This is an optimization exercise on Yosys and OpenROAD, whose aim is small area, not a production implementation.
RTL that was checked went through simulation tests only; none was proved equivalent to the original.
Not every run is shown, and edits may drop behaviour that the tests do not exercise.
For runs 2 to 7, only the layout was checked, not whether the RTL still works.
Power is estimated from default activity; no workload was simulated.

==> run_1/final_clocks.png <==
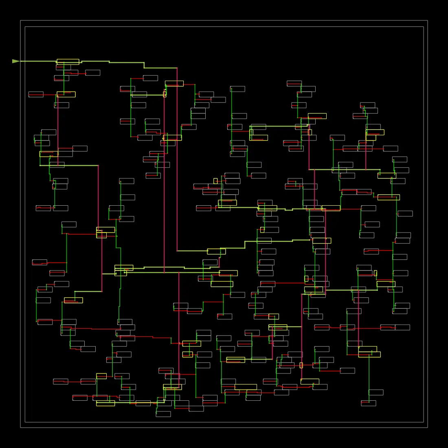
==> run_1/final_routing.png <==
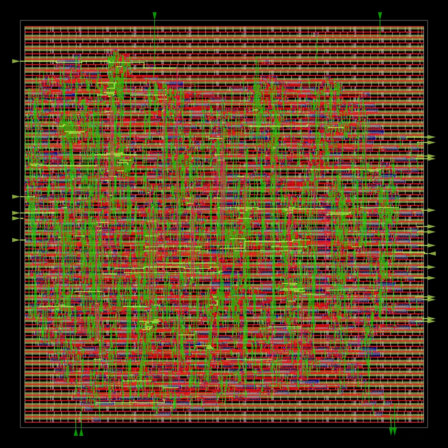
==> run_1/zoom.png <==
Region (77, 118) to (127, 168) µm. Cells in grey, sequential cells in the stronger grey; small squares are vias.
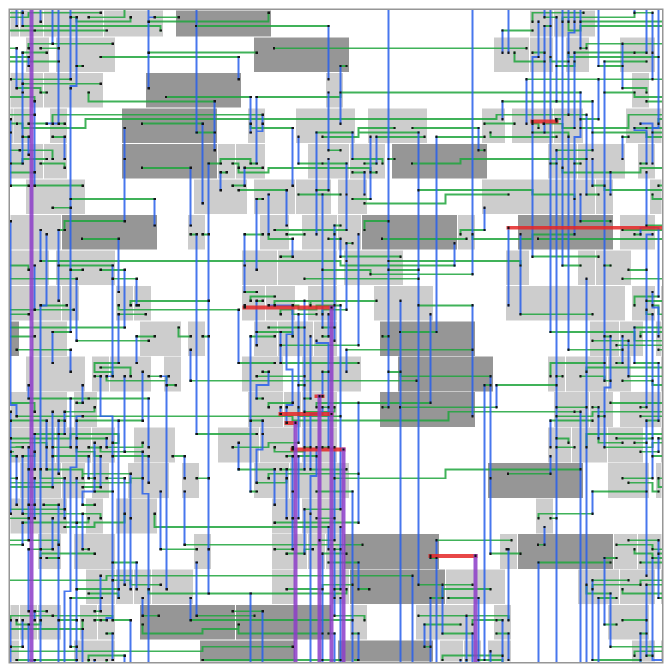
`config.mk`:
```
export PLATFORM = sky130hd
export DESIGN_NAME = fir
export DESIGN_NICKNAME = fir
export VERILOG_FILES = /design/flow/design.v
export SDC_FILE = /design/flow/constraint.sdc
export NUM_CORES = 4
export LEC_CHECK = 0
export CAP_MARGIN = 20
export CORE_MARGIN = 2
export CORE_UTILIZATION = 40
export SLEW_MARGIN = 20
```
`constraint.sdc`:
```
create_clock -name core_clock -period 6.5 [get_ports {clk}]
set_input_delay 1.3000 -clock core_clock [delete_from_list [all_inputs] [get_ports {clk}]]
set_output_delay 1.3000 -clock core_clock [all_outputs]
set_load 0.01 [all_outputs]
```
`design.v`:
```
module dff(clk, reset, d, q);
input clk;
input reset;
input  [15:0] d;
output [15:0] q; 
reg    [15:0] q_r;
always @(posedge clk)
begin
    if(reset)
        q_r <= 0;
    else
        q_r <= d;
end
assign q = q_r; 
endmodule
module fir(clk, din, reset, dout);
input clk; 
input signed [7:0] din; 
input reset; 
output signed [15:0] dout; 
reg    signed [15:0] dout_reg;
wire  signed [7:0]  h0,h1,h2,h3,h4,h5,h6,h7,h8,h9,h10,h11,h12;
wire  signed [15:0] m0,m1,m2,m3,m4,m5,m6,m7,m8,m9,m10,m11,m12; 
wire  signed [15:0] q1,q2,q3,q4,q5,q6,q7,q8,q9,q10,q11,q12; 
wire  signed [15:0] a1,a2,a3,a4,a5,a6,a7,a8,a9,a10,a11,a12;
assign h0  = -1;
assign h1  = 2;
assign h2  = 2;
assign h3  = -9;
assign h4  = -3;
assign h5  = 38;
assign h6  = 67;
assign h7  = 38;
assign h8  = -3;
assign h9  = -9;
assign h10 = 2;
assign h11 = 2;
assign h12 = -1;
assign m12 = h12 * din; 
assign m11 = h11 * din; 
assign m10 = h10 * din; 
assign m9  = h9  * din; 
assign m8  = h8  * din; 
assign m7  = h7  * din; 
assign m6  = h6  * din; 
assign m5  = h5  * din; 
assign m4  = h4  * din; 
assign m3  = h3  * din; 
assign m2  = h2  * din; 
assign m1  = h1  * din; 
assign m0  = h0  * din; 
assign a1  = q1  + m11;
assign a2  = q2  + m10; 
assign a3  = q3  + m9;
assign a4  = q4  + m8; 
assign a5  = q5  + m7;
assign a6  = q6  + m6; 
assign a7  = q7  + m5;
assign a8  = q8  + m4; 
assign a9  = q9  + m3;
assign a10 = q10 + m2; 
assign a11 = q11 + m1;
assign a12 = q12 + m0; 
dff dff1( .clk(clk), .reset(reset),.d(m12), .q(q1)); 
dff dff2( .clk(clk), .reset(reset),.d(a1),  .q(q2)); 
dff dff3( .clk(clk), .reset(reset),.d(a2),  .q(q3)); 
dff dff4( .clk(clk), .reset(reset),.d(a3),  .q(q4)); 
dff dff5( .clk(clk), .reset(reset),.d(a4),  .q(q5)); 
dff dff6( .clk(clk), .reset(reset),.d(a5),  .q(q6)); 
dff dff7( .clk(clk), .reset(reset),.d(a6),  .q(q7)); 
dff dff8( .clk(clk), .reset(reset),.d(a7),  .q(q8)); 
dff dff9( .clk(clk), .reset(reset),.d(a8),  .q(q9)); 
dff dff10(.clk(clk), .reset(reset),.d(a9),  .q(q10)); 
dff dff11(.clk(clk), .reset(reset),.d(a10), .q(q11)); 
dff dff12(.clk(clk), .reset(reset),.d(a11), .q(q12)); 
always @(posedge clk)
begin
  if(reset)
    dout_reg <= 0;
  else
    dout_reg <= a12;
end
assign dout = dout_reg;
endmodule
```
`run.sh`:
```
#!/bin/bash
# synth_recipe.tcl (not shown) runs the flow's synth.tcl, then flattens the netlist and writes it again
# the make line also repeats each setting of config.mk as NAME=value (left out here)
make -C /OpenROAD-flow-scripts/flow DESIGN_CONFIG=/design/flow/config.mk WORK_HOME=/design/flow/orfs CLKGATE_MAP_FILE= SYNTH_SCRIPT=/design/flow/synth_recipe.tcl finish
```
==> impl_metrics.toml, run 1 <==
[floorplan]
row_count = 73
coreArea_mm2 = 0.03973

[power]
p_seq_mw = 1.88
p_per_area_mw_per_mm2 = 471.1
netSwitchingFraction_pct = 41.39

[layout]
syn2layout_area_growth_pct = 12.75
seq_cells = 208
design_area_mm2 = 0.01812
mostFrequentLayoutCell = "ha_1"
post-route-util_pct = 45.61
diodes = 1

[status]
status = "complete, no violations"

[grt]
grt_first_pass_wirelength_mm = 63.97
grt_max_degree = 112

[setup_path]
crit_slowest_cell = "fa_1"
crit_end = "dff4.q_r[15]"
path_depth = 23
startpoint = "din[2]"

[hold_path]
min_from = "dff2.q_r[0]"

[clock_tree]
h-tree-depth = 1
post_cts_buffers = 0

[drt]
drcViolationCount = 0
postRouteAntennaNets = 0

[synthesis]
yosys.area_share.simple_pct = 15.63
synth_cell_types = 72
synth.avg_cell_area_um2 = 8.983
async_flop_share_pct = 0

[timing]
finalClockSkew_ns = 0.01339
maxSlewViolCount = 0

[place]
port_buffers = 25
Back to the opening pictures, final_clocks.png:
later-pin clock latency in the skew report: 0.56 ns
CTS buffer count: 26
total clock sinks: 208

Back to the opening pictures, final_routing.png:
gr usage total: 19.02%
wire per inst: 16.17 µm

Back to the opening pictures, zoom.png:
[met2] blue
[met4] purple
[met1] green
[met3] red
netlist names of flops here include: dff3.q_r (7), dff4.q_r (7), dff9.q_r (6)
sequential cells in the window: 20
cells with their middle in the window: 165
most frequent: nor2_1 (21), dfxtp_1 (20), ha_1 (17)

-- run 1: worst register-to-register path: stages, from the launching register on --
cell and delay, ns:
dfxtp_1 0.30, fa_1 0.37, ha_1 0.28, ha_1 0.13, inv_1 0.05, fa_1 0.49, inv_1 0.04, ha_1 0.19
ha_1 0.22, fa_1 0.40, a21o_1 0.20, a21oi_1 0.25, o21bai_1 0.12, a2111o_1 0.45, a41oi_1 0.25, xor2_1 0.17
nor2_1 0.05
-- run 1: Yosys cell counts (all sizes together), types with 10 or more instances --
library cell	n
nand4	13
and3	14
a21oi	104
o31a	10
nand3	22
nand2	63
xor2	69
o21a	32
nor2b	61
a31oi	20
nor3	53
or3	11
o21ai	68
xnor2	81
and2	19
a211oi	15
ha	278
dfxtp	208
nand2b	16
nor2	201
clkbuf	34
inv	129
fa	47
a2111oi	10
a21o	69
mux2	10
o21bai	17
-- run 1: through the flow --
stage,hold slack [ns],worst slack (ns),total power [mW]
after floorplan,0.4138,0.3871,5.679
after global placement,0.4182,0.03222,6.844
after detailed placement,0.4220,-0.02544,6.936
after CTS,0.4351,0.5528,8.570
after global routing,0.4496,0.1296,9.318
final,0.4331,0.4587,8.536
==> run_1/port_nets.png <==
Scale bar: 50 µm.
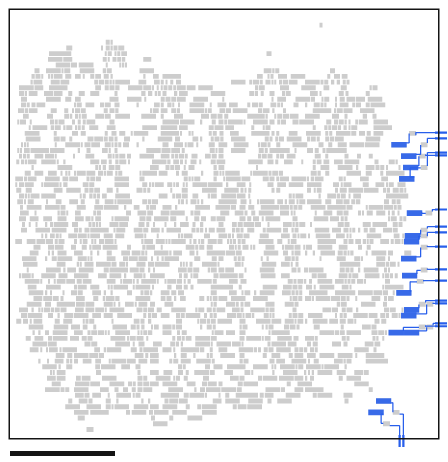

--- run 2 (changed files replaced; the others as in run 1) ---
==> design.v <==
module dff(clk, reset, d, q);
input clk;
input reset;
input  [15:0] d;
output [15:0] q; 
reg    [15:0] q_r;
always @(posedge clk)
begin
    if(reset)
        q_r <= 0;
    else
        q_r <= d;
end
assign q = q_r; 
endmodule
module fir(clk, din, reset, dout);
input clk;
input signed [7:0] din;
input reset;
output signed [15:0] dout;
reg [7:0] x1;
reg [7:0] x2;
reg [7:0] x3;
reg [7:0] x4;
reg [7:0] x5;
reg [7:0] x6;
reg [7:0] x7;
reg [7:0] x8;
reg [7:0] x9;
reg [7:0] x10;
reg [7:0] x11;
reg [7:0] x12;
always @(posedge clk) begin
  x1 <= reset ? 8'hff : (din ^ 8'hff);
  x2 <= reset ? 8'h00 : (x1 ^ 8'hff);
  x3 <= reset ? 8'hff : (x2 ^ 8'hff);
  x4 <= reset ? 8'h00 : (x3 ^ 8'hff);
  x5 <= reset ? 8'hff : (x4 ^ 8'hff);
  x6 <= reset ? 8'h00 : (x5 ^ 8'hff);
  x7 <= reset ? 8'hff : (x6 ^ 8'hff);
  x8 <= reset ? 8'h00 : (x7 ^ 8'hff);
  x9 <= reset ? 8'hff : (x8 ^ 8'hff);
  x10 <= reset ? 8'h00 : (x9 ^ 8'hff);
  x11 <= reset ? 8'hff : (x10 ^ 8'hff);
  x12 <= reset ? 8'h00 : (x11 ^ 8'hff);
end
wire n1;
wire n2;
wire s3;
wire c4;
wire n5;
wire s6;
wire c7;
wire s8;
wire c9;
wire s10;
wire c11;
wire s12;
wire c13;
wire s14;
wire c15;
wire s16;
wire c17;
wire n18;
wire s19;
wire c20;
wire s21;
wire c22;
wire s23;
wire c24;
wire s25;
wire c26;
wire s27;
wire c28;
wire s29;
wire c30;
wire s31;
wire c32;
wire s33;
wire c34;
wire n35;
wire s36;
wire c37;
wire n38;
wire n39;
wire s40;
wire c41;
wire n42;
wire s43;
wire c44;
wire s45;
wire c46;
wire s47;
wire c48;
wire s49;
wire c50;
wire s51;
wire c52;
wire s53;
wire c54;
wire n55;
wire s56;
wire c57;
wire n58;
wire s59;
wire c60;
wire n61;
wire s62;
wire c63;
wire s64;
wire c65;
wire s66;
wire c67;
wire n68;
wire s69;
wire c70;
wire s71;
wire c72;
wire n73;
wire s74;
wire c75;
wire n76;
wire s77;
wire c78;
wire n79;
wire s80;
wire c81;
wire s82;
wire c83;
wire s84;
wire c85;
wire n86;
wire s87;
wire c88;
wire n89;
wire s90;
wire c91;
wire n92;
wire s93;
wire c94;
wire s95;
wire c96;
wire s97;
wire c98;
wire n99;
wire s100;
wire c101;
wire n102;
wire s103;
wire c104;
wire n105;
wire s106;
wire c107;
wire s108;
wire c109;
wire s110;
wire c111;
wire n112;
wire s113;
wire c114;
wire n115;
wire s116;
wire c117;
wire s118;
wire c119;
wire n120;
wire s121;
wire c122;
wire n123;
wire s124;
wire c125;
wire s126;
wire c127;
wire s128;
wire c129;
wire n130;
wire s131;
wire c132;
wire s133;
wire c134;
wire n135;
wire s136;
wire c137;
wire s138;
wire c139;
wire s140;
wire c141;
wire n142;
wire s143;
wire c144;
wire n145;
wire s146;
wire c147;
wire n148;
wire s149;
wire c150;
wire s151;
wire c152;
wire n153;
wire s154;
wire c155;
wire s156;
wire c157;
wire n158;
wire s159;
wire c160;
wire s161;
wire c162;
wire n163;
wire s164;
wire c165;
wire n166;
wire s167;
wire c168;
wire s169;
wire c170;
wire s171;
wire c172;
wire s173;
wire c174;
wire s175;
wire c176;
wire n177;
wire s178;
wire c179;
wire n180;
wire s181;
wire c182;
wire n183;
wire s184;
wire c185;
wire n186;
wire s187;
wire c188;
wire s189;
wire c190;
wire s191;
wire c192;
wire s193;
wire c194;
wire s195;
wire c196;
wire s197;
wire c198;
wire n199;
wire s200;
wire c201;
wire s202;
wire c203;
wire s204;
wire c205;
wire s206;
wire c207;
wire s208;
wire c209;
wire n210;
wire s211;
wire c212;
wire n213;
wire s214;
wire c215;
wire n216;
wire s217;
wire c218;
wire n219;
wire s220;
wire c221;
wire s222;
wire c223;
wire s224;
wire c225;
wire s226;
wire c227;
wire n228;
wire s229;
wire c230;
wire s231;
wire c232;
wire s233;
wire c234;
wire n235;
wire s236;
wire c237;
wire s238;
wire c239;
wire n240;
wire s241;
wire c242;
wire s243;
wire c244;
wire n245;
wire s246;
wire c247;
wire n248;
wire s249;
wire c250;
wire n251;
wire s252;
wire c253;
wire s254;
wire c255;
wire n256;
wire s257;
wire c258;
wire n259;
wire s260;
wire c261;
wire s262;
wire c263;
wire n264;
wire s265;
wire c266;
wire s267;
wire c268;
wire s269;
wire c270;
wire n271;
wire s272;
wire c273;
wire s274;
wire c275;
wire n276;
wire s277;
wire c278;
wire n279;
wire s280;
wire c281;
wire n282;
wire s283;
wire c284;
wire n285;
wire s286;
wire c287;
wire n288;
wire s289;
wire c290;
wire n291;
wire s292;
wire c293;
wire n294;
wire s295;
wire c296;
wire n297;
wire s298;
wire c299;
wire s300;
wire c301;
wire s302;
wire c303;
wire n304;
wire s305;
wire c306;
wire s307;
wire c308;
wire n309;
wire s310;
wire c311;
wire s312;
wire c313;
wire n314;
wire s315;
wire c316;
wire n317;
wire s318;
wire c319;
wire n320;
wire s321;
wire c322;
wire n323;
wire s324;
wire c325;
wire n326;
wire s327;
wire c328;
wire s329;
wire c330;
wire n331;
wire s332;
wire c333;
wire n334;
wire s335;
wire c336;
wire n337;
wire s338;
wire c339;
wire n340;
wire s341;
wire c342;
wire n343;
wire s344;
wire c345;
wire s346;
wire c347;
wire n348;
wire s349;
wire c350;
wire s351;
wire c352;
wire s353;
wire c354;
wire s355;
wire c356;
wire n357;
wire s358;
wire c359;
wire n360;
wire s361;
wire c362;
wire n363;
wire s364;
wire c365;
wire n366;
wire s367;
wire c368;
wire s369;
wire c370;
wire s371;
wire c372;
wire s373;
wire c374;
wire s375;
wire c376;
wire s377;
wire c378;
wire s379;
wire c380;
wire n381;
wire s382;
wire c383;
wire s384;
wire c385;
wire s386;
wire c387;
assign n1 = ~x3[0];
assign n2 = ~x9[0];
ha u4 (.a(n1), .b(n2), .s(s3), .co(c4));
assign n5 = ~c4;
fa u7 (.a(x3[1]), .b(x9[1]), .ci(n5), .s(s6), .co(c7));
fa u9 (.a(x3[2]), .b(x9[2]), .ci(c7), .s(s8), .co(c9));
fa u11 (.a(x3[3]), .b(x9[3]), .ci(c9), .s(s10), .co(c11));
fa u13 (.a(x3[4]), .b(x9[4]), .ci(c11), .s(s12), .co(c13));
fa u15 (.a(x3[5]), .b(x9[5]), .ci(c13), .s(s14), .co(c15));
fa u17 (.a(x3[6]), .b(x9[6]), .ci(c15), .s(s16), .co(c17));
assign n18 = ~c17;
fa u20 (.a(x3[7]), .b(x9[7]), .ci(n18), .s(s19), .co(c20));
ha u22 (.a(x4[0]), .b(x8[0]), .s(s21), .co(c22));
fa u24 (.a(x4[1]), .b(x8[1]), .ci(c22), .s(s23), .co(c24));
fa u26 (.a(x4[2]), .b(x8[2]), .ci(c24), .s(s25), .co(c26));
fa u28 (.a(x4[3]), .b(x8[3]), .ci(c26), .s(s27), .co(c28));
fa u30 (.a(x4[4]), .b(x8[4]), .ci(c28), .s(s29), .co(c30));
fa u32 (.a(x4[5]), .b(x8[5]), .ci(c30), .s(s31), .co(c32));
fa u34 (.a(x4[6]), .b(x8[6]), .ci(c32), .s(s33), .co(c34));
assign n35 = ~c34;
fa u37 (.a(x4[7]), .b(x8[7]), .ci(n35), .s(s36), .co(c37));
assign n38 = ~x5[0];
assign n39 = ~x7[0];
ha u41 (.a(n38), .b(n39), .s(s40), .co(c41));
assign n42 = ~c41;
fa u44 (.a(x5[1]), .b(x7[1]), .ci(n42), .s(s43), .co(c44));
fa u46 (.a(x5[2]), .b(x7[2]), .ci(c44), .s(s45), .co(c46));
fa u48 (.a(x5[3]), .b(x7[3]), .ci(c46), .s(s47), .co(c48));
fa u50 (.a(x5[4]), .b(x7[4]), .ci(c48), .s(s49), .co(c50));
fa u52 (.a(x5[5]), .b(x7[5]), .ci(c50), .s(s51), .co(c52));
fa u54 (.a(x5[6]), .b(x7[6]), .ci(c52), .s(s53), .co(c54));
assign n55 = ~c54;
fa u57 (.a(x5[7]), .b(x7[7]), .ci(n55), .s(s56), .co(c57));
assign n58 = ~x12[0];
fa u60 (.a(x6[0]), .b(n58), .ci(s21), .s(s59), .co(c60));
assign n61 = ~s59;
fa u63 (.a(s3), .b(n61), .ci(din[0]), .s(s62), .co(c63));
fa u65 (.a(1'b0), .b(x12[1]), .ci(x1[0]), .s(s64), .co(c65));
fa u67 (.a(x2[0]), .b(x10[0]), .ci(x6[0]), .s(s66), .co(c67));
assign n68 = ~x11[0];
fa u70 (.a(x6[1]), .b(n68), .ci(s40), .s(s69), .co(c70));
fa u72 (.a(s66), .b(c60), .ci(s23), .s(s71), .co(c72));
assign n73 = ~s69;
fa u75 (.a(s64), .b(din[1]), .ci(n73), .s(s74), .co(c75));
assign n76 = ~c63;
fa u78 (.a(s6), .b(s71), .ci(n76), .s(s77), .co(c78));
assign n79 = ~s77;
fa u81 (.a(s62), .b(s74), .ci(n79), .s(s80), .co(c81));
fa u83 (.a(1'b0), .b(x12[2]), .ci(x1[1]), .s(s82), .co(c83));
fa u85 (.a(x2[1]), .b(x10[1]), .ci(x6[1]), .s(s84), .co(c85));
assign n86 = ~x6[2];
fa u88 (.a(x11[1]), .b(n86), .ci(s21), .s(s87), .co(c88));
assign n89 = ~c65;
fa u91 (.a(s40), .b(c67), .ci(n89), .s(s90), .co(c91));
assign n92 = ~s82;
fa u94 (.a(s84), .b(n92), .ci(c70), .s(s93), .co(c94));
fa u96 (.a(s87), .b(din[2]), .ci(s43), .s(s95), .co(c96));
fa u98 (.a(s90), .b(c72), .ci(s25), .s(s97), .co(c98));
assign n99 = ~c75;
fa u101 (.a(s93), .b(s8), .ci(n99), .s(s100), .co(c101));
assign n102 = ~s95;
fa u104 (.a(n102), .b(s97), .ci(c78), .s(s103), .co(c104));
assign n105 = ~c81;
fa u107 (.a(s100), .b(s103), .ci(n105), .s(s106), .co(c107));
fa u109 (.a(1'b0), .b(x12[3]), .ci(x1[2]), .s(s108), .co(c109));
fa u111 (.a(x2[2]), .b(x10[2]), .ci(x6[2]), .s(s110), .co(c111));
assign n112 = ~x6[3];
fa u114 (.a(x11[2]), .b(n112), .ci(s3), .s(s113), .co(c114));
assign n115 = ~c85;
fa u117 (.a(c83), .b(n115), .ci(s108), .s(s116), .co(c117));
fa u119 (.a(c88), .b(s23), .ci(s113), .s(s118), .co(c119));
assign n120 = ~s110;
fa u122 (.a(n120), .b(din[3]), .ci(s43), .s(s121), .co(c122));
assign n123 = ~s116;
fa u125 (.a(c91), .b(c94), .ci(n123), .s(s124), .co(c125));
fa u127 (.a(s45), .b(s118), .ci(c96), .s(s126), .co(c127));
fa u129 (.a(s27), .b(c98), .ci(s10), .s(s128), .co(c129));
assign n130 = ~s121;
fa u132 (.a(n130), .b(s124), .ci(c101), .s(s131), .co(c132));
fa u134 (.a(c104), .b(s128), .ci(s131), .s(s133), .co(c134));
assign n135 = ~s126;
fa u137 (.a(n135), .b(s133), .ci(c107), .s(s136), .co(c137));
fa u139 (.a(x12[4]), .b(x1[3]), .ci(x11[3]), .s(s138), .co(c139));
fa u141 (.a(x2[3]), .b(x10[3]), .ci(x6[3]), .s(s140), .co(c141));
assign n142 = ~c109;
fa u144 (.a(x6[4]), .b(c111), .ci(n142), .s(s143), .co(c144));
assign n145 = ~s140;
fa u147 (.a(s138), .b(n145), .ci(c114), .s(s146), .co(c147));
assign n148 = ~s6;
fa u150 (.a(din[4]), .b(n148), .ci(c117), .s(s149), .co(c150));
fa u152 (.a(s25), .b(s146), .ci(c119), .s(s151), .co(c152));
assign n153 = ~s143;
fa u155 (.a(n153), .b(s45), .ci(c122), .s(s154), .co(c155));
fa u157 (.a(s149), .b(s47), .ci(s151), .s(s156), .co(c157));
assign n158 = ~c125;
fa u160 (.a(n158), .b(c127), .ci(s154), .s(s159), .co(c160));
fa u162 (.a(s29), .b(s12), .ci(c129), .s(s161), .co(c162));
assign n163 = ~c132;
fa u165 (.a(n163), .b(s156), .ci(s159), .s(s164), .co(c165));
assign n166 = ~s164;
fa u168 (.a(s161), .b(c134), .ci(n166), .s(s167), .co(c168));
ha u170 (.a(c137), .b(s167), .s(s169), .co(c170));
fa u172 (.a(x12[5]), .b(x1[4]), .ci(x11[4]), .s(s171), .co(c172));
fa u174 (.a(x2[4]), .b(x10[4]), .ci(x6[4]), .s(s173), .co(c174));
fa u176 (.a(x6[5]), .b(s40), .ci(c141), .s(s175), .co(c176));
assign n177 = ~s173;
fa u179 (.a(c139), .b(s171), .ci(n177), .s(s178), .co(c179));
assign n180 = ~din[5];
fa u182 (.a(n180), .b(c144), .ci(s175), .s(s181), .co(c182));
assign n183 = ~s8;
fa u185 (.a(c147), .b(s178), .ci(n183), .s(s184), .co(c185));
assign n186 = ~s181;
fa u188 (.a(c150), .b(s27), .ci(n186), .s(s187), .co(c188));
fa u190 (.a(s47), .b(c152), .ci(c155), .s(s189), .co(c190));
fa u192 (.a(s184), .b(s49), .ci(s187), .s(s191), .co(c192));
fa u194 (.a(c157), .b(s189), .ci(c160), .s(s193), .co(c194));
fa u196 (.a(s31), .b(s14), .ci(c162), .s(s195), .co(c196));
fa u198 (.a(s191), .b(c165), .ci(s193), .s(s197), .co(c198));
assign n199 = ~s197;
fa u201 (.a(s195), .b(c168), .ci(n199), .s(s200), .co(c201));
ha u203 (.a(c170), .b(s200), .s(s202), .co(c203));
fa u205 (.a(x12[6]), .b(x1[5]), .ci(x11[5]), .s(s204), .co(c205));
fa u207 (.a(x2[5]), .b(x10[5]), .ci(x6[0]), .s(s206), .co(c207));
fa u209 (.a(x6[5]), .b(x6[6]), .ci(c174), .s(s208), .co(c209));
assign n210 = ~s206;
fa u212 (.a(c172), .b(s204), .ci(n210), .s(s211), .co(c212));
assign n213 = ~c176;
fa u215 (.a(din[6]), .b(s43), .ci(n213), .s(s214), .co(c215));
assign n216 = ~s208;
fa u218 (.a(n216), .b(c179), .ci(s211), .s(s217), .co(c218));
assign n219 = ~c182;
fa u221 (.a(s214), .b(n219), .ci(s217), .s(s220), .co(c221));
fa u223 (.a(c185), .b(s29), .ci(c188), .s(s222), .co(c223));
fa u225 (.a(s49), .b(s220), .ci(c190), .s(s224), .co(c225));
fa u227 (.a(s51), .b(s222), .ci(c192), .s(s226), .co(c227));
assign n228 = ~s10;
fa u230 (.a(n228), .b(s224), .ci(c194), .s(s229), .co(c230));
fa u232 (.a(s33), .b(s16), .ci(c196), .s(s231), .co(c232));
fa u234 (.a(s226), .b(c198), .ci(s229), .s(s233), .co(c234));
assign n235 = ~s233;
fa u237 (.a(s231), .b(c201), .ci(n235), .s(s236), .co(c237));
ha u239 (.a(c203), .b(s236), .s(s238), .co(c239));
assign n240 = ~x12[7];
fa u242 (.a(x1[6]), .b(x11[6]), .ci(n240), .s(s241), .co(c242));
fa u244 (.a(x2[6]), .b(x10[6]), .ci(x6[1]), .s(s243), .co(c244));
assign n245 = ~x6[6];
fa u247 (.a(x6[7]), .b(n245), .ci(c205), .s(s246), .co(c247));
assign n248 = ~s241;
fa u250 (.a(c207), .b(s243), .ci(n248), .s(s249), .co(c250));
assign n251 = ~s246;
fa u253 (.a(din[7]), .b(c209), .ci(n251), .s(s252), .co(c253));
fa u255 (.a(c212), .b(s45), .ci(c215), .s(s254), .co(c255));
assign n256 = ~c218;
fa u258 (.a(s249), .b(s252), .ci(n256), .s(s257), .co(c258));
assign n259 = ~s12;
fa u261 (.a(s254), .b(c221), .ci(n259), .s(s260), .co(c261));
fa u263 (.a(s31), .b(c223), .ci(s51), .s(s262), .co(c263));
assign n264 = ~s257;
fa u266 (.a(n264), .b(c225), .ci(s260), .s(s265), .co(c266));
fa u268 (.a(s53), .b(s262), .ci(c227), .s(s267), .co(c268));
fa u270 (.a(c230), .b(s265), .ci(s36), .s(s269), .co(c270));
assign n271 = ~c232;
fa u273 (.a(s19), .b(n271), .ci(s267), .s(s272), .co(c273));
fa u275 (.a(c234), .b(s269), .ci(s272), .s(s274), .co(c275));
assign n276 = ~s274;
fa u278 (.a(c237), .b(c239), .ci(n276), .s(s277), .co(c278));
assign n279 = ~x2[7];
fa u281 (.a(x1[7]), .b(x11[7]), .ci(n279), .s(s280), .co(c281));
assign n282 = ~x6[2];
fa u284 (.a(x10[7]), .b(x6[7]), .ci(n282), .s(s283), .co(c284));
assign n285 = ~c242;
fa u287 (.a(c244), .b(n285), .ci(s280), .s(s286), .co(c287));
assign n288 = ~c250;
fa u290 (.a(s283), .b(c247), .ci(n288), .s(s289), .co(c290));
assign n291 = ~s289;
fa u293 (.a(s286), .b(c253), .ci(n291), .s(s292), .co(c293));
assign n294 = ~c258;
fa u296 (.a(s47), .b(c255), .ci(n294), .s(s295), .co(c296));
assign n297 = ~c261;
fa u299 (.a(s292), .b(s14), .ci(n297), .s(s298), .co(c299));
fa u301 (.a(s295), .b(s33), .ci(s53), .s(s300), .co(c301));
fa u303 (.a(c263), .b(c266), .ci(c37), .s(s302), .co(c303));
assign n304 = ~c20;
fa u306 (.a(s298), .b(n304), .ci(s56), .s(s305), .co(c306));
fa u308 (.a(s300), .b(c268), .ci(c270), .s(s307), .co(c308));
assign n309 = ~s305;
fa u311 (.a(s302), .b(n309), .ci(c273), .s(s310), .co(c311));
fa u313 (.a(s307), .b(c275), .ci(s310), .s(s312), .co(c313));
assign n314 = ~s312;
fa u316 (.a(c278), .b(n314), .ci(s277), .s(s315), .co(c316));
assign n317 = ~c284;
fa u319 (.a(x6[3]), .b(c281), .ci(n317), .s(s318), .co(c319));
assign n320 = ~c290;
fa u322 (.a(c287), .b(s318), .ci(n320), .s(s321), .co(c322));
assign n323 = ~s49;
fa u325 (.a(c293), .b(s321), .ci(n323), .s(s324), .co(c325));
assign n326 = ~c296;
fa u328 (.a(n326), .b(s324), .ci(s16), .s(s327), .co(c328));
fa u330 (.a(c299), .b(s36), .ci(c57), .s(s329), .co(c330));
assign n331 = ~c301;
fa u333 (.a(s56), .b(n331), .ci(s327), .s(s332), .co(c333));
assign n334 = ~c303;
fa u336 (.a(n334), .b(s329), .ci(c306), .s(s335), .co(c336));
assign n337 = ~c308;
fa u339 (.a(s332), .b(n337), .ci(s335), .s(s338), .co(c339));
assign n340 = ~s338;
fa u342 (.a(c311), .b(n340), .ci(c313), .s(s341), .co(c342));
assign n343 = ~s341;
fa u345 (.a(n343), .b(c316), .ci(s315), .s(s344), .co(c345));
fa u347 (.a(x6[4]), .b(c319), .ci(c322), .s(s346), .co(c347));
assign n348 = ~s51;
fa u350 (.a(s346), .b(n348), .ci(c325), .s(s349), .co(c350));
fa u352 (.a(s349), .b(c37), .ci(c57), .s(s351), .co(c352));
fa u354 (.a(c328), .b(c330), .ci(s351), .s(s353), .co(c354));
fa u356 (.a(c333), .b(c336), .ci(s353), .s(s355), .co(c356));
assign n357 = ~s19;
fa u359 (.a(n357), .b(c339), .ci(s355), .s(s358), .co(c359));
assign n360 = ~c342;
fa u362 (.a(s358), .b(n360), .ci(c345), .s(s361), .co(c362));
assign n363 = ~s53;
fa u365 (.a(x6[5]), .b(c347), .ci(n363), .s(s364), .co(c365));
assign n366 = ~c20;
fa u368 (.a(c350), .b(n366), .ci(s364), .s(s367), .co(c368));
fa u370 (.a(c352), .b(s367), .ci(c354), .s(s369), .co(c370));
fa u372 (.a(s369), .b(c356), .ci(c359), .s(s371), .co(c372));
fa u374 (.a(s371), .b(c362), .ci(s361), .s(s373), .co(c374));
fa u376 (.a(x6[6]), .b(s56), .ci(c365), .s(s375), .co(c376));
fa u378 (.a(c368), .b(s375), .ci(c370), .s(s377), .co(c378));
fa u380 (.a(s377), .b(c372), .ci(c374), .s(s379), .co(c380));
assign n381 = ~x6[7];
fa u383 (.a(n381), .b(c57), .ci(c376), .s(s382), .co(c383));
fa u385 (.a(s382), .b(c378), .ci(c380), .s(s384), .co(c385));
fa u387 (.a(c383), .b(c385), .ci(s384), .s(s386), .co(c387));
reg [15:0] y;
always @(posedge clk) begin
  y <= reset ? 16'h0000 : {~c387, s386, ~s384, s379, s373, ~s361, s344, ~s315, ~s277, s238, s202, s169, s136, s106, ~s80, s62};
end
assign dout = y;
endmodule
module fa(a, b, ci, s, co);
input a, b, ci;
output s, co;
assign s = a ^ b ^ ci;
assign co = (a & b) | (a & ci) | (b & ci);
endmodule
module ha(a, b, s, co);
input a, b;
output s, co;
assign s = a ^ b;
assign co = a & b;
endmodule
==> config.mk <==
export PLATFORM = sky130hd
export DESIGN_NAME = fir
export DESIGN_NICKNAME = fir
export VERILOG_FILES = /design/flow/design.v
export SDC_FILE = /design/flow/constraint.sdc
export NUM_CORES = 4
export LEC_CHECK = 0
export CAP_MARGIN = 20
export CORE_MARGIN = 2
export CORE_UTILIZATION = 40
export SLEW_MARGIN = 20
export SYNTH_HIERARCHICAL = 1
export SYNTH_MINIMUM_KEEP_SIZE = 0
==> run_2/port_nets.png <==
Scale bar: 50 µm.
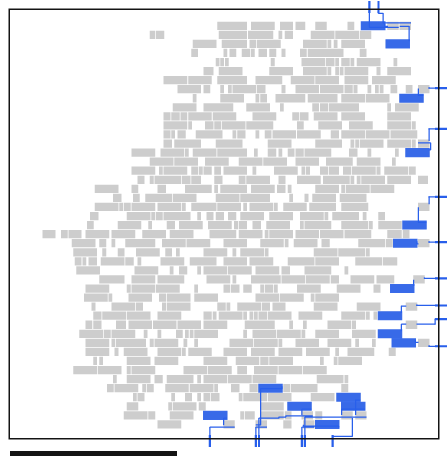
[dout] blue | bits: 16 | direction: output | end cells: 16 | buffers: 16 | wire: 234 µm

==> run_2/met1.png <==
Scale bar: 50 µm.
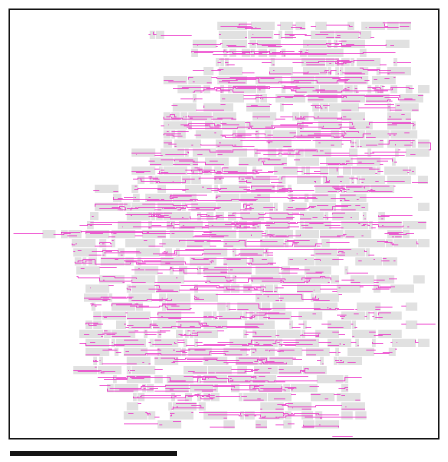
wire length on this layer: 5430 µm
nets with wire on the layer: 669
share of all routed wire: 48%

==> run_2/density.png <==
13 x 13 tiles, from dark blue (low) to red (high), 0 to 100% covered.
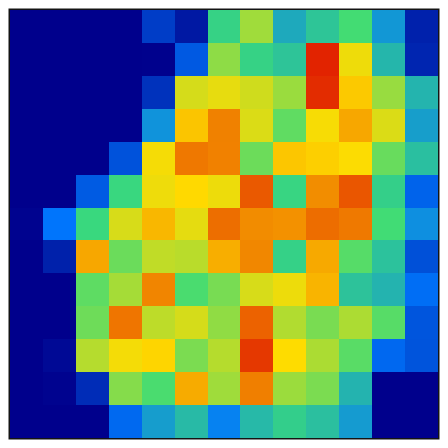
fullest tile: 96%
nearly empty tiles: 23%
emptiest ninth of the die: north-west
tiles over 75% full: 19%
densest ninth of the die: centre
mean over tiles: 44%

==> run 2 against run 1 <==
Compared with the run above: now fails the layout checks on setup timing; via count down 74%; total power decreased by 65%; die area fell by 60%; sequential power shrank 59%; setup slack got worse by 2.2 ns; clock skew is 0.0012 ns higher; largest power group unchanged.
==> impl_metrics.toml, run 2 <==
[power]
p_total_mw = 2.971
p_per_area_mw_per_mm2 = 397.0

[timing]
hold_ws_ns = 0.4004
setup_viol = 6
postLayoutSetupSlackWorst_ns = -1.724
finalClockSkew_ns = 0.01456
maxSlewViolCount = 0

[drt]
drt-wirelength-per-cell_um = 15.23
drcViolationCount = 0

[grt]
grt_first_pass_wirelength_mm = 18.85
grt_util_all_layers_pct = 15.31

[clock_tree]
cts.sinks = 112
clock_latency_ns = 0.36
post_cts_buffers = 1
cts_made_buffers = 9
h-tree-depth = 3

[layout]
syn2layout_area_growth_pct = 20.73
design_area_mm2 = 0.007485
post-route-util_pct = 49.42
mostFrequentLayoutCell = "fa_1"

[synthesis]
synth_cell_types = 11
synth.most_common_cell = "fa_1"
yosys.area_share.simple_pct = 9.122
synth_common_cells = "fa_1 (148), dfxtp_1 (112), inv_1 (77)"

[floorplan]
coreArea_mm2 = 0.01515
row_count = 45

[setup_path]
crit_slowest_cell = "fa_1"
path_depth = 20

[place]
dp_worst_setup_slack_ns = -2.541

[status]
status = "finished with violations"
violatedChecks = "setup timing"
[run 2: changes by cell type after synthesis, moves of 69 or more]
cell	change
a21oi_1	-104
dfxtp_1	-96
fa_1	+101
ha_1	-272
nor2_1	-147
xnor2_1	-81
xor2_1	-69
[run 2: logic make-up (layout without fill, tap and decap cells)]
| group | Yosys count | count (layout) |
|---|---|---|
| other | 1 | 3 |
| buffers and inverters | 89 | 172 |
| adder cells (fa/ha/maj) | 154 | 154 |
| AND/OR/NAND/NOR | 112 | 112 |
| flip-flops | 112 | 112 |
[run 2: cell type report]
| type | instances | area [µm²] |
|---|---|---|
| well taps | 188 | 235.2 |
| fillers | 1281 | 7661 |
| clock inverters | 7 | 85.08 |
| flip-flops and latches | 112 | 2251 |
| clock buffers | 9 | 225.2 |
| multi-input cells | 269 | 3742 |
| inverters | 77 | 296.5 |
| repair buffers | 79 | 649.4 |
[run 2: final timing paths]
path / slack [ns] / start / endpoint
setup / recovery: -1.72 / x2[5] / y[14]
hold / removal: 0.40 / x9[0] / x10[0]
setup reg to reg: -1.72 / x2[5] / y[14]
hold reg to reg: 0.40 / x9[0] / x10[0]
==> run_2/final_routing.png <==
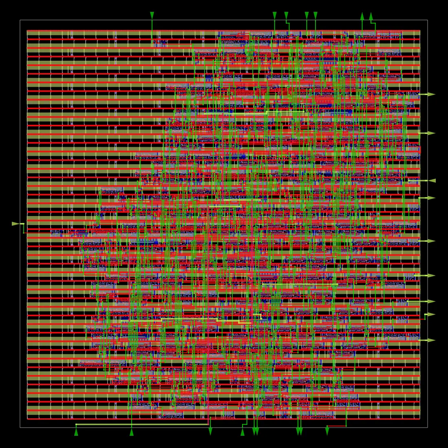

==> run 3: a larger rewrite; changed files in full <==
==> design.v <==
module dff(clk, reset, d, q);
input clk;
input reset;
input  [15:0] d;
output [15:0] q; 
reg    [15:0] q_r;
always @(posedge clk)
begin
    if(reset)
        q_r <= 0;
    else
        q_r <= d;
end
assign q = q_r; 
endmodule
module fir(clk, din, reset, dout);
input clk;
input signed [7:0] din;
input reset;
output signed [15:0] dout;
reg [7:0] x0;
reg [7:0] x1;
reg [7:0] x2;
reg [7:0] x3;
reg [7:0] x4;
reg [7:0] x5;
reg [7:0] x6;
reg [7:0] x7;
reg [7:0] x8;
reg [7:0] x9;
reg [7:0] x10;
reg [7:0] x11;
reg [7:0] x12;
always @(posedge clk) begin
  x0 <= reset ? 8'hff : ~din;
  x1 <= reset ? 8'h00 : ~x0;
  x2 <= reset ? 8'hff : ~x1;
  x3 <= reset ? 8'h00 : ~x2;
  x4 <= reset ? 8'hff : ~x3;
  x5 <= reset ? 8'h00 : ~x4;
  x6 <= reset ? 8'hff : ~x5;
  x7 <= reset ? 8'h00 : ~x6;
  x8 <= reset ? 8'hff : ~x7;
  x9 <= reset ? 8'h00 : ~x8;
  x10 <= reset ? 8'hff : ~x9;
  x11 <= reset ? 8'h00 : ~x10;
  x12 <= reset ? 8'hff : ~x11;
end
wire s1;
wire c2;
wire n3;
wire s4;
wire c5;
wire s6;
wire c7;
wire s8;
wire c9;
wire s10;
wire c11;
wire s12;
wire c13;
wire s14;
wire c15;
wire n16;
wire s17;
wire c18;
wire s19;
wire c20;
wire n21;
wire s22;
wire c23;
wire s24;
wire c25;
wire s26;
wire c27;
wire s28;
wire c29;
wire s30;
wire c31;
wire s32;
wire c33;
wire n34;
wire s35;
wire c36;
wire s37;
wire c38;
wire n39;
wire s40;
wire c41;
wire s42;
wire c43;
wire s44;
wire c45;
wire s46;
wire c47;
wire s48;
wire c49;
wire s50;
wire c51;
wire n52;
wire s53;
wire c54;
wire s55;
wire c56;
wire n57;
wire s58;
wire c59;
wire s60;
wire c61;
wire s62;
wire c63;
wire n64;
wire s65;
wire c66;
wire s67;
wire c68;
wire n69;
wire s70;
wire c71;
wire n72;
wire s73;
wire c74;
wire s75;
wire c76;
wire n77;
wire s78;
wire c79;
wire s80;
wire c81;
wire n82;
wire s83;
wire c84;
wire s85;
wire c86;
wire n87;
wire s88;
wire c89;
wire n90;
wire s91;
wire c92;
wire n93;
wire s94;
wire c95;
wire n96;
wire s97;
wire c98;
wire s99;
wire c100;
wire s101;
wire c102;
wire s103;
wire c104;
wire s105;
wire c106;
wire n107;
wire s108;
wire c109;
wire s110;
wire c111;
wire s112;
wire c113;
wire n114;
wire s115;
wire c116;
wire n117;
wire s118;
wire c119;
wire n120;
wire s121;
wire c122;
wire n123;
wire s124;
wire c125;
wire s126;
wire c127;
wire s128;
wire c129;
wire n130;
wire s131;
wire c132;
wire s133;
wire c134;
wire s135;
wire c136;
wire n137;
wire s138;
wire c139;
wire s140;
wire c141;
wire n142;
wire s143;
wire c144;
wire s145;
wire c146;
wire n147;
wire s148;
wire c149;
wire n150;
wire s151;
wire c152;
wire n153;
wire s154;
wire c155;
wire s156;
wire c157;
wire s158;
wire c159;
wire n160;
wire s161;
wire c162;
wire s163;
wire c164;
wire s165;
wire c166;
wire s167;
wire c168;
wire n169;
wire s170;
wire c171;
wire n172;
wire s173;
wire c174;
wire n175;
wire s176;
wire c177;
wire s178;
wire c179;
wire n180;
wire s181;
wire c182;
wire n183;
wire s184;
wire c185;
wire s186;
wire c187;
wire n188;
wire s189;
wire c190;
wire n191;
wire s192;
wire c193;
wire s194;
wire c195;
wire n196;
wire s197;
wire c198;
wire n199;
wire s200;
wire c201;
wire s202;
wire c203;
wire s204;
wire c205;
wire n206;
wire s207;
wire c208;
wire s209;
wire c210;
wire n211;
wire s212;
wire c213;
wire s214;
wire c215;
wire s216;
wire c217;
wire n218;
wire s219;
wire c220;
wire n221;
wire s222;
wire c223;
wire n224;
wire s225;
wire c226;
wire n227;
wire s228;
wire c229;
wire s230;
wire c231;
wire s232;
wire c233;
wire s234;
wire c235;
wire n236;
wire s237;
wire c238;
wire s239;
wire c240;
wire s241;
wire c242;
wire n243;
wire s244;
wire c245;
wire s246;
wire c247;
wire n248;
wire s249;
wire c250;
wire n251;
wire s252;
wire c253;
wire n254;
wire s255;
wire c256;
wire n257;
wire s258;
wire c259;
wire n260;
wire s261;
wire c262;
wire n263;
wire s264;
wire c265;
wire n266;
wire s267;
wire c268;
wire n269;
wire s270;
wire c271;
wire s272;
wire c273;
wire n274;
wire s275;
wire c276;
wire s277;
wire c278;
wire n279;
wire s280;
wire c281;
wire s282;
wire c283;
wire s284;
wire c285;
wire n286;
wire s287;
wire c288;
wire n289;
wire s290;
wire c291;
wire n292;
wire s293;
wire c294;
wire n295;
wire s296;
wire c297;
wire s298;
wire c299;
wire n300;
wire s301;
wire c302;
wire n303;
wire s304;
wire c305;
wire n306;
wire s307;
wire c308;
wire s309;
wire c310;
wire n311;
wire s312;
wire c313;
wire s314;
wire c315;
wire s316;
wire c317;
wire s318;
wire c319;
wire s320;
wire c321;
wire n322;
wire s323;
wire c324;
wire s325;
wire c326;
wire s327;
wire c328;
wire s329;
wire c330;
wire n331;
wire s332;
wire c333;
wire s334;
wire c335;
wire s336;
wire c337;
wire n338;
wire s339;
wire c340;
wire s341;
wire c342;
wire s343;
wire c344;
wire s345;
wire c346;
wire s347;
wire c348;
wire s349;
wire c350;
wire n351;
wire s352;
wire c353;
wire n354;
wire s355;
wire c356;
wire n357;
wire s358;
wire c359;
wire s360;
wire c361;
wire s362;
wire c363;
wire n364;
wire s365;
wire c366;
wire s367;
wire c368;
wire n369;
wire s370;
wire c371;
wire s372;
wire c373;
wire n374;
wire s375;
wire c376;
wire n377;
wire s378;
wire c379;
wire n380;
wire s381;
wire c382;
wire s383;
wire c384;
wire s385;
wire c386;
wire n387;
wire s388;
wire c389;
wire s390;
wire c391;
wire n392;
wire s393;
wire c394;
assign s1 = x3[0] ^ x9[0];
assign c2 = ~(x3[0] & x9[0]);
assign n3 = ~c2;
assign s4 = x3[1] ^ x9[1] ^ n3;
assign c5 = (x3[1] & x9[1]) | (x3[1] & n3) | (x9[1] & n3);
assign s6 = x3[2] ^ x9[2] ^ c5;
assign c7 = (x3[2] & x9[2]) | (x3[2] & c5) | (x9[2] & c5);
assign s8 = x3[3] ^ x9[3] ^ c7;
assign c9 = (x3[3] & x9[3]) | (x3[3] & c7) | (x9[3] & c7);
assign s10 = x3[4] ^ x9[4] ^ c9;
assign c11 = (x3[4] & x9[4]) | (x3[4] & c9) | (x9[4] & c9);
assign s12 = x3[5] ^ x9[5] ^ c11;
assign c13 = (x3[5] & x9[5]) | (x3[5] & c11) | (x9[5] & c11);
assign s14 = x3[6] ^ x9[6] ^ c13;
assign c15 = (x3[6] & x9[6]) | (x3[6] & c13) | (x9[6] & c13);
assign n16 = ~c15;
assign s17 = x3[7] ^ x9[7] ^ n16;
assign c18 = (x3[7] & x9[7]) | (x3[7] & n16) | (x9[7] & n16);
assign s19 = x4[0] ^ x8[0];
assign c20 = ~(x4[0] | x8[0]);
assign n21 = ~c20;
assign s22 = x4[1] ^ x8[1] ^ n21;
assign c23 = (x4[1] & x8[1]) | (x4[1] & n21) | (x8[1] & n21);
assign s24 = x4[2] ^ x8[2] ^ c23;
assign c25 = (x4[2] & x8[2]) | (x4[2] & c23) | (x8[2] & c23);
assign s26 = x4[3] ^ x8[3] ^ c25;
assign c27 = (x4[3] & x8[3]) | (x4[3] & c25) | (x8[3] & c25);
assign s28 = x4[4] ^ x8[4] ^ c27;
assign c29 = (x4[4] & x8[4]) | (x4[4] & c27) | (x8[4] & c27);
assign s30 = x4[5] ^ x8[5] ^ c29;
assign c31 = (x4[5] & x8[5]) | (x4[5] & c29) | (x8[5] & c29);
assign s32 = x4[6] ^ x8[6] ^ c31;
assign c33 = (x4[6] & x8[6]) | (x4[6] & c31) | (x8[6] & c31);
assign n34 = ~c33;
assign s35 = x4[7] ^ x8[7] ^ n34;
assign c36 = (x4[7] & x8[7]) | (x4[7] & n34) | (x8[7] & n34);
assign s37 = x5[0] ^ x7[0];
assign c38 = ~(x5[0] & x7[0]);
assign n39 = ~c38;
assign s40 = x5[1] ^ x7[1] ^ n39;
assign c41 = (x5[1] & x7[1]) | (x5[1] & n39) | (x7[1] & n39);
assign s42 = x5[2] ^ x7[2] ^ c41;
assign c43 = (x5[2] & x7[2]) | (x5[2] & c41) | (x7[2] & c41);
assign s44 = x5[3] ^ x7[3] ^ c43;
assign c45 = (x5[3] & x7[3]) | (x5[3] & c43) | (x7[3] & c43);
assign s46 = x5[4] ^ x7[4] ^ c45;
assign c47 = (x5[4] & x7[4]) | (x5[4] & c45) | (x7[4] & c45);
assign s48 = x5[5] ^ x7[5] ^ c47;
assign c49 = (x5[5] & x7[5]) | (x5[5] & c47) | (x7[5] & c47);
assign s50 = x5[6] ^ x7[6] ^ c49;
assign c51 = (x5[6] & x7[6]) | (x5[6] & c49) | (x7[6] & c49);
assign n52 = ~c51;
assign s53 = x5[7] ^ x7[7] ^ n52;
assign c54 = (x5[7] & x7[7]) | (x5[7] & n52) | (x7[7] & n52);
assign s55 = x0[0] ^ x12[0];
assign c56 = ~(x0[0] | x12[0]);
assign n57 = ~s19;
assign s58 = x6[0] ^ s1 ^ n57;
assign c59 = (x6[0] & s1) | (x6[0] & n57) | (s1 & n57);
assign s60 = s55 ^ s58;
assign c61 = ~(s55 | s58);
assign s62 = x0[1] ^ x12[1];
assign c63 = ~(x0[1] | x12[1]);
assign n64 = ~x2[0];
assign s65 = x1[0] ^ x11[0] ^ n64;
assign c66 = (x1[0] & x11[0]) | (x1[0] & n64) | (x11[0] & n64);
assign s67 = x10[0] ^ x6[0] ^ x6[1];
assign c68 = (x10[0] & x6[0]) | (x10[0] & x6[1]) | (x6[0] & x6[1]);
assign n69 = ~s37;
assign s70 = c56 ^ s62 ^ n69;
assign c71 = (c56 & s62) | (c56 & n69) | (s62 & n69);
assign n72 = ~s65;
assign s73 = s67 ^ n72 ^ c59;
assign c74 = (s67 & n72) | (s67 & c59) | (n72 & c59);
assign s75 = s4 ^ s22 ^ s70;
assign c76 = (s4 & s22) | (s4 & s70) | (s22 & s70);
assign n77 = ~c61;
assign s78 = s73 ^ n77 ^ s75;
assign c79 = (s73 & n77) | (s73 & s75) | (n77 & s75);
assign s80 = x0[2] ^ x12[2];
assign c81 = ~(x0[2] | x12[2]);
assign n82 = ~x2[1];
assign s83 = x1[1] ^ x11[1] ^ n82;
assign c84 = (x1[1] & x11[1]) | (x1[1] & n82) | (x11[1] & n82);
assign s85 = x10[1] ^ x6[1] ^ x6[2];
assign c86 = (x10[1] & x6[1]) | (x10[1] & x6[2]) | (x6[1] & x6[2]);
assign n87 = ~s37;
assign s88 = c63 ^ s19 ^ n87;
assign c89 = (c63 & s19) | (c63 & n87) | (s19 & n87);
assign n90 = ~c66;
assign s91 = s80 ^ c68 ^ n90;
assign c92 = (s80 & c68) | (s80 & n90) | (c68 & n90);
assign n93 = ~s83;
assign s94 = s85 ^ n93 ^ c71;
assign c95 = (s85 & n93) | (s85 & c71) | (n93 & c71);
assign n96 = ~s40;
assign s97 = s88 ^ n96 ^ s91;
assign c98 = (s88 & n96) | (s88 & s91) | (n96 & s91);
assign s99 = c74 ^ s6 ^ s24;
assign c100 = (c74 & s6) | (c74 & s24) | (s6 & s24);
assign s101 = s94 ^ c76 ^ s97;
assign c102 = (s94 & c76) | (s94 & s97) | (c76 & s97);
assign s103 = c79 ^ s99 ^ s101;
assign c104 = (c79 & s99) | (c79 & s101) | (s99 & s101);
assign s105 = x0[3] ^ x12[3];
assign c106 = ~(x0[3] | x12[3]);
assign n107 = ~x2[2];
assign s108 = x1[2] ^ x11[2] ^ n107;
assign c109 = (x1[2] & x11[2]) | (x1[2] & n107) | (x11[2] & n107);
assign s110 = x10[2] ^ x6[2] ^ x6[3];
assign c111 = (x10[2] & x6[2]) | (x10[2] & x6[3]) | (x6[2] & x6[3]);
assign s112 = c81 ^ s1 ^ s105;
assign c113 = (c81 & s1) | (c81 & s105) | (s1 & s105);
assign n114 = ~c86;
assign s115 = c84 ^ s108 ^ n114;
assign c116 = (c84 & s108) | (c84 & n114) | (s108 & n114);
assign n117 = ~s22;
assign s118 = s110 ^ c89 ^ n117;
assign c119 = (s110 & c89) | (s110 & n117) | (c89 & n117);
assign n120 = ~s40;
assign s121 = s112 ^ n120 ^ c92;
assign c122 = (s112 & n120) | (s112 & c92) | (n120 & c92);
assign n123 = ~c95;
assign s124 = s115 ^ s42 ^ n123;
assign c125 = (s115 & s42) | (s115 & n123) | (s42 & n123);
assign s126 = s118 ^ c98 ^ s121;
assign c127 = (s118 & c98) | (s118 & s121) | (c98 & s121);
assign s128 = s8 ^ s26 ^ c100;
assign c129 = (s8 & s26) | (s8 & c100) | (s26 & c100);
assign n130 = ~s124;
assign s131 = n130 ^ c102 ^ s126;
assign c132 = (n130 & c102) | (n130 & s126) | (c102 & s126);
assign s133 = s128 ^ c104 ^ s131;
assign c134 = (s128 & c104) | (s128 & s131) | (c104 & s131);
assign s135 = x0[4] ^ x12[4] ^ x1[3];
assign c136 = (x0[4] & x12[4]) | (x0[4] & x1[3]) | (x12[4] & x1[3]);
assign n137 = ~x11[3];
assign s138 = x2[3] ^ x10[3] ^ n137;
assign c139 = (x2[3] & x10[3]) | (x2[3] & n137) | (x10[3] & n137);
assign s140 = x6[3] ^ x6[4] ^ c106;
assign c141 = (x6[3] & x6[4]) | (x6[3] & c106) | (x6[4] & c106);
assign n142 = ~c111;
assign s143 = c109 ^ s135 ^ n142;
assign c144 = (c109 & s135) | (c109 & n142) | (s135 & n142);
assign s145 = s138 ^ s140 ^ c113;
assign c146 = (s138 & s140) | (s138 & c113) | (s140 & c113);
assign n147 = ~s4;
assign s148 = n147 ^ c116 ^ s143;
assign c149 = (n147 & c116) | (n147 & s143) | (c116 & s143);
assign n150 = ~s145;
assign s151 = s24 ^ s42 ^ n150;
assign c152 = (s24 & s42) | (s24 & n150) | (s42 & n150);
assign n153 = ~s148;
assign s154 = c119 ^ c122 ^ n153;
assign c155 = (c119 & c122) | (c119 & n153) | (c122 & n153);
assign s156 = s44 ^ c125 ^ s151;
assign c157 = (s44 & c125) | (s44 & s151) | (c125 & s151);
assign s158 = c127 ^ s10 ^ s28;
assign c159 = (c127 & s10) | (c127 & s28) | (s10 & s28);
assign n160 = ~s156;
assign s161 = s154 ^ c129 ^ n160;
assign c162 = (s154 & c129) | (s154 & n160) | (c129 & n160);
assign s163 = c132 ^ s158 ^ c134;
assign c164 = (c132 & s158) | (c132 & c134) | (s158 & c134);
assign s165 = s161 ^ s163;
assign c166 = ~(s161 | s163);
assign s167 = x0[5] ^ x12[5] ^ x1[4];
assign c168 = (x0[5] & x12[5]) | (x0[5] & x1[4]) | (x12[5] & x1[4]);
assign n169 = ~x11[4];
assign s170 = x2[4] ^ x10[4] ^ n169;
assign c171 = (x2[4] & x10[4]) | (x2[4] & n169) | (x10[4] & n169);
assign n172 = ~s37;
assign s173 = x6[4] ^ x6[5] ^ n172;
assign c174 = (x6[4] & x6[5]) | (x6[4] & n172) | (x6[5] & n172);
assign n175 = ~c139;
assign s176 = c136 ^ s167 ^ n175;
assign c177 = (c136 & s167) | (c136 & n175) | (s167 & n175);
assign s178 = s170 ^ c141 ^ s173;
assign c179 = (s170 & c141) | (s170 & s173) | (c141 & s173);
assign n180 = ~c146;
assign s181 = c144 ^ s176 ^ n180;
assign c182 = (c144 & s176) | (c144 & n180) | (s176 & n180);
assign n183 = ~c149;
assign s184 = s6 ^ s178 ^ n183;
assign c185 = (s6 & s178) | (s6 & n183) | (s178 & n183);
assign s186 = s26 ^ s44 ^ c152;
assign c187 = (s26 & s44) | (s26 & c152) | (s44 & c152);
assign n188 = ~c155;
assign s189 = s181 ^ s46 ^ n188;
assign c190 = (s181 & s46) | (s181 & n188) | (s46 & n188);
assign n191 = ~s184;
assign s192 = n191 ^ s186 ^ c157;
assign c193 = (n191 & s186) | (n191 & c157) | (s186 & c157);
assign s194 = s12 ^ s30 ^ c159;
assign c195 = (s12 & s30) | (s12 & c159) | (s30 & c159);
assign n196 = ~c162;
assign s197 = s189 ^ s192 ^ n196;
assign c198 = (s189 & s192) | (s189 & n196) | (s192 & n196);
assign n199 = ~s197;
assign s200 = s194 ^ c164 ^ n199;
assign c201 = (s194 & c164) | (s194 & n199) | (c164 & n199);
assign s202 = c166 ^ s200;
assign c203 = c166 & ~s200;
assign s204 = x0[6] ^ x12[6] ^ x1[5];
assign c205 = (x0[6] & x12[6]) | (x0[6] & x1[5]) | (x12[6] & x1[5]);
assign n206 = ~x11[5];
assign s207 = x2[5] ^ x10[5] ^ n206;
assign c208 = (x2[5] & x10[5]) | (x2[5] & n206) | (x10[5] & n206);
assign s209 = x6[0] ^ x6[5] ^ x6[6];
assign c210 = (x6[0] & x6[5]) | (x6[0] & x6[6]) | (x6[5] & x6[6]);
assign n211 = ~c171;
assign s212 = c168 ^ s204 ^ n211;
assign c213 = (c168 & s204) | (c168 & n211) | (s204 & n211);
assign s214 = s207 ^ s209 ^ c174;
assign c215 = (s207 & s209) | (s207 & c174) | (s209 & c174);
assign s216 = s40 ^ c177 ^ s212;
assign c217 = (s40 & c177) | (s40 & s212) | (c177 & s212);
assign n218 = ~s216;
assign s219 = c179 ^ s214 ^ n218;
assign c220 = (c179 & s214) | (c179 & n218) | (s214 & n218);
assign n221 = ~c182;
assign s222 = s8 ^ n221 ^ c185;
assign c223 = (s8 & n221) | (s8 & c185) | (n221 & c185);
assign n224 = ~s219;
assign s225 = s28 ^ s46 ^ n224;
assign c226 = (s28 & s46) | (s28 & n224) | (s46 & n224);
assign n227 = ~s222;
assign s228 = c187 ^ s48 ^ n227;
assign c229 = (c187 & s48) | (c187 & n227) | (s48 & n227);
assign s230 = c190 ^ s225 ^ c193;
assign c231 = (c190 & s225) | (c190 & c193) | (s225 & c193);
assign s232 = s14 ^ s32 ^ c195;
assign c233 = (s14 & s32) | (s14 & c195) | (s32 & c195);
assign s234 = s228 ^ s230 ^ c198;
assign c235 = (s228 & s230) | (s228 & c198) | (s230 & c198);
assign n236 = ~s234;
assign s237 = s232 ^ c201 ^ n236;
assign c238 = (s232 & c201) | (s232 & n236) | (c201 & n236);
assign s239 = c203 ^ s237;
assign c240 = c203 & ~s237;
assign s241 = x0[7] ^ x12[7];
assign c242 = ~(x0[7] & x12[7]);
assign n243 = ~x2[6];
assign s244 = x1[6] ^ x11[6] ^ n243;
assign c245 = (x1[6] & x11[6]) | (x1[6] & n243) | (x11[6] & n243);
assign s246 = x10[6] ^ x6[1] ^ x6[6];
assign c247 = (x10[6] & x6[1]) | (x10[6] & x6[6]) | (x6[1] & x6[6]);
assign n248 = ~s241;
assign s249 = x6[7] ^ n248 ^ c205;
assign c250 = (x6[7] & n248) | (x6[7] & c205) | (n248 & c205);
assign n251 = ~s244;
assign s252 = c208 ^ c210 ^ n251;
assign c253 = (c208 & c210) | (c208 & n251) | (c210 & n251);
assign n254 = ~s246;
assign s255 = n254 ^ s249 ^ c213;
assign c256 = (n254 & s249) | (n254 & c213) | (s249 & c213);
assign n257 = ~s42;
assign s258 = s252 ^ c215 ^ n257;
assign c259 = (s252 & c215) | (s252 & n257) | (c215 & n257);
assign n260 = ~s258;
assign s261 = s255 ^ c217 ^ n260;
assign c262 = (s255 & c217) | (s255 & n260) | (c217 & n260);
assign n263 = ~s261;
assign s264 = s10 ^ c220 ^ n263;
assign c265 = (s10 & c220) | (s10 & n263) | (c220 & n263);
assign n266 = ~c223;
assign s267 = s30 ^ s48 ^ n266;
assign c268 = (s30 & s48) | (s30 & n266) | (s48 & n266);
assign n269 = ~s264;
assign s270 = c226 ^ s50 ^ n269;
assign c271 = (c226 & s50) | (c226 & n269) | (s50 & n269);
assign s272 = c229 ^ s267 ^ c231;
assign c273 = (c229 & s267) | (c229 & c231) | (s267 & c231);
assign n274 = ~c233;
assign s275 = s17 ^ s35 ^ n274;
assign c276 = (s17 & s35) | (s17 & n274) | (s35 & n274);
assign s277 = s270 ^ s272 ^ c235;
assign c278 = (s270 & s272) | (s270 & c235) | (s272 & c235);
assign n279 = ~c238;
assign s280 = s275 ^ s277 ^ n279;
assign c281 = (s275 & s277) | (s275 & n279) | (s277 & n279);
assign s282 = c240 ^ s280;
assign c283 = ~(c240 & s280);
assign s284 = x1[7] ^ x11[7];
assign c285 = ~(x1[7] & x11[7]);
assign n286 = ~x6[2];
assign s287 = x2[7] ^ x10[7] ^ n286;
assign c288 = (x2[7] & x10[7]) | (x2[7] & n286) | (x10[7] & n286);
assign n289 = ~s284;
assign s290 = x6[7] ^ c242 ^ n289;
assign c291 = (x6[7] & c242) | (x6[7] & n289) | (c242 & n289);
assign n292 = ~c247;
assign s293 = c245 ^ s287 ^ n292;
assign c294 = (c245 & s287) | (c245 & n292) | (s287 & n292);
assign n295 = ~c253;
assign s296 = s290 ^ c250 ^ n295;
assign c297 = (s290 & c250) | (s290 & n295) | (c250 & n295);
assign s298 = s293 ^ c256 ^ s296;
assign c299 = (s293 & c256) | (s293 & s296) | (c256 & s296);
assign n300 = ~c259;
assign s301 = s44 ^ n300 ^ s298;
assign c302 = (s44 & n300) | (s44 & s298) | (n300 & s298);
assign n303 = ~s12;
assign s304 = c262 ^ s301 ^ n303;
assign c305 = (c262 & s301) | (c262 & n303) | (s301 & n303);
assign n306 = ~c265;
assign s307 = s32 ^ s50 ^ n306;
assign c308 = (s32 & s50) | (s32 & n306) | (s50 & n306);
assign s309 = c268 ^ s304 ^ c18;
assign c310 = (c268 & s304) | (c268 & c18) | (s304 & c18);
assign n311 = ~s53;
assign s312 = c36 ^ c271 ^ n311;
assign c313 = (c36 & c271) | (c36 & n311) | (c271 & n311);
assign s314 = s307 ^ c273 ^ s309;
assign c315 = (s307 & c273) | (s307 & s309) | (c273 & s309);
assign s316 = c276 ^ s312 ^ c278;
assign c317 = (c276 & s312) | (c276 & c278) | (s312 & c278);
assign s318 = s314 ^ s316 ^ c281;
assign c319 = (s314 & s316) | (s314 & c281) | (s316 & c281);
assign s320 = s318 ^ c283;
assign c321 = s318 & ~c283;
assign n322 = ~x6[3];
assign s323 = n322 ^ c285 ^ c288;
assign c324 = (n322 & c285) | (n322 & c288) | (c285 & c288);
assign s325 = c291 ^ s323 ^ c294;
assign c326 = (c291 & s323) | (c291 & c294) | (s323 & c294);
assign s327 = s325 ^ c297 ^ c299;
assign c328 = (s325 & c297) | (s325 & c299) | (c297 & c299);
assign s329 = s46 ^ c302 ^ s327;
assign c330 = (s46 & c302) | (s46 & s327) | (c302 & s327);
assign n331 = ~s14;
assign s332 = n331 ^ c305 ^ s329;
assign c333 = (n331 & c305) | (n331 & s329) | (c305 & s329);
assign s334 = c54 ^ s35 ^ s53;
assign c335 = (c54 & s35) | (c54 & s53) | (s35 & s53);
assign s336 = c308 ^ s332 ^ c310;
assign c337 = (c308 & s332) | (c308 & c310) | (s332 & c310);
assign n338 = ~s334;
assign s339 = c313 ^ n338 ^ c315;
assign c340 = (c313 & n338) | (c313 & c315) | (n338 & c315);
assign s341 = s336 ^ c317 ^ s339;
assign c342 = (s336 & c317) | (s336 & s339) | (c317 & s339);
assign s343 = s341 ^ c319 ^ c321;
assign c344 = (s341 & c319) | (s341 & c321) | (c319 & c321);
assign s345 = c324 ^ x6[4];
assign c346 = c324 | ~x6[4];
assign s347 = s345 ^ c326 ^ c328;
assign c348 = (s345 & c326) | (s345 & c328) | (c326 & c328);
assign s349 = s48 ^ s347 ^ c330;
assign c350 = (s48 & s347) | (s48 & c330) | (s347 & c330);
assign n351 = ~s17;
assign s352 = c36 ^ c54 ^ n351;
assign c353 = (c36 & c54) | (c36 & n351) | (c54 & n351);
assign n354 = ~c335;
assign s355 = s349 ^ c333 ^ n354;
assign c356 = (s349 & c333) | (s349 & n354) | (c333 & n354);
assign n357 = ~s352;
assign s358 = n357 ^ c337 ^ s355;
assign c359 = (n357 & c337) | (n357 & s355) | (c337 & s355);
assign s360 = c340 ^ s358 ^ c342;
assign c361 = (c340 & s358) | (c340 & c342) | (s358 & c342);
assign s362 = s360 ^ c344;
assign c363 = ~(s360 & c344);
assign n364 = ~x6[5];
assign s365 = n364 ^ c346 ^ c348;
assign c366 = (n364 & c346) | (n364 & c348) | (c346 & c348);
assign s367 = s50 ^ s365 ^ c18;
assign c368 = (s50 & s365) | (s50 & c18) | (s365 & c18);
assign n369 = ~c353;
assign s370 = c350 ^ s367 ^ n369;
assign c371 = (c350 & s367) | (c350 & n369) | (s367 & n369);
assign s372 = c356 ^ s370 ^ c359;
assign c373 = (c356 & s370) | (c356 & c359) | (s370 & c359);
assign n374 = ~c363;
assign s375 = s372 ^ c361 ^ n374;
assign c376 = (s372 & c361) | (s372 & n374) | (c361 & n374);
assign n377 = ~c366;
assign s378 = x6[6] ^ n377 ^ s53;
assign c379 = (x6[6] & n377) | (x6[6] & s53) | (n377 & s53);
assign n380 = ~s378;
assign s381 = c368 ^ n380 ^ c371;
assign c382 = (c368 & n380) | (c368 & c371) | (n380 & c371);
assign s383 = s381 ^ c373 ^ c376;
assign c384 = (s381 & c373) | (s381 & c376) | (c373 & c376);
assign s385 = x6[7] ^ c54;
assign c386 = x6[7] | ~c54;
assign n387 = ~c379;
assign s388 = s385 ^ n387 ^ c382;
assign c389 = (s385 & n387) | (s385 & c382) | (n387 & c382);
assign s390 = s388 ^ c384;
assign c391 = ~(s388 & c384);
assign n392 = ~c391;
assign s393 = c386 ^ c389 ^ n392;
assign c394 = (c386 & c389) | (c386 & n392) | (c389 & n392);
assign dout[0] = s60;
assign dout[1] = ~s78;
assign dout[2] = ~s103;
assign dout[3] = ~s133;
assign dout[4] = s165;
assign dout[5] = ~s202;
assign dout[6] = ~s239;
assign dout[7] = s282;
assign dout[8] = ~s320;
assign dout[9] = s343;
assign dout[10] = s362;
assign dout[11] = s375;
assign dout[12] = s383;
assign dout[13] = s390;
assign dout[14] = s393;
assign dout[15] = ~c394;
endmodule
==> config.mk <==
export PLATFORM = sky130hd
export DESIGN_NAME = fir
export DESIGN_NICKNAME = fir
export VERILOG_FILES = /design/flow/design.v
export SDC_FILE = /design/flow/constraint.sdc
export NUM_CORES = 4
export LEC_CHECK = 0
export CAP_MARGIN = 20
export CORE_MARGIN = 2
export CORE_UTILIZATION = 40
export SLEW_MARGIN = 20
==> run_3/final_routing.png <==
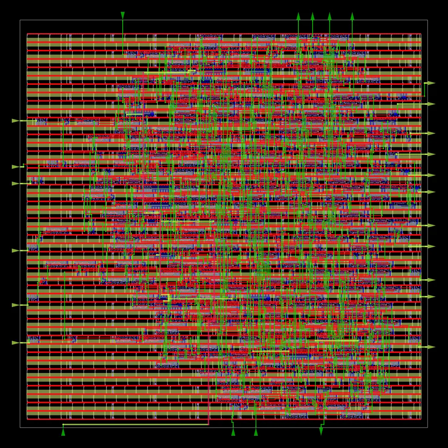
vias: 3623
final wirelength: 11.40 mm
DR WL met3: 210 µm
DRT met1 WL: 5.786 mm

==> run_3/port_nets.png <==
Scale bar: 50 µm.
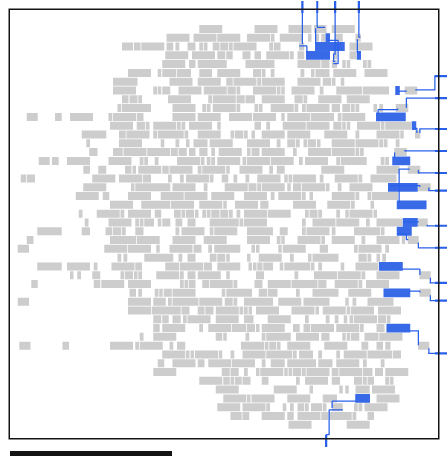
[dout] blue | bits: 16 | direction: output | end cells: 16 | buffers: 16 | wire: 228 µm

==> run 3 against run 2 <==
Compared with the run above: still fails the layout checks on setup timing; fmax fell by 10%; total power fell by 11%; non-clock buffer count rose by 19; synthesized cell count rose by 28%; clock skew fell by 0.0064 ns; register-to-register slack improved by 7.4 ns; final cell count rose by 23%; die area rose by 6.1%; clock power fell by 4.3%; via count rose by 13%.
==> impl_metrics.toml, run 3 <==
[status]
status = "finished with violations"
violatedChecks = "setup timing"

[timing]
postLayoutSetupSlackWorst_ns = -2.655
maxSlewViolCount = 0
finalClockSkew_ns = 0.008180
setup_viol = 9
hold_ws_ns = 0.3978

[synthesis]
synth_common_cells = "inv_1 (206), fa_1 (138), dfxtp_1 (104)"
synth.most_common_cell = "inv_1"
syn_area_mm2 = 0.006588
synth_cell_types = 15

[floorplan]
row_count = 46

[power]
p_total_mw = 2.639
p_per_area_mw_per_mm2 = 332.9

[setup_path]
path_depth = 26
crit_end = "dout[14]"
crit_slowest_cell = "fa_1"
r2r-start = "x6[3]"
r2r_slack_ns = 5.72
path_buf_inv = 9

[layout]
design_area_mm2 = 0.007926
post-route-util_pct = 49.54
n_fill_cell = 1471
multi_input_area_mm2 = 0.003701
mostFrequentLayoutCell = "inv_1"
syn2layout_area_growth_pct = 20.32

[clock_tree]
clock_latency_ns = 0.35
cts.sinks = 104
cts_made_buffers = 9

[drt]
drt-wirelength-per-cell_um = 12.54
drcViolationCount = 0

[hold_path]
min_from = "x3[3]"

[place]
dp_worst_setup_slack_ns = -2.750
==> run_3/met1.png <==
Scale bar: 50 µm.
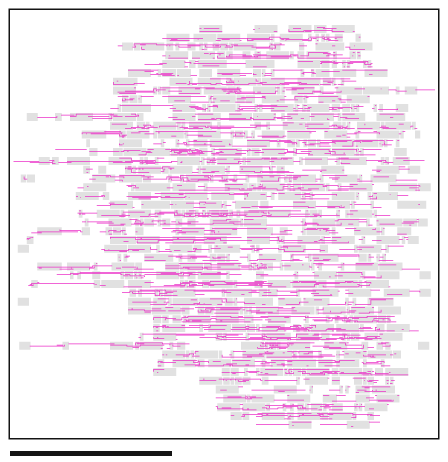
main direction: horizontal
wire length on this layer: 5790 µm
longest straight run: 40.5 µm
share of all routed wire: 51%
nets with wire on the layer: 816

==> run 3: cell count changes after synthesis, sizes merged, moves of 2 or more <==
cell    delta
dfxtp      -8
buf        +5
nor2       -6
fa        -10
ha        +14
nand2b     +8
inv      +129
clkbuf     +3
xnor2      +2
nor2b     -10
==> run 3: layout make-up <==
cell class / count / share of cell area, %
clock inverters: 7 / 1.105
repair buffers: 98 / 9.834
inverters: 206 / 9.755
well taps: 216 / 3.410
multi-input cells: 269 / 46.69
flip-flops and latches: 104 / 26.36
clock buffers: 9 / 2.841
==> run 3: cell families after synthesis <==
logic type	count (synthesis)	share of synthesized area, %
compound gates	3	0.2658
simple gates	105	8.148
fa+ha+maj	158	45.74
xor+xnor	3	0.3989
flops	104	31.60
buf+inv	226	13.85
==> run 3: timing repair <==
| item | in CTS | in global routing |
|---|---|---|
| setup buffers | 2 | 0 |
| pin swaps | 9 | 2 |
| gates cloned | 0 | 0 |
| setup endpoints to repair | 11 | 10 |
| gates resized for setup | 31 | 38 |
==> run 3: power breakdown <==
| part | switching [mW] | internal (mW) |
|---|---|---|
| registers | 0.00493 | 0.645 |
| clock network | 0.255 | 0.307 |
| logic | 0.678 | 0.749 |
| total | 0.937 | 1.70 |
==> run_3/zoom.png <==
Region (41, 68) to (91, 118) µm. Cells in grey, sequential cells in the stronger grey; small squares are vias.
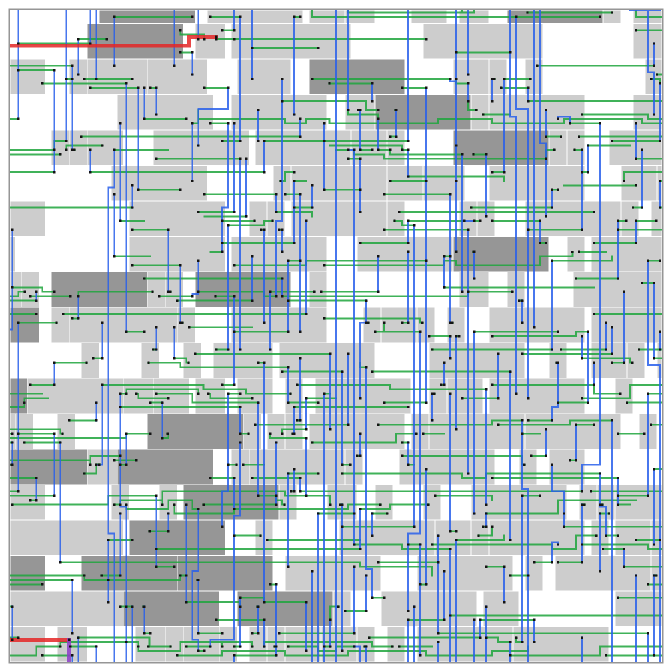

--- run 4 (changed files replaced; the others as in run 3) ---
==> design.v <==
module dff(clk, reset, d, q);
input clk;
input reset;
input  [15:0] d;
output [15:0] q; 
reg    [15:0] q_r;
always @(posedge clk)
begin
    if(reset)
        q_r <= 0;
    else
        q_r <= d;
end
assign q = q_r; 
endmodule
module fir(clk, din, reset, dout);
input clk;
input signed [7:0] din;
input reset;
output signed [15:0] dout;
reg [7:0] x1;
reg [7:0] x2;
reg [7:0] x3;
reg [7:0] x4;
reg [7:0] x5;
reg [7:0] x6;
reg [7:0] x7;
reg [7:0] x8;
reg [7:0] x9;
reg [7:0] x10;
reg [7:0] x11;
reg [7:0] x12;
always @(posedge clk) begin
  x1 <= reset ? 8'h00 : din;
  x2 <= reset ? 8'hff : (x1 ^ 8'hff);
  x3 <= reset ? 8'h00 : (x2 ^ 8'hff);
  x4 <= reset ? 8'hff : (x3 ^ 8'hff);
  x5 <= reset ? 8'h00 : (x4 ^ 8'hff);
  x6 <= reset ? 8'hff : (x5 ^ 8'hff);
  x7 <= reset ? 8'h00 : (x6 ^ 8'hff);
  x8 <= reset ? 8'hff : (x7 ^ 8'hff);
  x9 <= reset ? 8'h00 : (x8 ^ 8'hff);
  x10 <= reset ? 8'hff : (x9 ^ 8'hff);
  x11 <= reset ? 8'h00 : (x10 ^ 8'hff);
  x12 <= reset ? 8'hff : (x11 ^ 8'hff);
end
wire s1;
wire c2;
wire s3;
wire c4;
wire s5;
wire c6;
wire s7;
wire c8;
wire s9;
wire c10;
wire s11;
wire c12;
wire s13;
wire c14;
wire n15;
wire s16;
wire c17;
wire p18;
wire n19;
wire n20;
wire s21;
wire c22;
wire n23;
wire s24;
wire c25;
wire s26;
wire c27;
wire s28;
wire c29;
wire s30;
wire c31;
wire s32;
wire c33;
wire s34;
wire c35;
wire n36;
wire s37;
wire c38;
wire p39;
wire s40;
wire c41;
wire s42;
wire c43;
wire s44;
wire c45;
wire s46;
wire c47;
wire s48;
wire c49;
wire s50;
wire c51;
wire s52;
wire c53;
wire n54;
wire s55;
wire c56;
wire p57;
wire n58;
wire s59;
wire c60;
wire n61;
wire s62;
wire c63;
wire s64;
wire c65;
wire s66;
wire c67;
wire n68;
wire s69;
wire c70;
wire s71;
wire c72;
wire n73;
wire s74;
wire c75;
wire s76;
wire c77;
wire n78;
wire s79;
wire c80;
wire s81;
wire c82;
wire s83;
wire c84;
wire n85;
wire s86;
wire c87;
wire n88;
wire s89;
wire c90;
wire s91;
wire c92;
wire n93;
wire s94;
wire c95;
wire s96;
wire c97;
wire n98;
wire s99;
wire c100;
wire s101;
wire c102;
wire n103;
wire s104;
wire c105;
wire s106;
wire c107;
wire s108;
wire c109;
wire n110;
wire s111;
wire c112;
wire n113;
wire s114;
wire c115;
wire n116;
wire s117;
wire c118;
wire n119;
wire s120;
wire c121;
wire s122;
wire c123;
wire s124;
wire c125;
wire s126;
wire c127;
wire s128;
wire c129;
wire s130;
wire c131;
wire n132;
wire s133;
wire c134;
wire s135;
wire c136;
wire s137;
wire c138;
wire n139;
wire s140;
wire c141;
wire s142;
wire c143;
wire n144;
wire s145;
wire c146;
wire s147;
wire c148;
wire s149;
wire c150;
wire s151;
wire c152;
wire s153;
wire c154;
wire n155;
wire s156;
wire c157;
wire n158;
wire s159;
wire c160;
wire n161;
wire s162;
wire c163;
wire n164;
wire n165;
wire s166;
wire c167;
wire s168;
wire c169;
wire s170;
wire c171;
wire n172;
wire s173;
wire c174;
wire n175;
wire s176;
wire c177;
wire n178;
wire s179;
wire c180;
wire s181;
wire c182;
wire s183;
wire c184;
wire s185;
wire c186;
wire s187;
wire c188;
wire s189;
wire c190;
wire n191;
wire s192;
wire c193;
wire n194;
wire s195;
wire c196;
wire n197;
wire s198;
wire c199;
wire n200;
wire s201;
wire c202;
wire s203;
wire c204;
wire s205;
wire c206;
wire s207;
wire c208;
wire n209;
wire s210;
wire c211;
wire n212;
wire s213;
wire c214;
wire n215;
wire s216;
wire c217;
wire n218;
wire s219;
wire c220;
wire n221;
wire s222;
wire c223;
wire n224;
wire s225;
wire c226;
wire n227;
wire s228;
wire c229;
wire s230;
wire c231;
wire s232;
wire c233;
wire s234;
wire c235;
wire n236;
wire s237;
wire c238;
wire n239;
wire s240;
wire c241;
wire s242;
wire c243;
wire n244;
wire s245;
wire c246;
wire n247;
wire s248;
wire c249;
wire n250;
wire s251;
wire c252;
wire s253;
wire c254;
wire n255;
wire s256;
wire c257;
wire n258;
wire s259;
wire c260;
wire s261;
wire c262;
wire s263;
wire c264;
wire s265;
wire c266;
wire n267;
wire s268;
wire c269;
wire s270;
wire c271;
wire n272;
wire s273;
wire c274;
wire n275;
wire s276;
wire c277;
wire s278;
wire c279;
wire s280;
wire c281;
wire n282;
wire s283;
wire c284;
wire n285;
wire s286;
wire c287;
wire s288;
wire c289;
wire n290;
wire s291;
wire c292;
wire s293;
wire c294;
wire n295;
wire s296;
wire c297;
wire s298;
wire c299;
wire n300;
wire s301;
wire c302;
wire n303;
wire s304;
wire c305;
wire s306;
wire c307;
wire s308;
wire c309;
wire n310;
wire s311;
wire c312;
wire n313;
wire s314;
wire c315;
wire n316;
wire s317;
wire c318;
wire s319;
wire c320;
wire n321;
wire s322;
wire c323;
wire n324;
wire s325;
wire c326;
wire s327;
wire c328;
wire s329;
wire c330;
wire s331;
wire c332;
wire n333;
wire s334;
wire c335;
wire s336;
wire c337;
wire n338;
wire s339;
wire c340;
wire n341;
wire s342;
wire c343;
wire n344;
wire s345;
wire c346;
wire n347;
wire s348;
wire c349;
wire n350;
wire s351;
wire c352;
wire s353;
wire c354;
wire s355;
wire c356;
wire n357;
wire s358;
wire c359;
wire n360;
wire s361;
wire c362;
wire s363;
wire c364;
wire s365;
wire c366;
wire n367;
wire s368;
wire c369;
wire n370;
wire s371;
wire c372;
wire n373;
wire s374;
wire c375;
wire n376;
wire s377;
wire c378;
wire n379;
wire s380;
wire c381;
wire s382;
wire c383;
wire s384;
wire c385;
wire s386;
wire c387;
wire g388;
wire p389;
wire p390;
wire g391;
wire p392;
wire g393;
wire g394;
wire g395;
wire p396;
wire g397;
wire p398;
wire g399;
wire g400;
wire g401;
wire g402;
wire g403;
wire g404;
wire s405;
wire s406;
wire s407;
wire s408;
wire s409;
wire s410;
wire s411;
wire s412;
ha u2 (.a(x3[0]), .b(x9[0]), .s(s1), .co(c2));
fa u4 (.a(x3[1]), .b(x9[1]), .ci(c2), .s(s3), .co(c4));
fa u6 (.a(x3[2]), .b(x9[2]), .ci(c4), .s(s5), .co(c6));
fa u8 (.a(x3[3]), .b(x9[3]), .ci(c6), .s(s7), .co(c8));
fa u10 (.a(x3[4]), .b(x9[4]), .ci(c8), .s(s9), .co(c10));
fa u12 (.a(x3[5]), .b(x9[5]), .ci(c10), .s(s11), .co(c12));
fa u14 (.a(x3[6]), .b(x9[6]), .ci(c12), .s(s13), .co(c14));
assign n15 = ~c14;
fa u17 (.a(x3[7]), .b(x9[7]), .ci(n15), .s(s16), .co(c17));
assign p18 = ~s16 & s13;
assign n19 = ~x4[0];
assign n20 = ~x8[0];
ha u22 (.a(n19), .b(n20), .s(s21), .co(c22));
assign n23 = ~c22;
fa u25 (.a(x4[1]), .b(x8[1]), .ci(n23), .s(s24), .co(c25));
fa u27 (.a(x4[2]), .b(x8[2]), .ci(c25), .s(s26), .co(c27));
fa u29 (.a(x4[3]), .b(x8[3]), .ci(c27), .s(s28), .co(c29));
fa u31 (.a(x4[4]), .b(x8[4]), .ci(c29), .s(s30), .co(c31));
fa u33 (.a(x4[5]), .b(x8[5]), .ci(c31), .s(s32), .co(c33));
fa u35 (.a(x4[6]), .b(x8[6]), .ci(c33), .s(s34), .co(c35));
assign n36 = ~c35;
fa u38 (.a(x4[7]), .b(x8[7]), .ci(n36), .s(s37), .co(c38));
assign p39 = s37 & ~s34;
ha u41 (.a(x5[0]), .b(x7[0]), .s(s40), .co(c41));
fa u43 (.a(x5[1]), .b(x7[1]), .ci(c41), .s(s42), .co(c43));
fa u45 (.a(x5[2]), .b(x7[2]), .ci(c43), .s(s44), .co(c45));
fa u47 (.a(x5[3]), .b(x7[3]), .ci(c45), .s(s46), .co(c47));
fa u49 (.a(x5[4]), .b(x7[4]), .ci(c47), .s(s48), .co(c49));
fa u51 (.a(x5[5]), .b(x7[5]), .ci(c49), .s(s50), .co(c51));
fa u53 (.a(x5[6]), .b(x7[6]), .ci(c51), .s(s52), .co(c53));
assign n54 = ~c53;
fa u56 (.a(x5[7]), .b(x7[7]), .ci(n54), .s(s55), .co(c56));
assign p57 = ~s55 & s52;
assign n58 = ~x12[0];
fa u60 (.a(x6[0]), .b(n58), .ci(s1), .s(s59), .co(c60));
assign n61 = ~s21;
fa u63 (.a(n61), .b(s59), .ci(din[0]), .s(s62), .co(c63));
fa u65 (.a(1'b1), .b(x12[1]), .ci(x1[0]), .s(s64), .co(c65));
fa u67 (.a(x2[0]), .b(x10[0]), .ci(x6[0]), .s(s66), .co(c67));
assign n68 = ~x6[1];
fa u70 (.a(x11[0]), .b(n68), .ci(s40), .s(s69), .co(c70));
fa u72 (.a(s66), .b(c60), .ci(s3), .s(s71), .co(c72));
assign n73 = ~din[1];
fa u75 (.a(s64), .b(s69), .ci(n73), .s(s74), .co(c75));
fa u77 (.a(s24), .b(s71), .ci(c63), .s(s76), .co(c77));
assign n78 = ~s74;
fa u80 (.a(s62), .b(n78), .ci(s76), .s(s79), .co(c80));
fa u82 (.a(1'b1), .b(x12[2]), .ci(x1[1]), .s(s81), .co(c82));
fa u84 (.a(x2[1]), .b(x10[1]), .ci(x6[1]), .s(s83), .co(c84));
assign n85 = ~x6[2];
fa u87 (.a(x11[1]), .b(n85), .ci(s40), .s(s86), .co(c87));
assign n88 = ~c65;
fa u90 (.a(s21), .b(c67), .ci(n88), .s(s89), .co(c90));
fa u92 (.a(s81), .b(c70), .ci(s42), .s(s91), .co(c92));
assign n93 = ~s86;
fa u95 (.a(s83), .b(din[2]), .ci(n93), .s(s94), .co(c95));
fa u97 (.a(s89), .b(s5), .ci(c72), .s(s96), .co(c97));
assign n98 = ~s26;
fa u100 (.a(s91), .b(c75), .ci(n98), .s(s99), .co(c100));
fa u102 (.a(s94), .b(s96), .ci(c77), .s(s101), .co(c102));
assign n103 = ~s99;
fa u105 (.a(n103), .b(c80), .ci(s101), .s(s104), .co(c105));
fa u107 (.a(1'b1), .b(x12[3]), .ci(x1[2]), .s(s106), .co(c107));
fa u109 (.a(x2[2]), .b(x10[2]), .ci(x6[2]), .s(s108), .co(c109));
assign n110 = ~x11[2];
fa u112 (.a(x6[3]), .b(n110), .ci(s1), .s(s111), .co(c112));
assign n113 = ~c84;
fa u115 (.a(c82), .b(n113), .ci(s106), .s(s114), .co(c115));
assign n116 = ~s108;
fa u118 (.a(n116), .b(c87), .ci(s42), .s(s117), .co(c118));
assign n119 = ~s24;
fa u121 (.a(s111), .b(din[3]), .ci(n119), .s(s120), .co(c121));
fa u123 (.a(s44), .b(s114), .ci(c92), .s(s122), .co(c123));
fa u125 (.a(c90), .b(c95), .ci(s120), .s(s124), .co(c125));
fa u127 (.a(s7), .b(c97), .ci(s28), .s(s126), .co(c127));
fa u129 (.a(s117), .b(s122), .ci(c100), .s(s128), .co(c129));
fa u131 (.a(s124), .b(c102), .ci(s126), .s(s130), .co(c131));
assign n132 = ~s128;
fa u134 (.a(n132), .b(c105), .ci(s130), .s(s133), .co(c134));
fa u136 (.a(x12[4]), .b(x1[3]), .ci(x11[3]), .s(s135), .co(c136));
fa u138 (.a(x2[3]), .b(x10[3]), .ci(x6[3]), .s(s137), .co(c138));
assign n139 = ~c107;
fa u141 (.a(x6[4]), .b(c109), .ci(n139), .s(s140), .co(c141));
fa u143 (.a(s137), .b(c112), .ci(s3), .s(s142), .co(c143));
assign n144 = ~din[4];
fa u146 (.a(s135), .b(n144), .ci(c115), .s(s145), .co(c146));
fa u148 (.a(s44), .b(c118), .ci(s26), .s(s147), .co(c148));
fa u150 (.a(s140), .b(s142), .ci(c121), .s(s149), .co(c150));
fa u152 (.a(s46), .b(s145), .ci(c123), .s(s151), .co(c152));
fa u154 (.a(c125), .b(s149), .ci(s9), .s(s153), .co(c154));
assign n155 = ~s147;
fa u157 (.a(n155), .b(s30), .ci(c127), .s(s156), .co(c157));
assign n158 = ~s153;
fa u160 (.a(s151), .b(c129), .ci(n158), .s(s159), .co(c160));
assign n161 = ~s159;
fa u163 (.a(s156), .b(c131), .ci(n161), .s(s162), .co(c163));
assign n164 = ~c134;
assign n165 = ~s162;
ha u167 (.a(n164), .b(n165), .s(s166), .co(c167));
fa u169 (.a(x12[5]), .b(x1[4]), .ci(x11[4]), .s(s168), .co(c169));
fa u171 (.a(x2[4]), .b(x10[4]), .ci(x6[4]), .s(s170), .co(c171));
assign n172 = ~x6[5];
fa u174 (.a(n172), .b(s40), .ci(c136), .s(s173), .co(c174));
assign n175 = ~s168;
fa u177 (.a(c138), .b(s170), .ci(n175), .s(s176), .co(c177));
assign n178 = ~s173;
fa u180 (.a(din[5]), .b(c141), .ci(n178), .s(s179), .co(c180));
fa u182 (.a(s5), .b(s176), .ci(c143), .s(s181), .co(c182));
fa u184 (.a(c146), .b(s46), .ci(s28), .s(s183), .co(c184));
fa u186 (.a(s179), .b(s181), .ci(c150), .s(s185), .co(c186));
fa u188 (.a(c148), .b(s48), .ci(c152), .s(s187), .co(c188));
fa u190 (.a(s185), .b(s11), .ci(c154), .s(s189), .co(c190));
assign n191 = ~s32;
fa u193 (.a(s183), .b(n191), .ci(s187), .s(s192), .co(c193));
assign n194 = ~c160;
fa u196 (.a(c157), .b(s189), .ci(n194), .s(s195), .co(c196));
assign n197 = ~s192;
fa u199 (.a(n197), .b(c163), .ci(s195), .s(s198), .co(c199));
assign n200 = ~s198;
ha u202 (.a(c167), .b(n200), .s(s201), .co(c202));
fa u204 (.a(x12[6]), .b(x1[5]), .ci(x11[5]), .s(s203), .co(c204));
fa u206 (.a(x2[5]), .b(x10[5]), .ci(x6[0]), .s(s205), .co(c206));
fa u208 (.a(x6[5]), .b(x6[6]), .ci(c171), .s(s207), .co(c208));
assign n209 = ~s205;
fa u211 (.a(c169), .b(s203), .ci(n209), .s(s210), .co(c211));
assign n212 = ~din[6];
fa u214 (.a(s42), .b(n212), .ci(c174), .s(s213), .co(c214));
assign n215 = ~s210;
fa u217 (.a(s207), .b(c177), .ci(n215), .s(s216), .co(c217));
assign n218 = ~s213;
fa u220 (.a(c180), .b(s7), .ci(n218), .s(s219), .co(c220));
assign n221 = ~s48;
fa u223 (.a(c182), .b(s216), .ci(n221), .s(s222), .co(c223));
assign n224 = ~s219;
fa u226 (.a(s30), .b(c184), .ci(n224), .s(s225), .co(c226));
assign n227 = ~c186;
fa u229 (.a(n227), .b(s50), .ci(c188), .s(s228), .co(c229));
fa u231 (.a(s222), .b(s13), .ci(c190), .s(s230), .co(c231));
fa u233 (.a(s225), .b(s228), .ci(c193), .s(s232), .co(c233));
fa u235 (.a(s34), .b(s230), .ci(c196), .s(s234), .co(c235));
assign n236 = ~s232;
fa u238 (.a(n236), .b(s234), .ci(c199), .s(s237), .co(c238));
assign n239 = ~x12[7];
fa u241 (.a(1'b1), .b(x1[6]), .ci(n239), .s(s240), .co(c241));
fa u243 (.a(x2[6]), .b(x10[6]), .ci(x6[1]), .s(s242), .co(c243));
assign n244 = ~x6[6];
fa u246 (.a(x11[6]), .b(x6[7]), .ci(n244), .s(s245), .co(c246));
assign n247 = ~c206;
fa u249 (.a(c204), .b(n247), .ci(s240), .s(s248), .co(c249));
assign n250 = ~s242;
fa u252 (.a(s245), .b(n250), .ci(din[7]), .s(s251), .co(c252));
fa u254 (.a(c211), .b(s44), .ci(s248), .s(s253), .co(c254));
assign n255 = ~c208;
fa u257 (.a(n255), .b(s251), .ci(c214), .s(s256), .co(c257));
assign n258 = ~c217;
fa u260 (.a(n258), .b(s253), .ci(s256), .s(s259), .co(c260));
fa u262 (.a(s9), .b(c220), .ci(c223), .s(s261), .co(c262));
fa u264 (.a(s50), .b(s259), .ci(s32), .s(s263), .co(c264));
fa u266 (.a(c226), .b(s52), .ci(c229), .s(s265), .co(c266));
assign n267 = ~s261;
fa u269 (.a(n267), .b(s263), .ci(s16), .s(s268), .co(c269));
fa u271 (.a(s37), .b(s265), .ci(c233), .s(s270), .co(c271));
assign n272 = ~s268;
fa u274 (.a(c231), .b(n272), .ci(c235), .s(s273), .co(c274));
assign n275 = ~s270;
fa u277 (.a(n275), .b(s273), .ci(c238), .s(s276), .co(c277));
fa u279 (.a(1'b0), .b(x1[7]), .ci(x11[7]), .s(s278), .co(c279));
fa u281 (.a(x2[7]), .b(x10[7]), .ci(x6[7]), .s(s280), .co(c281));
assign n282 = ~c241;
fa u284 (.a(x6[2]), .b(c243), .ci(n282), .s(s283), .co(c284));
assign n285 = ~s278;
fa u287 (.a(c246), .b(s280), .ci(n285), .s(s286), .co(c287));
fa u289 (.a(c249), .b(s286), .ci(c252), .s(s288), .co(c289));
assign n290 = ~s283;
fa u292 (.a(n290), .b(s46), .ci(c254), .s(s291), .co(c292));
fa u294 (.a(s288), .b(c257), .ci(s291), .s(s293), .co(c294));
assign n295 = ~s11;
fa u297 (.a(c260), .b(n295), .ci(s293), .s(s296), .co(c297));
fa u299 (.a(s52), .b(s34), .ci(c264), .s(s298), .co(c299));
assign n300 = ~c262;
fa u302 (.a(n300), .b(s296), .ci(c17), .s(s301), .co(c302));
assign n303 = ~s55;
fa u305 (.a(c38), .b(c266), .ci(n303), .s(s304), .co(c305));
fa u307 (.a(s298), .b(c269), .ci(s301), .s(s306), .co(c307));
fa u309 (.a(s304), .b(c271), .ci(s306), .s(s308), .co(c309));
assign n310 = ~s308;
fa u312 (.a(c274), .b(n310), .ci(c277), .s(s311), .co(c312));
assign n313 = ~c281;
fa u315 (.a(x6[3]), .b(c279), .ci(n313), .s(s314), .co(c315));
assign n316 = ~c287;
fa u318 (.a(c284), .b(s314), .ci(n316), .s(s317), .co(c318));
fa u320 (.a(c289), .b(s48), .ci(c292), .s(s319), .co(c320));
assign n321 = ~s317;
fa u323 (.a(n321), .b(c294), .ci(s319), .s(s322), .co(c323));
assign n324 = ~s13;
fa u326 (.a(n324), .b(c297), .ci(s322), .s(s325), .co(c326));
fa u328 (.a(c56), .b(s55), .ci(s37), .s(s327), .co(c328));
fa u330 (.a(c299), .b(s325), .ci(c302), .s(s329), .co(c330));
fa u332 (.a(c305), .b(c307), .ci(s329), .s(s331), .co(c332));
assign n333 = ~s327;
fa u335 (.a(n333), .b(c309), .ci(s331), .s(s334), .co(c335));
fa u337 (.a(1'b0), .b(x6[4]), .ci(c315), .s(s336), .co(c337));
assign n338 = ~s50;
fa u340 (.a(s336), .b(c318), .ci(n338), .s(s339), .co(c340));
assign n341 = ~s339;
fa u343 (.a(c320), .b(n341), .ci(c323), .s(s342), .co(c343));
assign n344 = ~s16;
fa u346 (.a(c56), .b(c38), .ci(n344), .s(s345), .co(c346));
assign n347 = ~c328;
fa u349 (.a(c326), .b(s342), .ci(n347), .s(s348), .co(c349));
assign n350 = ~s345;
fa u352 (.a(n350), .b(c330), .ci(s348), .s(s351), .co(c352));
fa u354 (.a(c332), .b(s351), .ci(c335), .s(s353), .co(c354));
fa u356 (.a(x6[5]), .b(c337), .ci(c340), .s(s355), .co(c356));
assign n357 = ~s355;
fa u359 (.a(s52), .b(c17), .ci(n357), .s(s358), .co(c359));
assign n360 = ~c346;
fa u362 (.a(c343), .b(n360), .ci(s358), .s(s361), .co(c362));
fa u364 (.a(c349), .b(s361), .ci(c352), .s(s363), .co(c364));
fa u366 (.a(x6[6]), .b(c356), .ci(s55), .s(s365), .co(c366));
assign n367 = ~s365;
fa u369 (.a(c359), .b(n367), .ci(c362), .s(s368), .co(c369));
assign n370 = ~c56;
fa u372 (.a(1'b1), .b(x6[7]), .ci(n370), .s(s371), .co(c372));
assign n373 = ~c366;
fa u375 (.a(s371), .b(n373), .ci(c369), .s(s374), .co(c375));
assign n376 = ~s237;
ha u378 (.a(c202), .b(n376), .s(s377), .co(c378));
assign n379 = ~c312;
ha u381 (.a(n379), .b(s334), .s(s380), .co(c381));
ha u383 (.a(c354), .b(s363), .s(s382), .co(c383));
ha u385 (.a(c364), .b(s368), .s(s384), .co(c385));
ha u387 (.a(c372), .b(c375), .s(s386), .co(c387));
assign g388 = 1'b0 | (~s276 & c378);
assign p389 = s380 & ~s311;
assign p390 = s382 & s353;
assign g391 = 1'b0 | (s374 & c385);
assign p392 = s374 & s384;
assign g393 = 1'b0 | (~s311 & g388);
assign g394 = c381 | (p389 & g388);
assign g395 = c385 | (s384 & c383);
assign p396 = s384 & p390;
assign g397 = g391 | (p392 & c383);
assign p398 = p392 & p390;
assign g399 = 1'b0 | (s353 & g394);
assign g400 = c383 | (p390 & g394);
assign g401 = g395 | (p396 & g394);
assign g402 = g397 | (p398 & g394);
assign g403 = c387 | (s386 & g402);
assign g404 = c387 | (s386 & g402);
assign s405 = s276 ^ c378;
assign s406 = s311 ^ g388;
assign s407 = s380 ^ g393;
assign s408 = s353 ^ g394;
assign s409 = s382 ^ g399;
assign s410 = s384 ^ g400;
assign s411 = s374 ^ g401;
assign s412 = s386 ^ g402;
reg [15:0] y;
always @(posedge clk) begin
  y <= reset ? 16'h0000 : {~g403, s412, s411, s410, s409, s408, s407, ~s406, ~s405, s377, s201, s166, ~s133, ~s104, ~s79, s62};
end
assign dout = y;
endmodule
module fa(a, b, ci, s, co);
input a, b, ci;
output s, co;
assign s = a ^ b ^ ci;
assign co = (a & b) | (a & ci) | (b & ci);
endmodule
module ha(a, b, s, co);
input a, b;
output s, co;
assign s = a ^ b;
assign co = a & b;
endmodule
==> config.mk <==
export PLATFORM = sky130hd
export DESIGN_NAME = fir
export DESIGN_NICKNAME = fir
export VERILOG_FILES = /design/flow/design.v
export SDC_FILE = /design/flow/constraint.sdc
export NUM_CORES = 4
export LEC_CHECK = 0
export CAP_MARGIN = 20
export CORE_MARGIN = 2
export CORE_UTILIZATION = 40
export SLEW_MARGIN = 20
export SYNTH_HIERARCHICAL = 1
export SYNTH_MINIMUM_KEEP_SIZE = 0
==> run_4/zoom.png <==
Region (40, 66) to (90, 116) µm. Cells in grey, sequential cells in the stronger grey; small squares are vias.
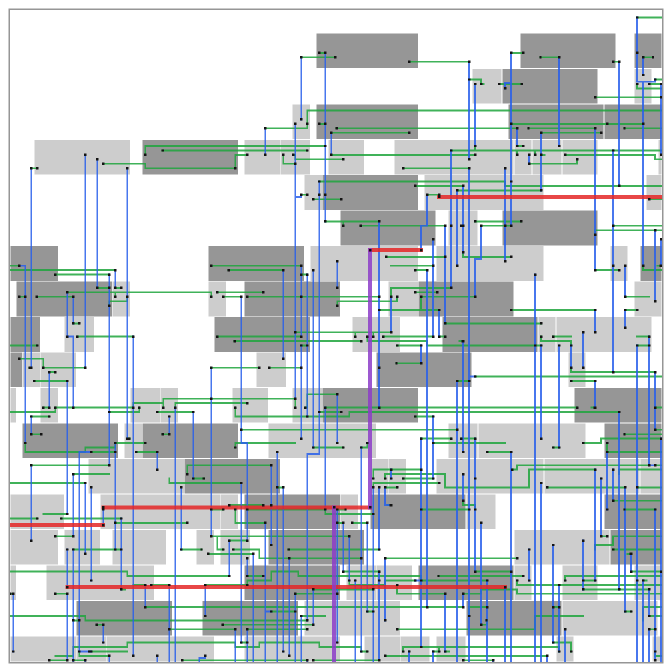
[met3] red
[met2] blue
[met4] purple
[met1] green
cells with their middle in the window: 105
netlist names of flops here include: x4 (4), x5 (4), x6 (4)
sequential cells in the window: 34
most frequent: dfxtp_1 (32), nand2b_1 (18), nor2_1 (18)

==> run_4/met1.png <==
Scale bar: 50 µm.
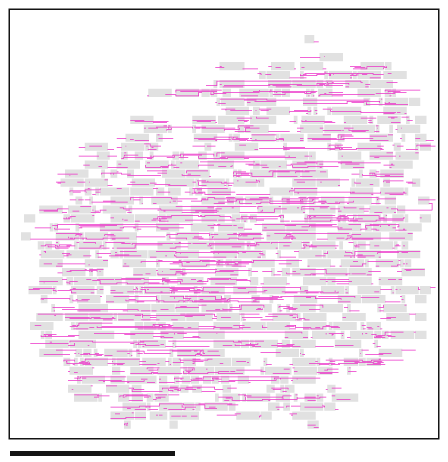
nets with wire on the layer: 667
wire length on this layer: 5150 µm
longest straight run: 43.7 µm
share of all routed wire: 45%
main direction: horizontal

==> run 4 against run 3 <==
Compared with the run above: the layout still fails its checks (setup timing); final cell count decreased by 15%; clock skew increased by 0.0042 ns; non-clock buffer count decreased by 34; routed wire length increased by 1.3%; critical endpoint is now y[14]; largest power group unchanged.
==> impl_metrics.toml, run 4 <==
[layout]
syn2layout_area_growth_pct = 19.54
post-route-util_pct = 48.23
design_area_mm2 = 0.007579

[synthesis]
synth_cell_types = 18
syn_area_mm2 = 0.006340
synth.most_common_cell = "fa_1"
synth_common_cells = "fa_1 (144), dfxtp_1 (112), inv_1 (78)"
synth.area.top_cells = "fa_1 (45%), dfxtp_1 (35%), nand2b_1 (4.8%)"

[power]
p_per_area_mw_per_mm2 = 429.6
power_switching_mw = 1.093
seq_power_share_pct = 23.4
p_clk_uw = 586
comb_power_share_pct = 58.6
clkPwrFrac_pct = 18.0
p_seq_uw = 763
p_int_mw = 2.162
p_total_mw = 3.256
netSwitchingFraction_pct = 33.58
largestPowerGroup = "combinational cells"

[timing]
maxSlewViolCount = 0
postLayoutSetupSlackWorst_ns = -0.009517
setup_viol = 1
finalClockSkew_ns = 0.01236

[floorplan]
row_count = 46

[setup_path]
r2r_slack_ns = 0

[status]
status = "finished with violations"
violatedChecks = "setup timing"

[clock_tree]
post_cts_buffers = 2
cts_resized = 18
cts.sinks = 112
cts_made_buffers = 9
clock_latency_ns = 0.36

[drt]
vias = 3287
dr_wl_met2_mm = 6.023
met1_length_mm = 5.146
drcViolationCount = 0
routed_wl_mm = 11.55
drt-wirelength-per-cell_um = 14.87
routed-wl-met3_um = 286

[place]
dp_worst_setup_slack_ns = -0.7152
==> run_4/port_nets.png <==
Scale bar: 50 µm.
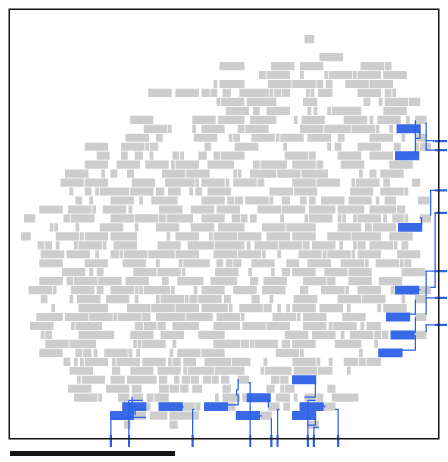
[dout] blue | bits: 16 | direction: output | end cells: 16 | buffers: 16 | wire: 248 µm

==> run 4: worst paths after layout <==
kind,end,startpoint,cells after the start
setup / recovery,y[14],din[6],18
hold / removal,x10[0],x9[0],1
setup reg to reg,y[14],x7[0],19
hold reg to reg,x10[0],x9[0],1
==> run 4: critical path, stage by stage <==
cell and delay (ns):
clkdlybuf4s50_1 0.45, inv_1 0.08, fa_2 0.36, fa_2 0.56, fa_2 0.44, fa_2 0.36
fa_2 0.38, fa_1 0.57, fa_1 0.44, fa_2 0.35, fa_2 0.36, ha_4 0.28
a21o_1 0.13, a21oi_2 0.06, a21oi_2 0.13, and2_4 0.16, ha_4 0.18, nor2b_1 0.12
==> run 4: final cells by class <==
cell class / instances / area (µm²)
Inverter: 78 / 292.8
Sequential cell: 112 / 2245
Multi-Input combinational cell: 291 / 3924
Fill cell: 1381 / 8134
Timing Repair Buffer: 64 / 535.5
Tap cell: 216 / 270.3
Clock inverter: 6 / 82.58
Clock buffer: 10 / 229.0
==> run 4: kinds of logic after synthesis <==
family          share of synthesized area, %
compound gates                        0.5724
xor+xnor                              0.4145
fa+ha+maj                              48.23
buf+inv                                5.447
flops                                  35.37
mux                                   0.2368
other cells                           0.1185
simple gates                           9.611
==> run_4/density.png <==
13 x 13 tiles, from dark blue (low) to red (high), 0 to 100% covered.
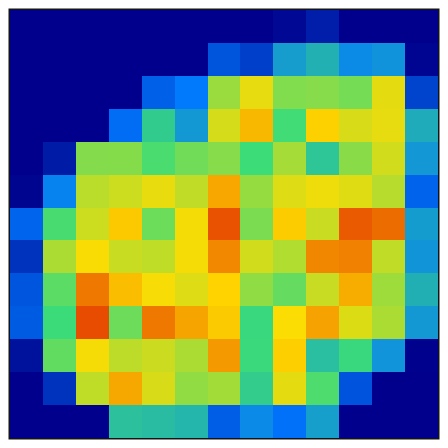

==> run 5: too many edits to list; what changed since run 4 <==
design.v: 734 -> 686 lines; modules unchanged: 3
  fir: edited, 707 -> 659 lines
--- a/config.mk
+++ b/config.mk
@@ -6,7 +6,12 @@
 export NUM_CORES = 4
 export LEC_CHECK = 0
+export ABC_AREA = 1
 export CAP_MARGIN = 20
 export CORE_MARGIN = 2
-export CORE_UTILIZATION = 40
+export CORE_UTILIZATION = 70
+export CTS_BUF_LIST = sky130_fd_sc_hd__clkbuf_4 sky130_fd_sc_hd__clkbuf_8
+export GPL_ROUTABILITY_DRIVEN = 0
+export GPL_TIMING_DRIVEN = 0
+export PLACE_DENSITY = 0.8
 export SLEW_MARGIN = 20
 export SYNTH_HIERARCHICAL = 1
==> run_5/density.png <==
10 x 10 tiles, from dark blue (low) to red (high), 0 to 100% covered.
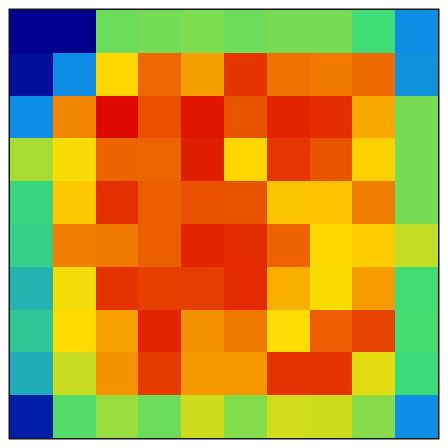
emptiest ninth of the die: north-west
mean over tiles: 72%
densest ninth of the die: centre
tiles over 75% full: 57%
nearly empty tiles: 2.0%

==> run_5/final_routing.png <==
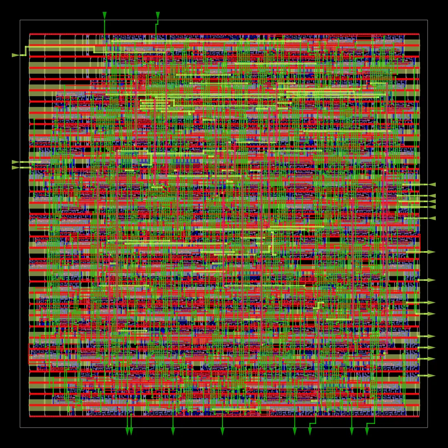
max layer used: met4
final wirelength: 13.56 mm
WL met2: 7.262 mm
gr usage total: 28.43%

==> run_5/port_nets.png <==
Scale bar: 20 µm.
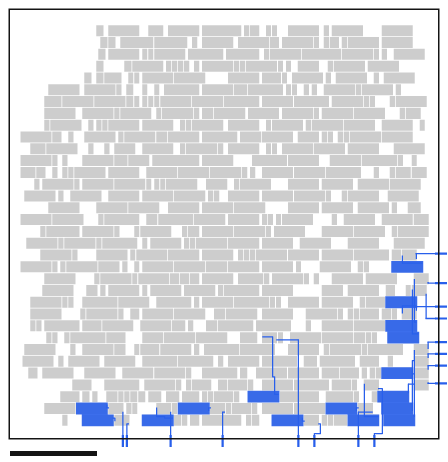
[dout] blue | bits: 16 | direction: output | end cells: 16 | buffers: 16 | wire: 210 µm

==> run 5 against run 4 <==
Compared with the run above: the run now finishes clean; non-clock buffer count down 19; final area is 6.4% lower; die area fell by 42%; setup slack better by 0.10 ns; flip-flop and latch count unchanged; routed wire length up 17%; via count is 7.4% higher; critical path type is now flip-flop to flip-flop.
==> impl_metrics.toml, run 5 <==
[synthesis]
synth_fa_ha_area_share_pct = 48.95
synth-xor-area-share_pct = 0.1397
synth_mux_area_share_pct = 0
syn_area_mm2 = 0.006267
synth_cell_types = 24
yosys.area_share.simple_pct = 8.624
synth_compound_area_share_pct = 0.5590
synth_top_family_by_area = "adder cells"

[power]
power_switching_mw = 1.336
largestPowerGroup = "combinational cells"
comb_power_share_pct = 62.8
p_per_area_mw_per_mm2 = 461.5
p_seq_uw = 766
p_clk_uw = 453
seq_power_share_pct = 23.4
clkPwrFrac_pct = 13.8

[layout]
regArea_mm2 = 0.002247
seq_cells = 112
buffer_area_share_pct = 5.431
n_fill_cell = 479
clock_area_share_pct = 3.086
multi_input_area_mm2 = 0.003819
nClkBuffers = 10
num-multi-input-gates = 299

[drt]
vias = 3531
met1_length_mm = 5.079
drcViolationCount = 0

[setup_path]
r2r_slack_ns = 0.09
crit_slowest_cell = "fa_2"
r2r-start = "x5[0]"
r2r_cells = 21

[clock_tree]
cts_made_buffers = 9
cts.sinks = 112

[timing]
maxSlewViolCount = 0

[hold_path]
min_from = "x5[7]"
whs_endpoint = "x6[7]"

[status]
status = "complete, no violations"

[floorplan]
row_count = 34
-- run 5: timing repair --
item                       CTS  global route
setup endpoints to repair    3             3
resized for setup           19            24
setup buffers                2             7
pin swaps                    5            18
-- run 5: per-module statistics from Yosys, one instance, submodules excluded --
module / flip-flops and latches / cells inside
fir: 112 / 338
fa: 0 / 1
ha: 0 / 1
-- run 5: worst max-delay path: cells and delay by family (launching register included) --
kind | cells | cell delay (ns)
AO/OA/AOI/OAI | 1 | 0.16
adder cells (fa/ha/maj) | 14 | 5.41
buffers and inverters | 1 | 0.06
flip-flops | 1 | 0.36
AND/OR/NAND/NOR | 5 | 0.29
-- run 5: metrics by stage --
| stage | setup TNS, ns | setup WS, ns | util, % | instance area (µm²) | total power [mW] |
|---|---|---|---|---|---|
| 3_5_place_dp | -1.804 | -0.5375 | 76.43 | 6665 | 2.476 |
| 4_1_cts | 0 | 0.008136 | 79.83 | 6962 | 3.008 |
| 2_1_floorplan | 0 | 0.1722 | - | 6290 | 2.087 |
| 5_1_grt | -0.07573 | -0.07573 | 81.36 | 7096 | 3.551 |
| 6_report | 0 | 0.09413 | 81.36 | 7096 | 3.274 |
| 3_3_place_gp | -1.471 | -0.4743 | 76.43 | 6665 | 2.388 |
==> run_5/zoom.png <==
Region (24, 44) to (74, 94) µm. Cells in grey, sequential cells in the stronger grey; small squares are vias.
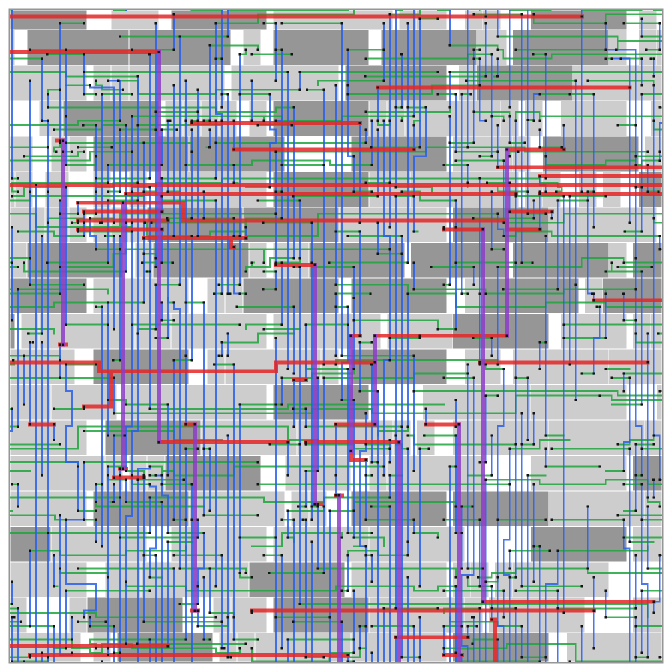

==> run 6: too many edits to list; what changed since run 5 <==
design.v: 686 -> 704 lines; modules unchanged: 3
  fir: edited, 659 -> 662 lines
  xr: new, 5 lines
  nr: new, 5 lines
  nd: new, 5 lines
==> module xr as of run 6 <==
module xr(a, b, y);
input a, b;
output y;
assign y = a ^ b;
endmodule
==> module nd as of run 6 <==
module nd(a, b, y);
input a, b;
output y;
assign y = ~(a & b);
endmodule
==> module nr as of run 6 <==
module nr(a, b, y);
input a, b;
output y;
assign y = ~(a | b);
endmodule
==> flow/run.sh (new file) <==
#!/bin/bash
# Layout flow: the standard flow (standard.sh, unchanged synthesis), with
# the ports buffered by the smallest buffer and no dummy loads on the clock tree.
set -euo pipefail
bash standard.sh \
  BUFFER_PORTS_ARGS="-buffer_cell sky130_fd_sc_hd__buf_1" \
  CTS_ARGS="-sink_clustering_enable -repair_clock_nets -buf_list {sky130_fd_sc_hd__clkbuf_4 sky130_fd_sc_hd__clkbuf_8} -dont_use_dummy_load" \
  finish > flow.log 2>&1
==> standard.sh (new file) <==
#!/bin/bash
# synth_recipe.tcl (not shown) runs the flow's synth.tcl, then flattens the netlist and writes it again
# the make line also repeats each setting of config.mk as NAME=value (left out here)
make -C /OpenROAD-flow-scripts/flow DESIGN_CONFIG=/design/flow/config.mk WORK_HOME=/design/flow/orfs CLKGATE_MAP_FILE= SYNTH_SCRIPT=/design/flow/synth_recipe.tcl "${@:-finish}"
--- a/config.mk
+++ b/config.mk
@@ -7,12 +7,12 @@
 export LEC_CHECK = 0
 export ABC_AREA = 1
-export CAP_MARGIN = 20
+export CAP_MARGIN = 5
 export CORE_MARGIN = 2
-export CORE_UTILIZATION = 70
+export CORE_UTILIZATION = 80
 export CTS_BUF_LIST = sky130_fd_sc_hd__clkbuf_4 sky130_fd_sc_hd__clkbuf_8
 export GPL_ROUTABILITY_DRIVEN = 0
 export GPL_TIMING_DRIVEN = 0
-export PLACE_DENSITY = 0.8
-export SLEW_MARGIN = 20
+export PLACE_DENSITY = 0.85
+export SLEW_MARGIN = 5
 export SYNTH_HIERARCHICAL = 1
 export SYNTH_MINIMUM_KEEP_SIZE = 0
removed: run.sh
==> run_6/zoom.png <==
Region (21, 40) to (71, 90) µm. Cells in grey, sequential cells in the stronger grey; small squares are vias.
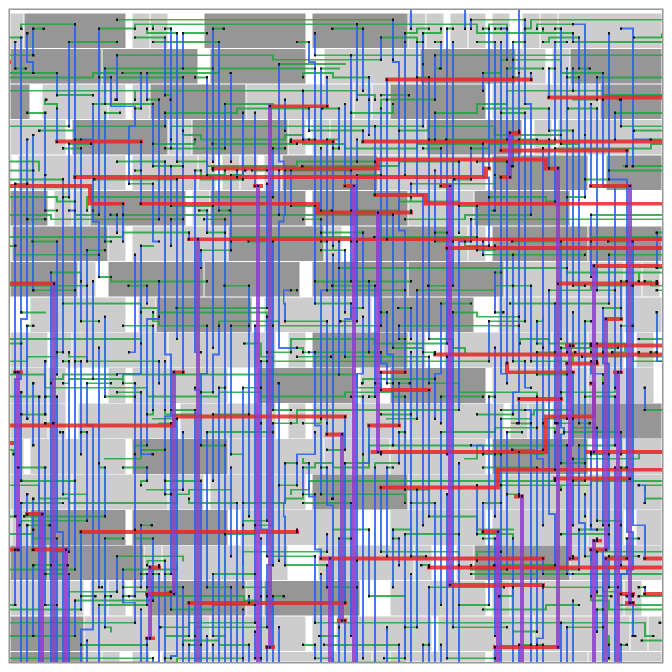
[met1] green
[met2] blue
[met3] red
[met4] purple
most frequent: dfxtp_1 (44), fa_1 (32), nand2_1 (27)
netlist names of flops here include: x10 (6), x12 (5), x2 (5)
cells with their middle in the window: 172
sequential cells in the window: 47

==> run_6/density.png <==
9 x 9 tiles, from dark blue (low) to red (high), 0 to 100% covered.
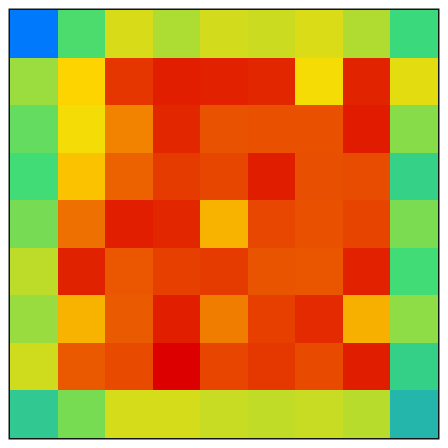
fullest tile: 100%
tiles over 75% full: 58%
mean over tiles: 78%

==> run 6 against run 5 <==
Compared with the run above: final cell count is 4.9% higher; register-to-register slack got worse by 0.20 ns; largest power group unchanged; non-clock buffer count shrank 3; the layout now fails its checks (setup timing).
==> impl_metrics.toml, run 6 <==
[place]
dp_worst_setup_slack_ns = -0.4406
placed_area_mm2 = 0.006474

[layout]
regArea_mm2 = 0.002260
layout.cells.non_filler = 689
diodes = 0
inv_count = 94
post-route-util_pct = 89.17
buffer_area_share_pct = 3.046
nClkBuffers = 9
num-multi-input-gates = 330
design_area_mm2 = 0.006819
clock_area_share_pct = 1.817
n_fill_cell = 301
buffers = 42
multi_input_area_mm2 = 0.003747

[setup_path]
crit_slowest_cell = "fa_1"
path_buf_inv = 3
r2r_cells = 23
crit_path_end_kind = "flip-flop"
path_max_fanout = 4
path_depth = 23
cp_top_family = "adder cells"
startpoint_type = "flip-flop"

[floorplan]
tap_cells = 102
row_count = 32

[synthesis]
synthFlopType = "dfxtp_1"
synth_top_family_by_area = "adder cells"
yosys.area_share.simple_pct = 10.96
synth_common_cells = "fa_1 (135), dfxtp_1 (112), inv_1 (92)"
syn_inst = 548
synth_fa_ha_area_share_pct = 45.60
synth_compound_area_share_pct = 0.6600
syn_area_mm2 = 0.006256
synth-xor-area-share_pct = 0.1400
yosysSeqAreaShare_pct = 35.84
synth_cell_types = 20
synth_mux_area_share_pct = 0

[timing]
finalSetupTns_ns = -0.1011
setup_viol = 1
maxSlewViolCount = 0
postLayoutSetupSlackWorst_ns = -0.1011

[power]
p_per_area_mw_per_mm2 = 409.5
p_total_mw = 2.793

[grt]
grt_util_all_layers_pct = 39.37

[drt]
postRouteAntennaNets = 0
routed_wl_mm = 16.03
drcViolationCount = 0

[hold_path]
hold_path_class = "flip-flop to flip-flop"
whs_path_depth = 1

[status]
violatedChecks = "setup timing"
status = "finished with violations"
==> run_6/final_clocks.png <==
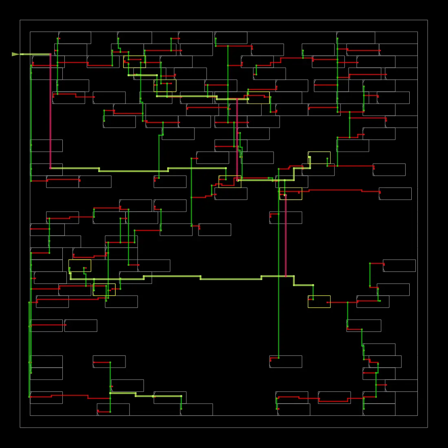
Power Clock: 337 µW
total clock sinks: 112
CTS buffer count: 9
later-pin clock latency in the skew report: 0.38 ns
flip-flop and latch count: 112

-- run 6: power breakdown --
part	internal [mW]	switching [mW]	leakage, nW	total (mW)
Clock	0.125	0.211	0.0647	0.337
Combinational	0.700	0.996	1.90	1.70
Sequential	0.742	0.0176	0.912	0.759
-- run 6: layer usage --
layer  global-route usage (%)  up-vias  share of wire, %
li1                         -     1655                 -
met1                    42.40     2044                33
met2                    68.43      256                53
met3                    10.98       99               7.3
met4                    24.75        0               7.1
met5                        0        -                 0
-- run 6: per-module statistics from Yosys, one instance, submodules excluded --
module | copies in the design | flops+latches | cells
fa | 135 | 0 | 1
fir | 1 | 112 | 327
ha | 8 | 0 | 1
nd | 2 | 0 | 1
nr | 11 | 0 | 1
xr | 13 | 0 | 5
-- run 6: what timing repair did --
| action | in CTS | in global routing |
|---|---|---|
| pin swaps | 16 | 12 |
| setup endpoints to repair | 4 | 3 |
| setup buffers | 5 | 1 |
| resized for setup | 33 | 30 |
-- run 6: worst paths after layout --
kind	start	slack [ns]	endpoint
max	x5[0]	-0.10	y[14]
min	x9[4]	0.40	x10[4]
max reg2reg	x5[0]	-0.10	y[14]
min reg2reg	x9[4]	0.40	x10[4]
==> run_6/met1.png <==
Scale bar: 20 µm.
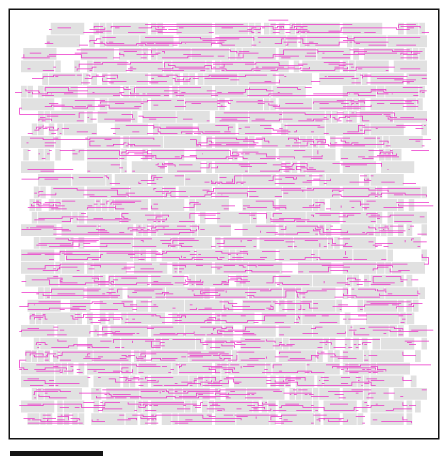

==> inputs of run 7 (changes only) <==
--- a/config.mk
+++ b/config.mk
@@ -6,13 +6,13 @@
 export NUM_CORES = 4
 export LEC_CHECK = 0
 export ABC_AREA = 1
-export CAP_MARGIN = 5
+export CAP_MARGIN = 20
 export CORE_MARGIN = 2
-export CORE_UTILIZATION = 80
+export CORE_UTILIZATION = 70
 export CTS_BUF_LIST = sky130_fd_sc_hd__clkbuf_4 sky130_fd_sc_hd__clkbuf_8
 export GPL_ROUTABILITY_DRIVEN = 0
 export GPL_TIMING_DRIVEN = 0
-export PLACE_DENSITY = 0.85
-export SLEW_MARGIN = 5
+export PLACE_DENSITY = 0.8
+export SLEW_MARGIN = 20
 export SYNTH_HIERARCHICAL = 1
 export SYNTH_MINIMUM_KEEP_SIZE = 0
==> run_7/met1.png <==
Scale bar: 20 µm.
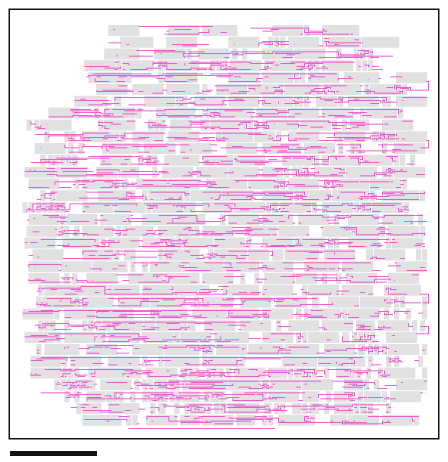
main direction: horizontal
share of all routed wire: 38%
longest straight run: 74.1 µm
wire length on this layer: 4990 µm

==> run_7/final_routing.png <==
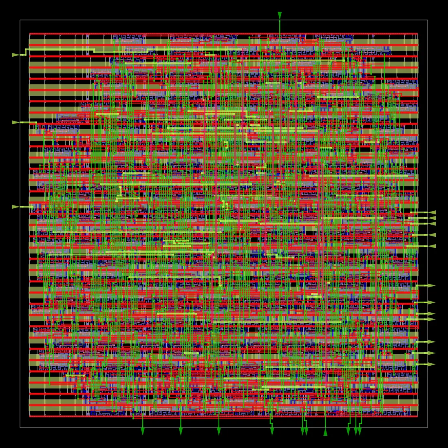
final wirelength: 12.98 mm
vias: 3706
WL met2: 6.854 mm
DR WL met3: 730 µm

==> run 7 against run 6 <==
Compared with the run above: now clean on timing, DRC and antenna; via count decreased by 8.6%; die area increased by 14%; area after synthesis unchanged; combinational power decreased by 12%; routed wire length decreased by 19%; global-route usage decreased by 10 points; hold slack improved by 0.00091 ns; setup slack improved by 0.21 ns; synthesized cell count unchanged; largest cell class unchanged.
==> impl_metrics.toml, run 7 <==
[setup_path]
crit_slowest_cell = "fa_2"
startpoint_type = "flip-flop"
cp_top_family = "adder cells"
path_max_fanout = 4
cpMostUsedCell = "fa_2"
crit_path_end_kind = "flip-flop"
path_buf_inv = 2

[synthesis]
synth-xor-area-share_pct = 0.1400
synth_top_family_by_area = "adder cells"
synth_compound_area_share_pct = 0.6600
synth_mux_area_share_pct = 0
syn_area_mm2 = 0.006256
synthFlopType = "dfxtp_1"
yosysSeqAreaShare_pct = 35.84
yosys.area_share.simple_pct = 10.96
synth_cell_types = 20
synth_common_cells = "fa_1 (135), dfxtp_1 (112), inv_1 (92)"
syn_inst = 548

[power]
netSwitchingFraction_pct = 41.23
seq_power_share_pct = 29.4
p_clk_uw = 332
clkPwrFrac_pct = 12.8
p_total_mw = 2.585
power_switching_mw = 1.066
powerComb_mw = 1.49
comb_power_share_pct = 57.8
largestPowerGroup = "combinational cells"
p_int_mw = 1.519
p_per_area_mw_per_mm2 = 379.9

[grt]
met3_usage_pct = 6.383
busiest_layer = "met2"
grt_util_all_layers_pct = 29.38
met2_usage_pct = 50.92

[place]
dp_worst_setup_slack_ns = -0.3840
placed_area_mm2 = 0.006481

[timing]
maxSlewViolCount = 0
setup_viol = 0
postLayoutSetupSlackWorst_ns = 0.1134
finalSetupTns_ns = 0

[clock_tree]
clock_latency_ns = 0.36
cts_made_buffers = 9
cts.sinks = 112

[drt]
postRouteAntennaNets = 0
met1_length_mm = 4.985
drcViolationCount = 0

[hold_path]
hold_path_class = "flip-flop to flip-flop"

[status]
status = "complete, no violations"

[layout]
n_fill_cell = 535
layout.cells.non_filler = 694
multi_input_area_mm2 = 0.003736

[floorplan]
row_count = 34
==> run_7/zoom.png <==
Region (24, 44) to (74, 94) µm. Cells in grey, sequential cells in the stronger grey; small squares are vias.
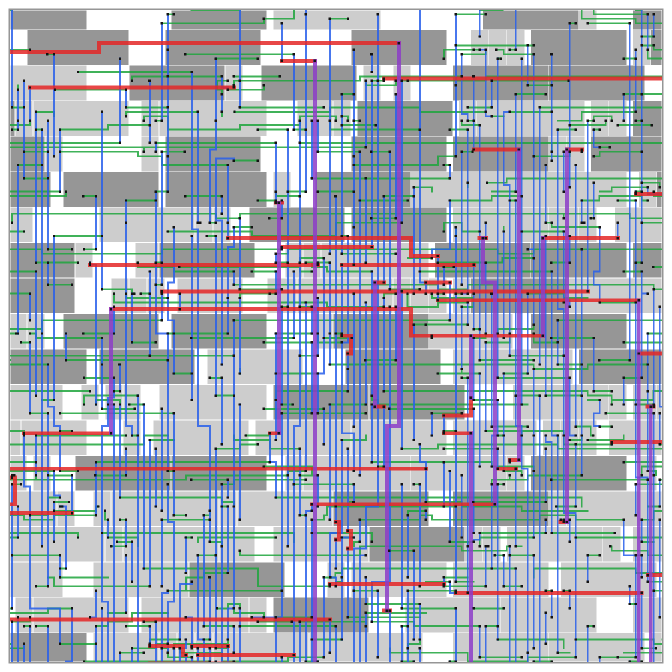
[met3] red
[met1] green
[met4] purple
[met2] blue
most frequent: dfxtp_1 (44), fa_1 (31)
sequential cells in the window: 46
cells with their middle in the window: 170
netlist names of flops here include: x12 (5), x2 (5), x3 (5)

run 7: cell counts after synthesis:
Identical to the previous run, type by type.
run 7: worst paths after layout:
check / slack, ns / from / endpoint / cells after the start
worst max-delay path: 0.11 / x3[0] / y[14] / 21
worst min-delay path: 0.40 / x11[1] / x12[1] / 1
worst max register to register: 0.11 / x3[0] / y[14] / 21
worst min register to register: 0.40 / x11[1] / x12[1] / 1
run 7: Yosys stat by module (local to each module, per instance):
module | cells | copies in the design
nd | 1 | 2
ha | 1 | 8
fa | 1 | 135
nr | 1 | 11
fir | 327 | 1
xr | 5 | 13
run 7: final cells by class:
type / instances / share of cell area, %
inverter: 94 / 5.186
clock buffer: 9 / 1.821
multi-input combinational: 330 / 54.91
timing repair buffer: 29 / 1.876
sequential: 112 / 33.16
tap: 108 / 1.986
buffer: 12 / 1.067
run 7: logic make-up after synthesis:
family,count (synthesis)
AO/OA/AOI/OAI,7
adder cells (fa/ha/maj),147
AND/OR/NAND/NOR,175
buffers and inverters,106
XOR/XNOR,1
flip-flops,112
run 7: timing repair:
action                     4_1_cts  5_1_grt
gates cloned                     0        0
buffers inserted                 5        0
pin swaps                       12       11
resized for setup               34       20
setup endpoints to repair        3        3

==> layout pictures side by side <==
Cell area per tile.
(a)
13 x 13 tiles, from dark blue (low) to red (high), 0 to 100% covered.
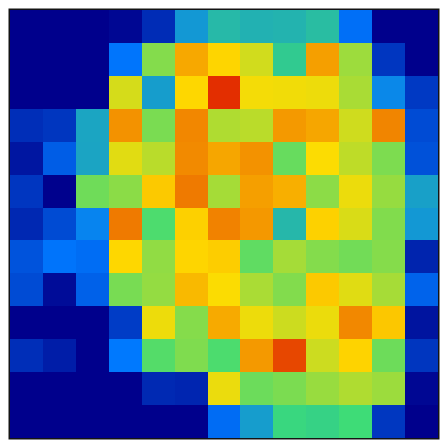
(b)
20 x 20 tiles, from dark blue (low) to red (high), 0 to 100% covered.
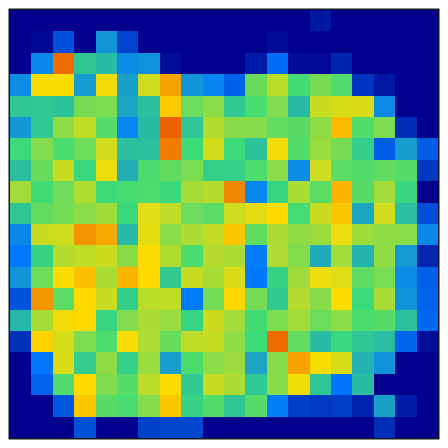
(c)
10 x 10 tiles, from dark blue (low) to red (high), 0 to 100% covered.
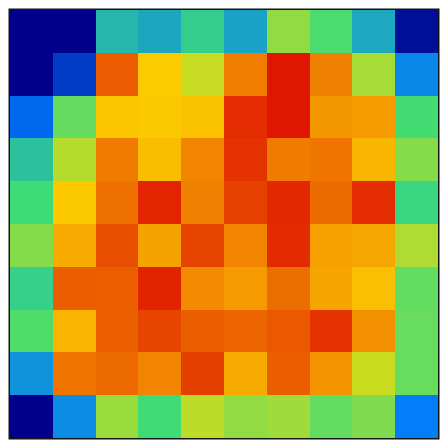
(b): run 1
(c): run 7
(a): run 3
- highest utilization: (c)


==> gallery <==
Clock wiring as the flow saved it.
image #1
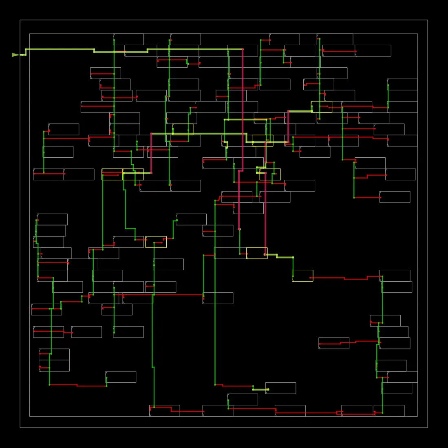
image #2
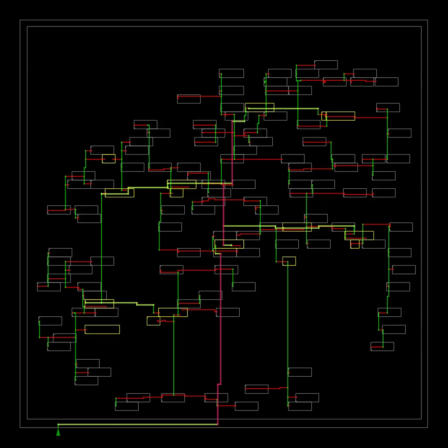
image #3
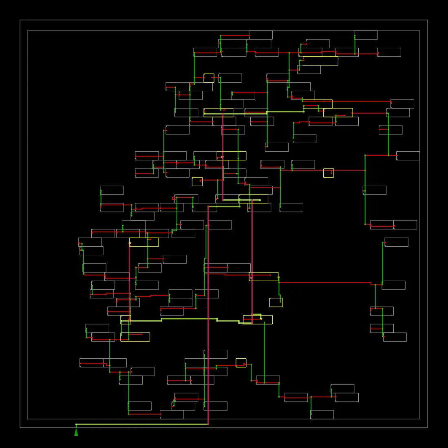
image #4
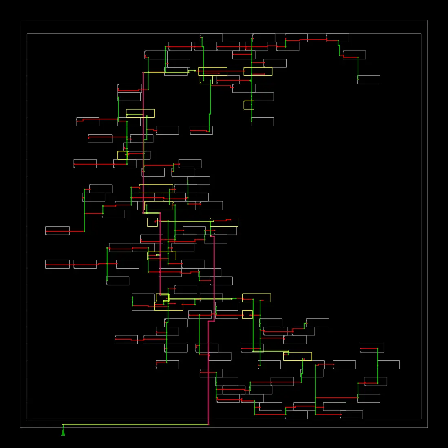
image #5
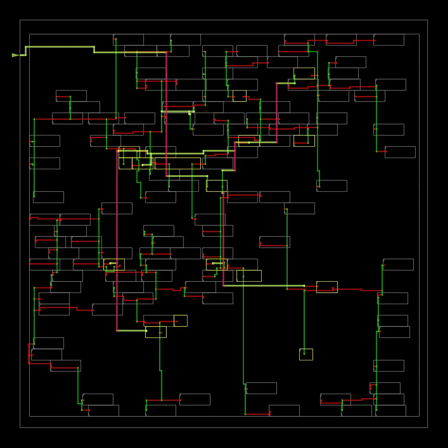
Run 3 is image #4.
Run 7 is image #1.
Run 2 is image #3.
Run 5 is image #5.
Run 4 is image #2.

[separate check: timing with driven ports]
Ports are ideal in the flow. The routed layouts listed here were re-timed in OpenROAD. Step 1, drivers: a clkbuf_16 drives clk and a buf_2 each remaining input, both assumed. Step 2 times the ports against the registers' clock, not the clock port: input delays grow and output delays shrink by t, the midpoint of the rising clock arrivals with the driver on. Three values: ideal, step 1, step 2; two values: the first two.
run | shift t [ns] | setup slack, ns | clock arrival spread, ns
run 1 | 0.603 | 0.459 / 0.491 / -0.112 | 0.014 / 0.014
run 2 | 0.391 | -1.724 / -1.724 / -2.072 | 0.015 / 0.015
run 3 | 0.386 | -2.655 / -2.693 / -2.307 | 0.012 / 0.012
run 4 | 0.386 | -0.010 / -0.002 / -0.383 | 0.014 / 0.014
run 5 | 0.409 | 0.094 / 0.094 / -0.260 | 0.014 / 0.013
run 6 | 0.398 | -0.101 / -0.101 / -0.237 | 0.027 / 0.027
run 7 | 0.386 | 0.113 / 0.113 / -0.004 | 0.031 / 0.031
With both steps, setup timing fails in run 1, run 5 and run 7, where it was met with ideal ports. For run 1, which loses most, drivers alone change the setup slack by +0.032 ns; drivers and shift together by -0.571 ns.
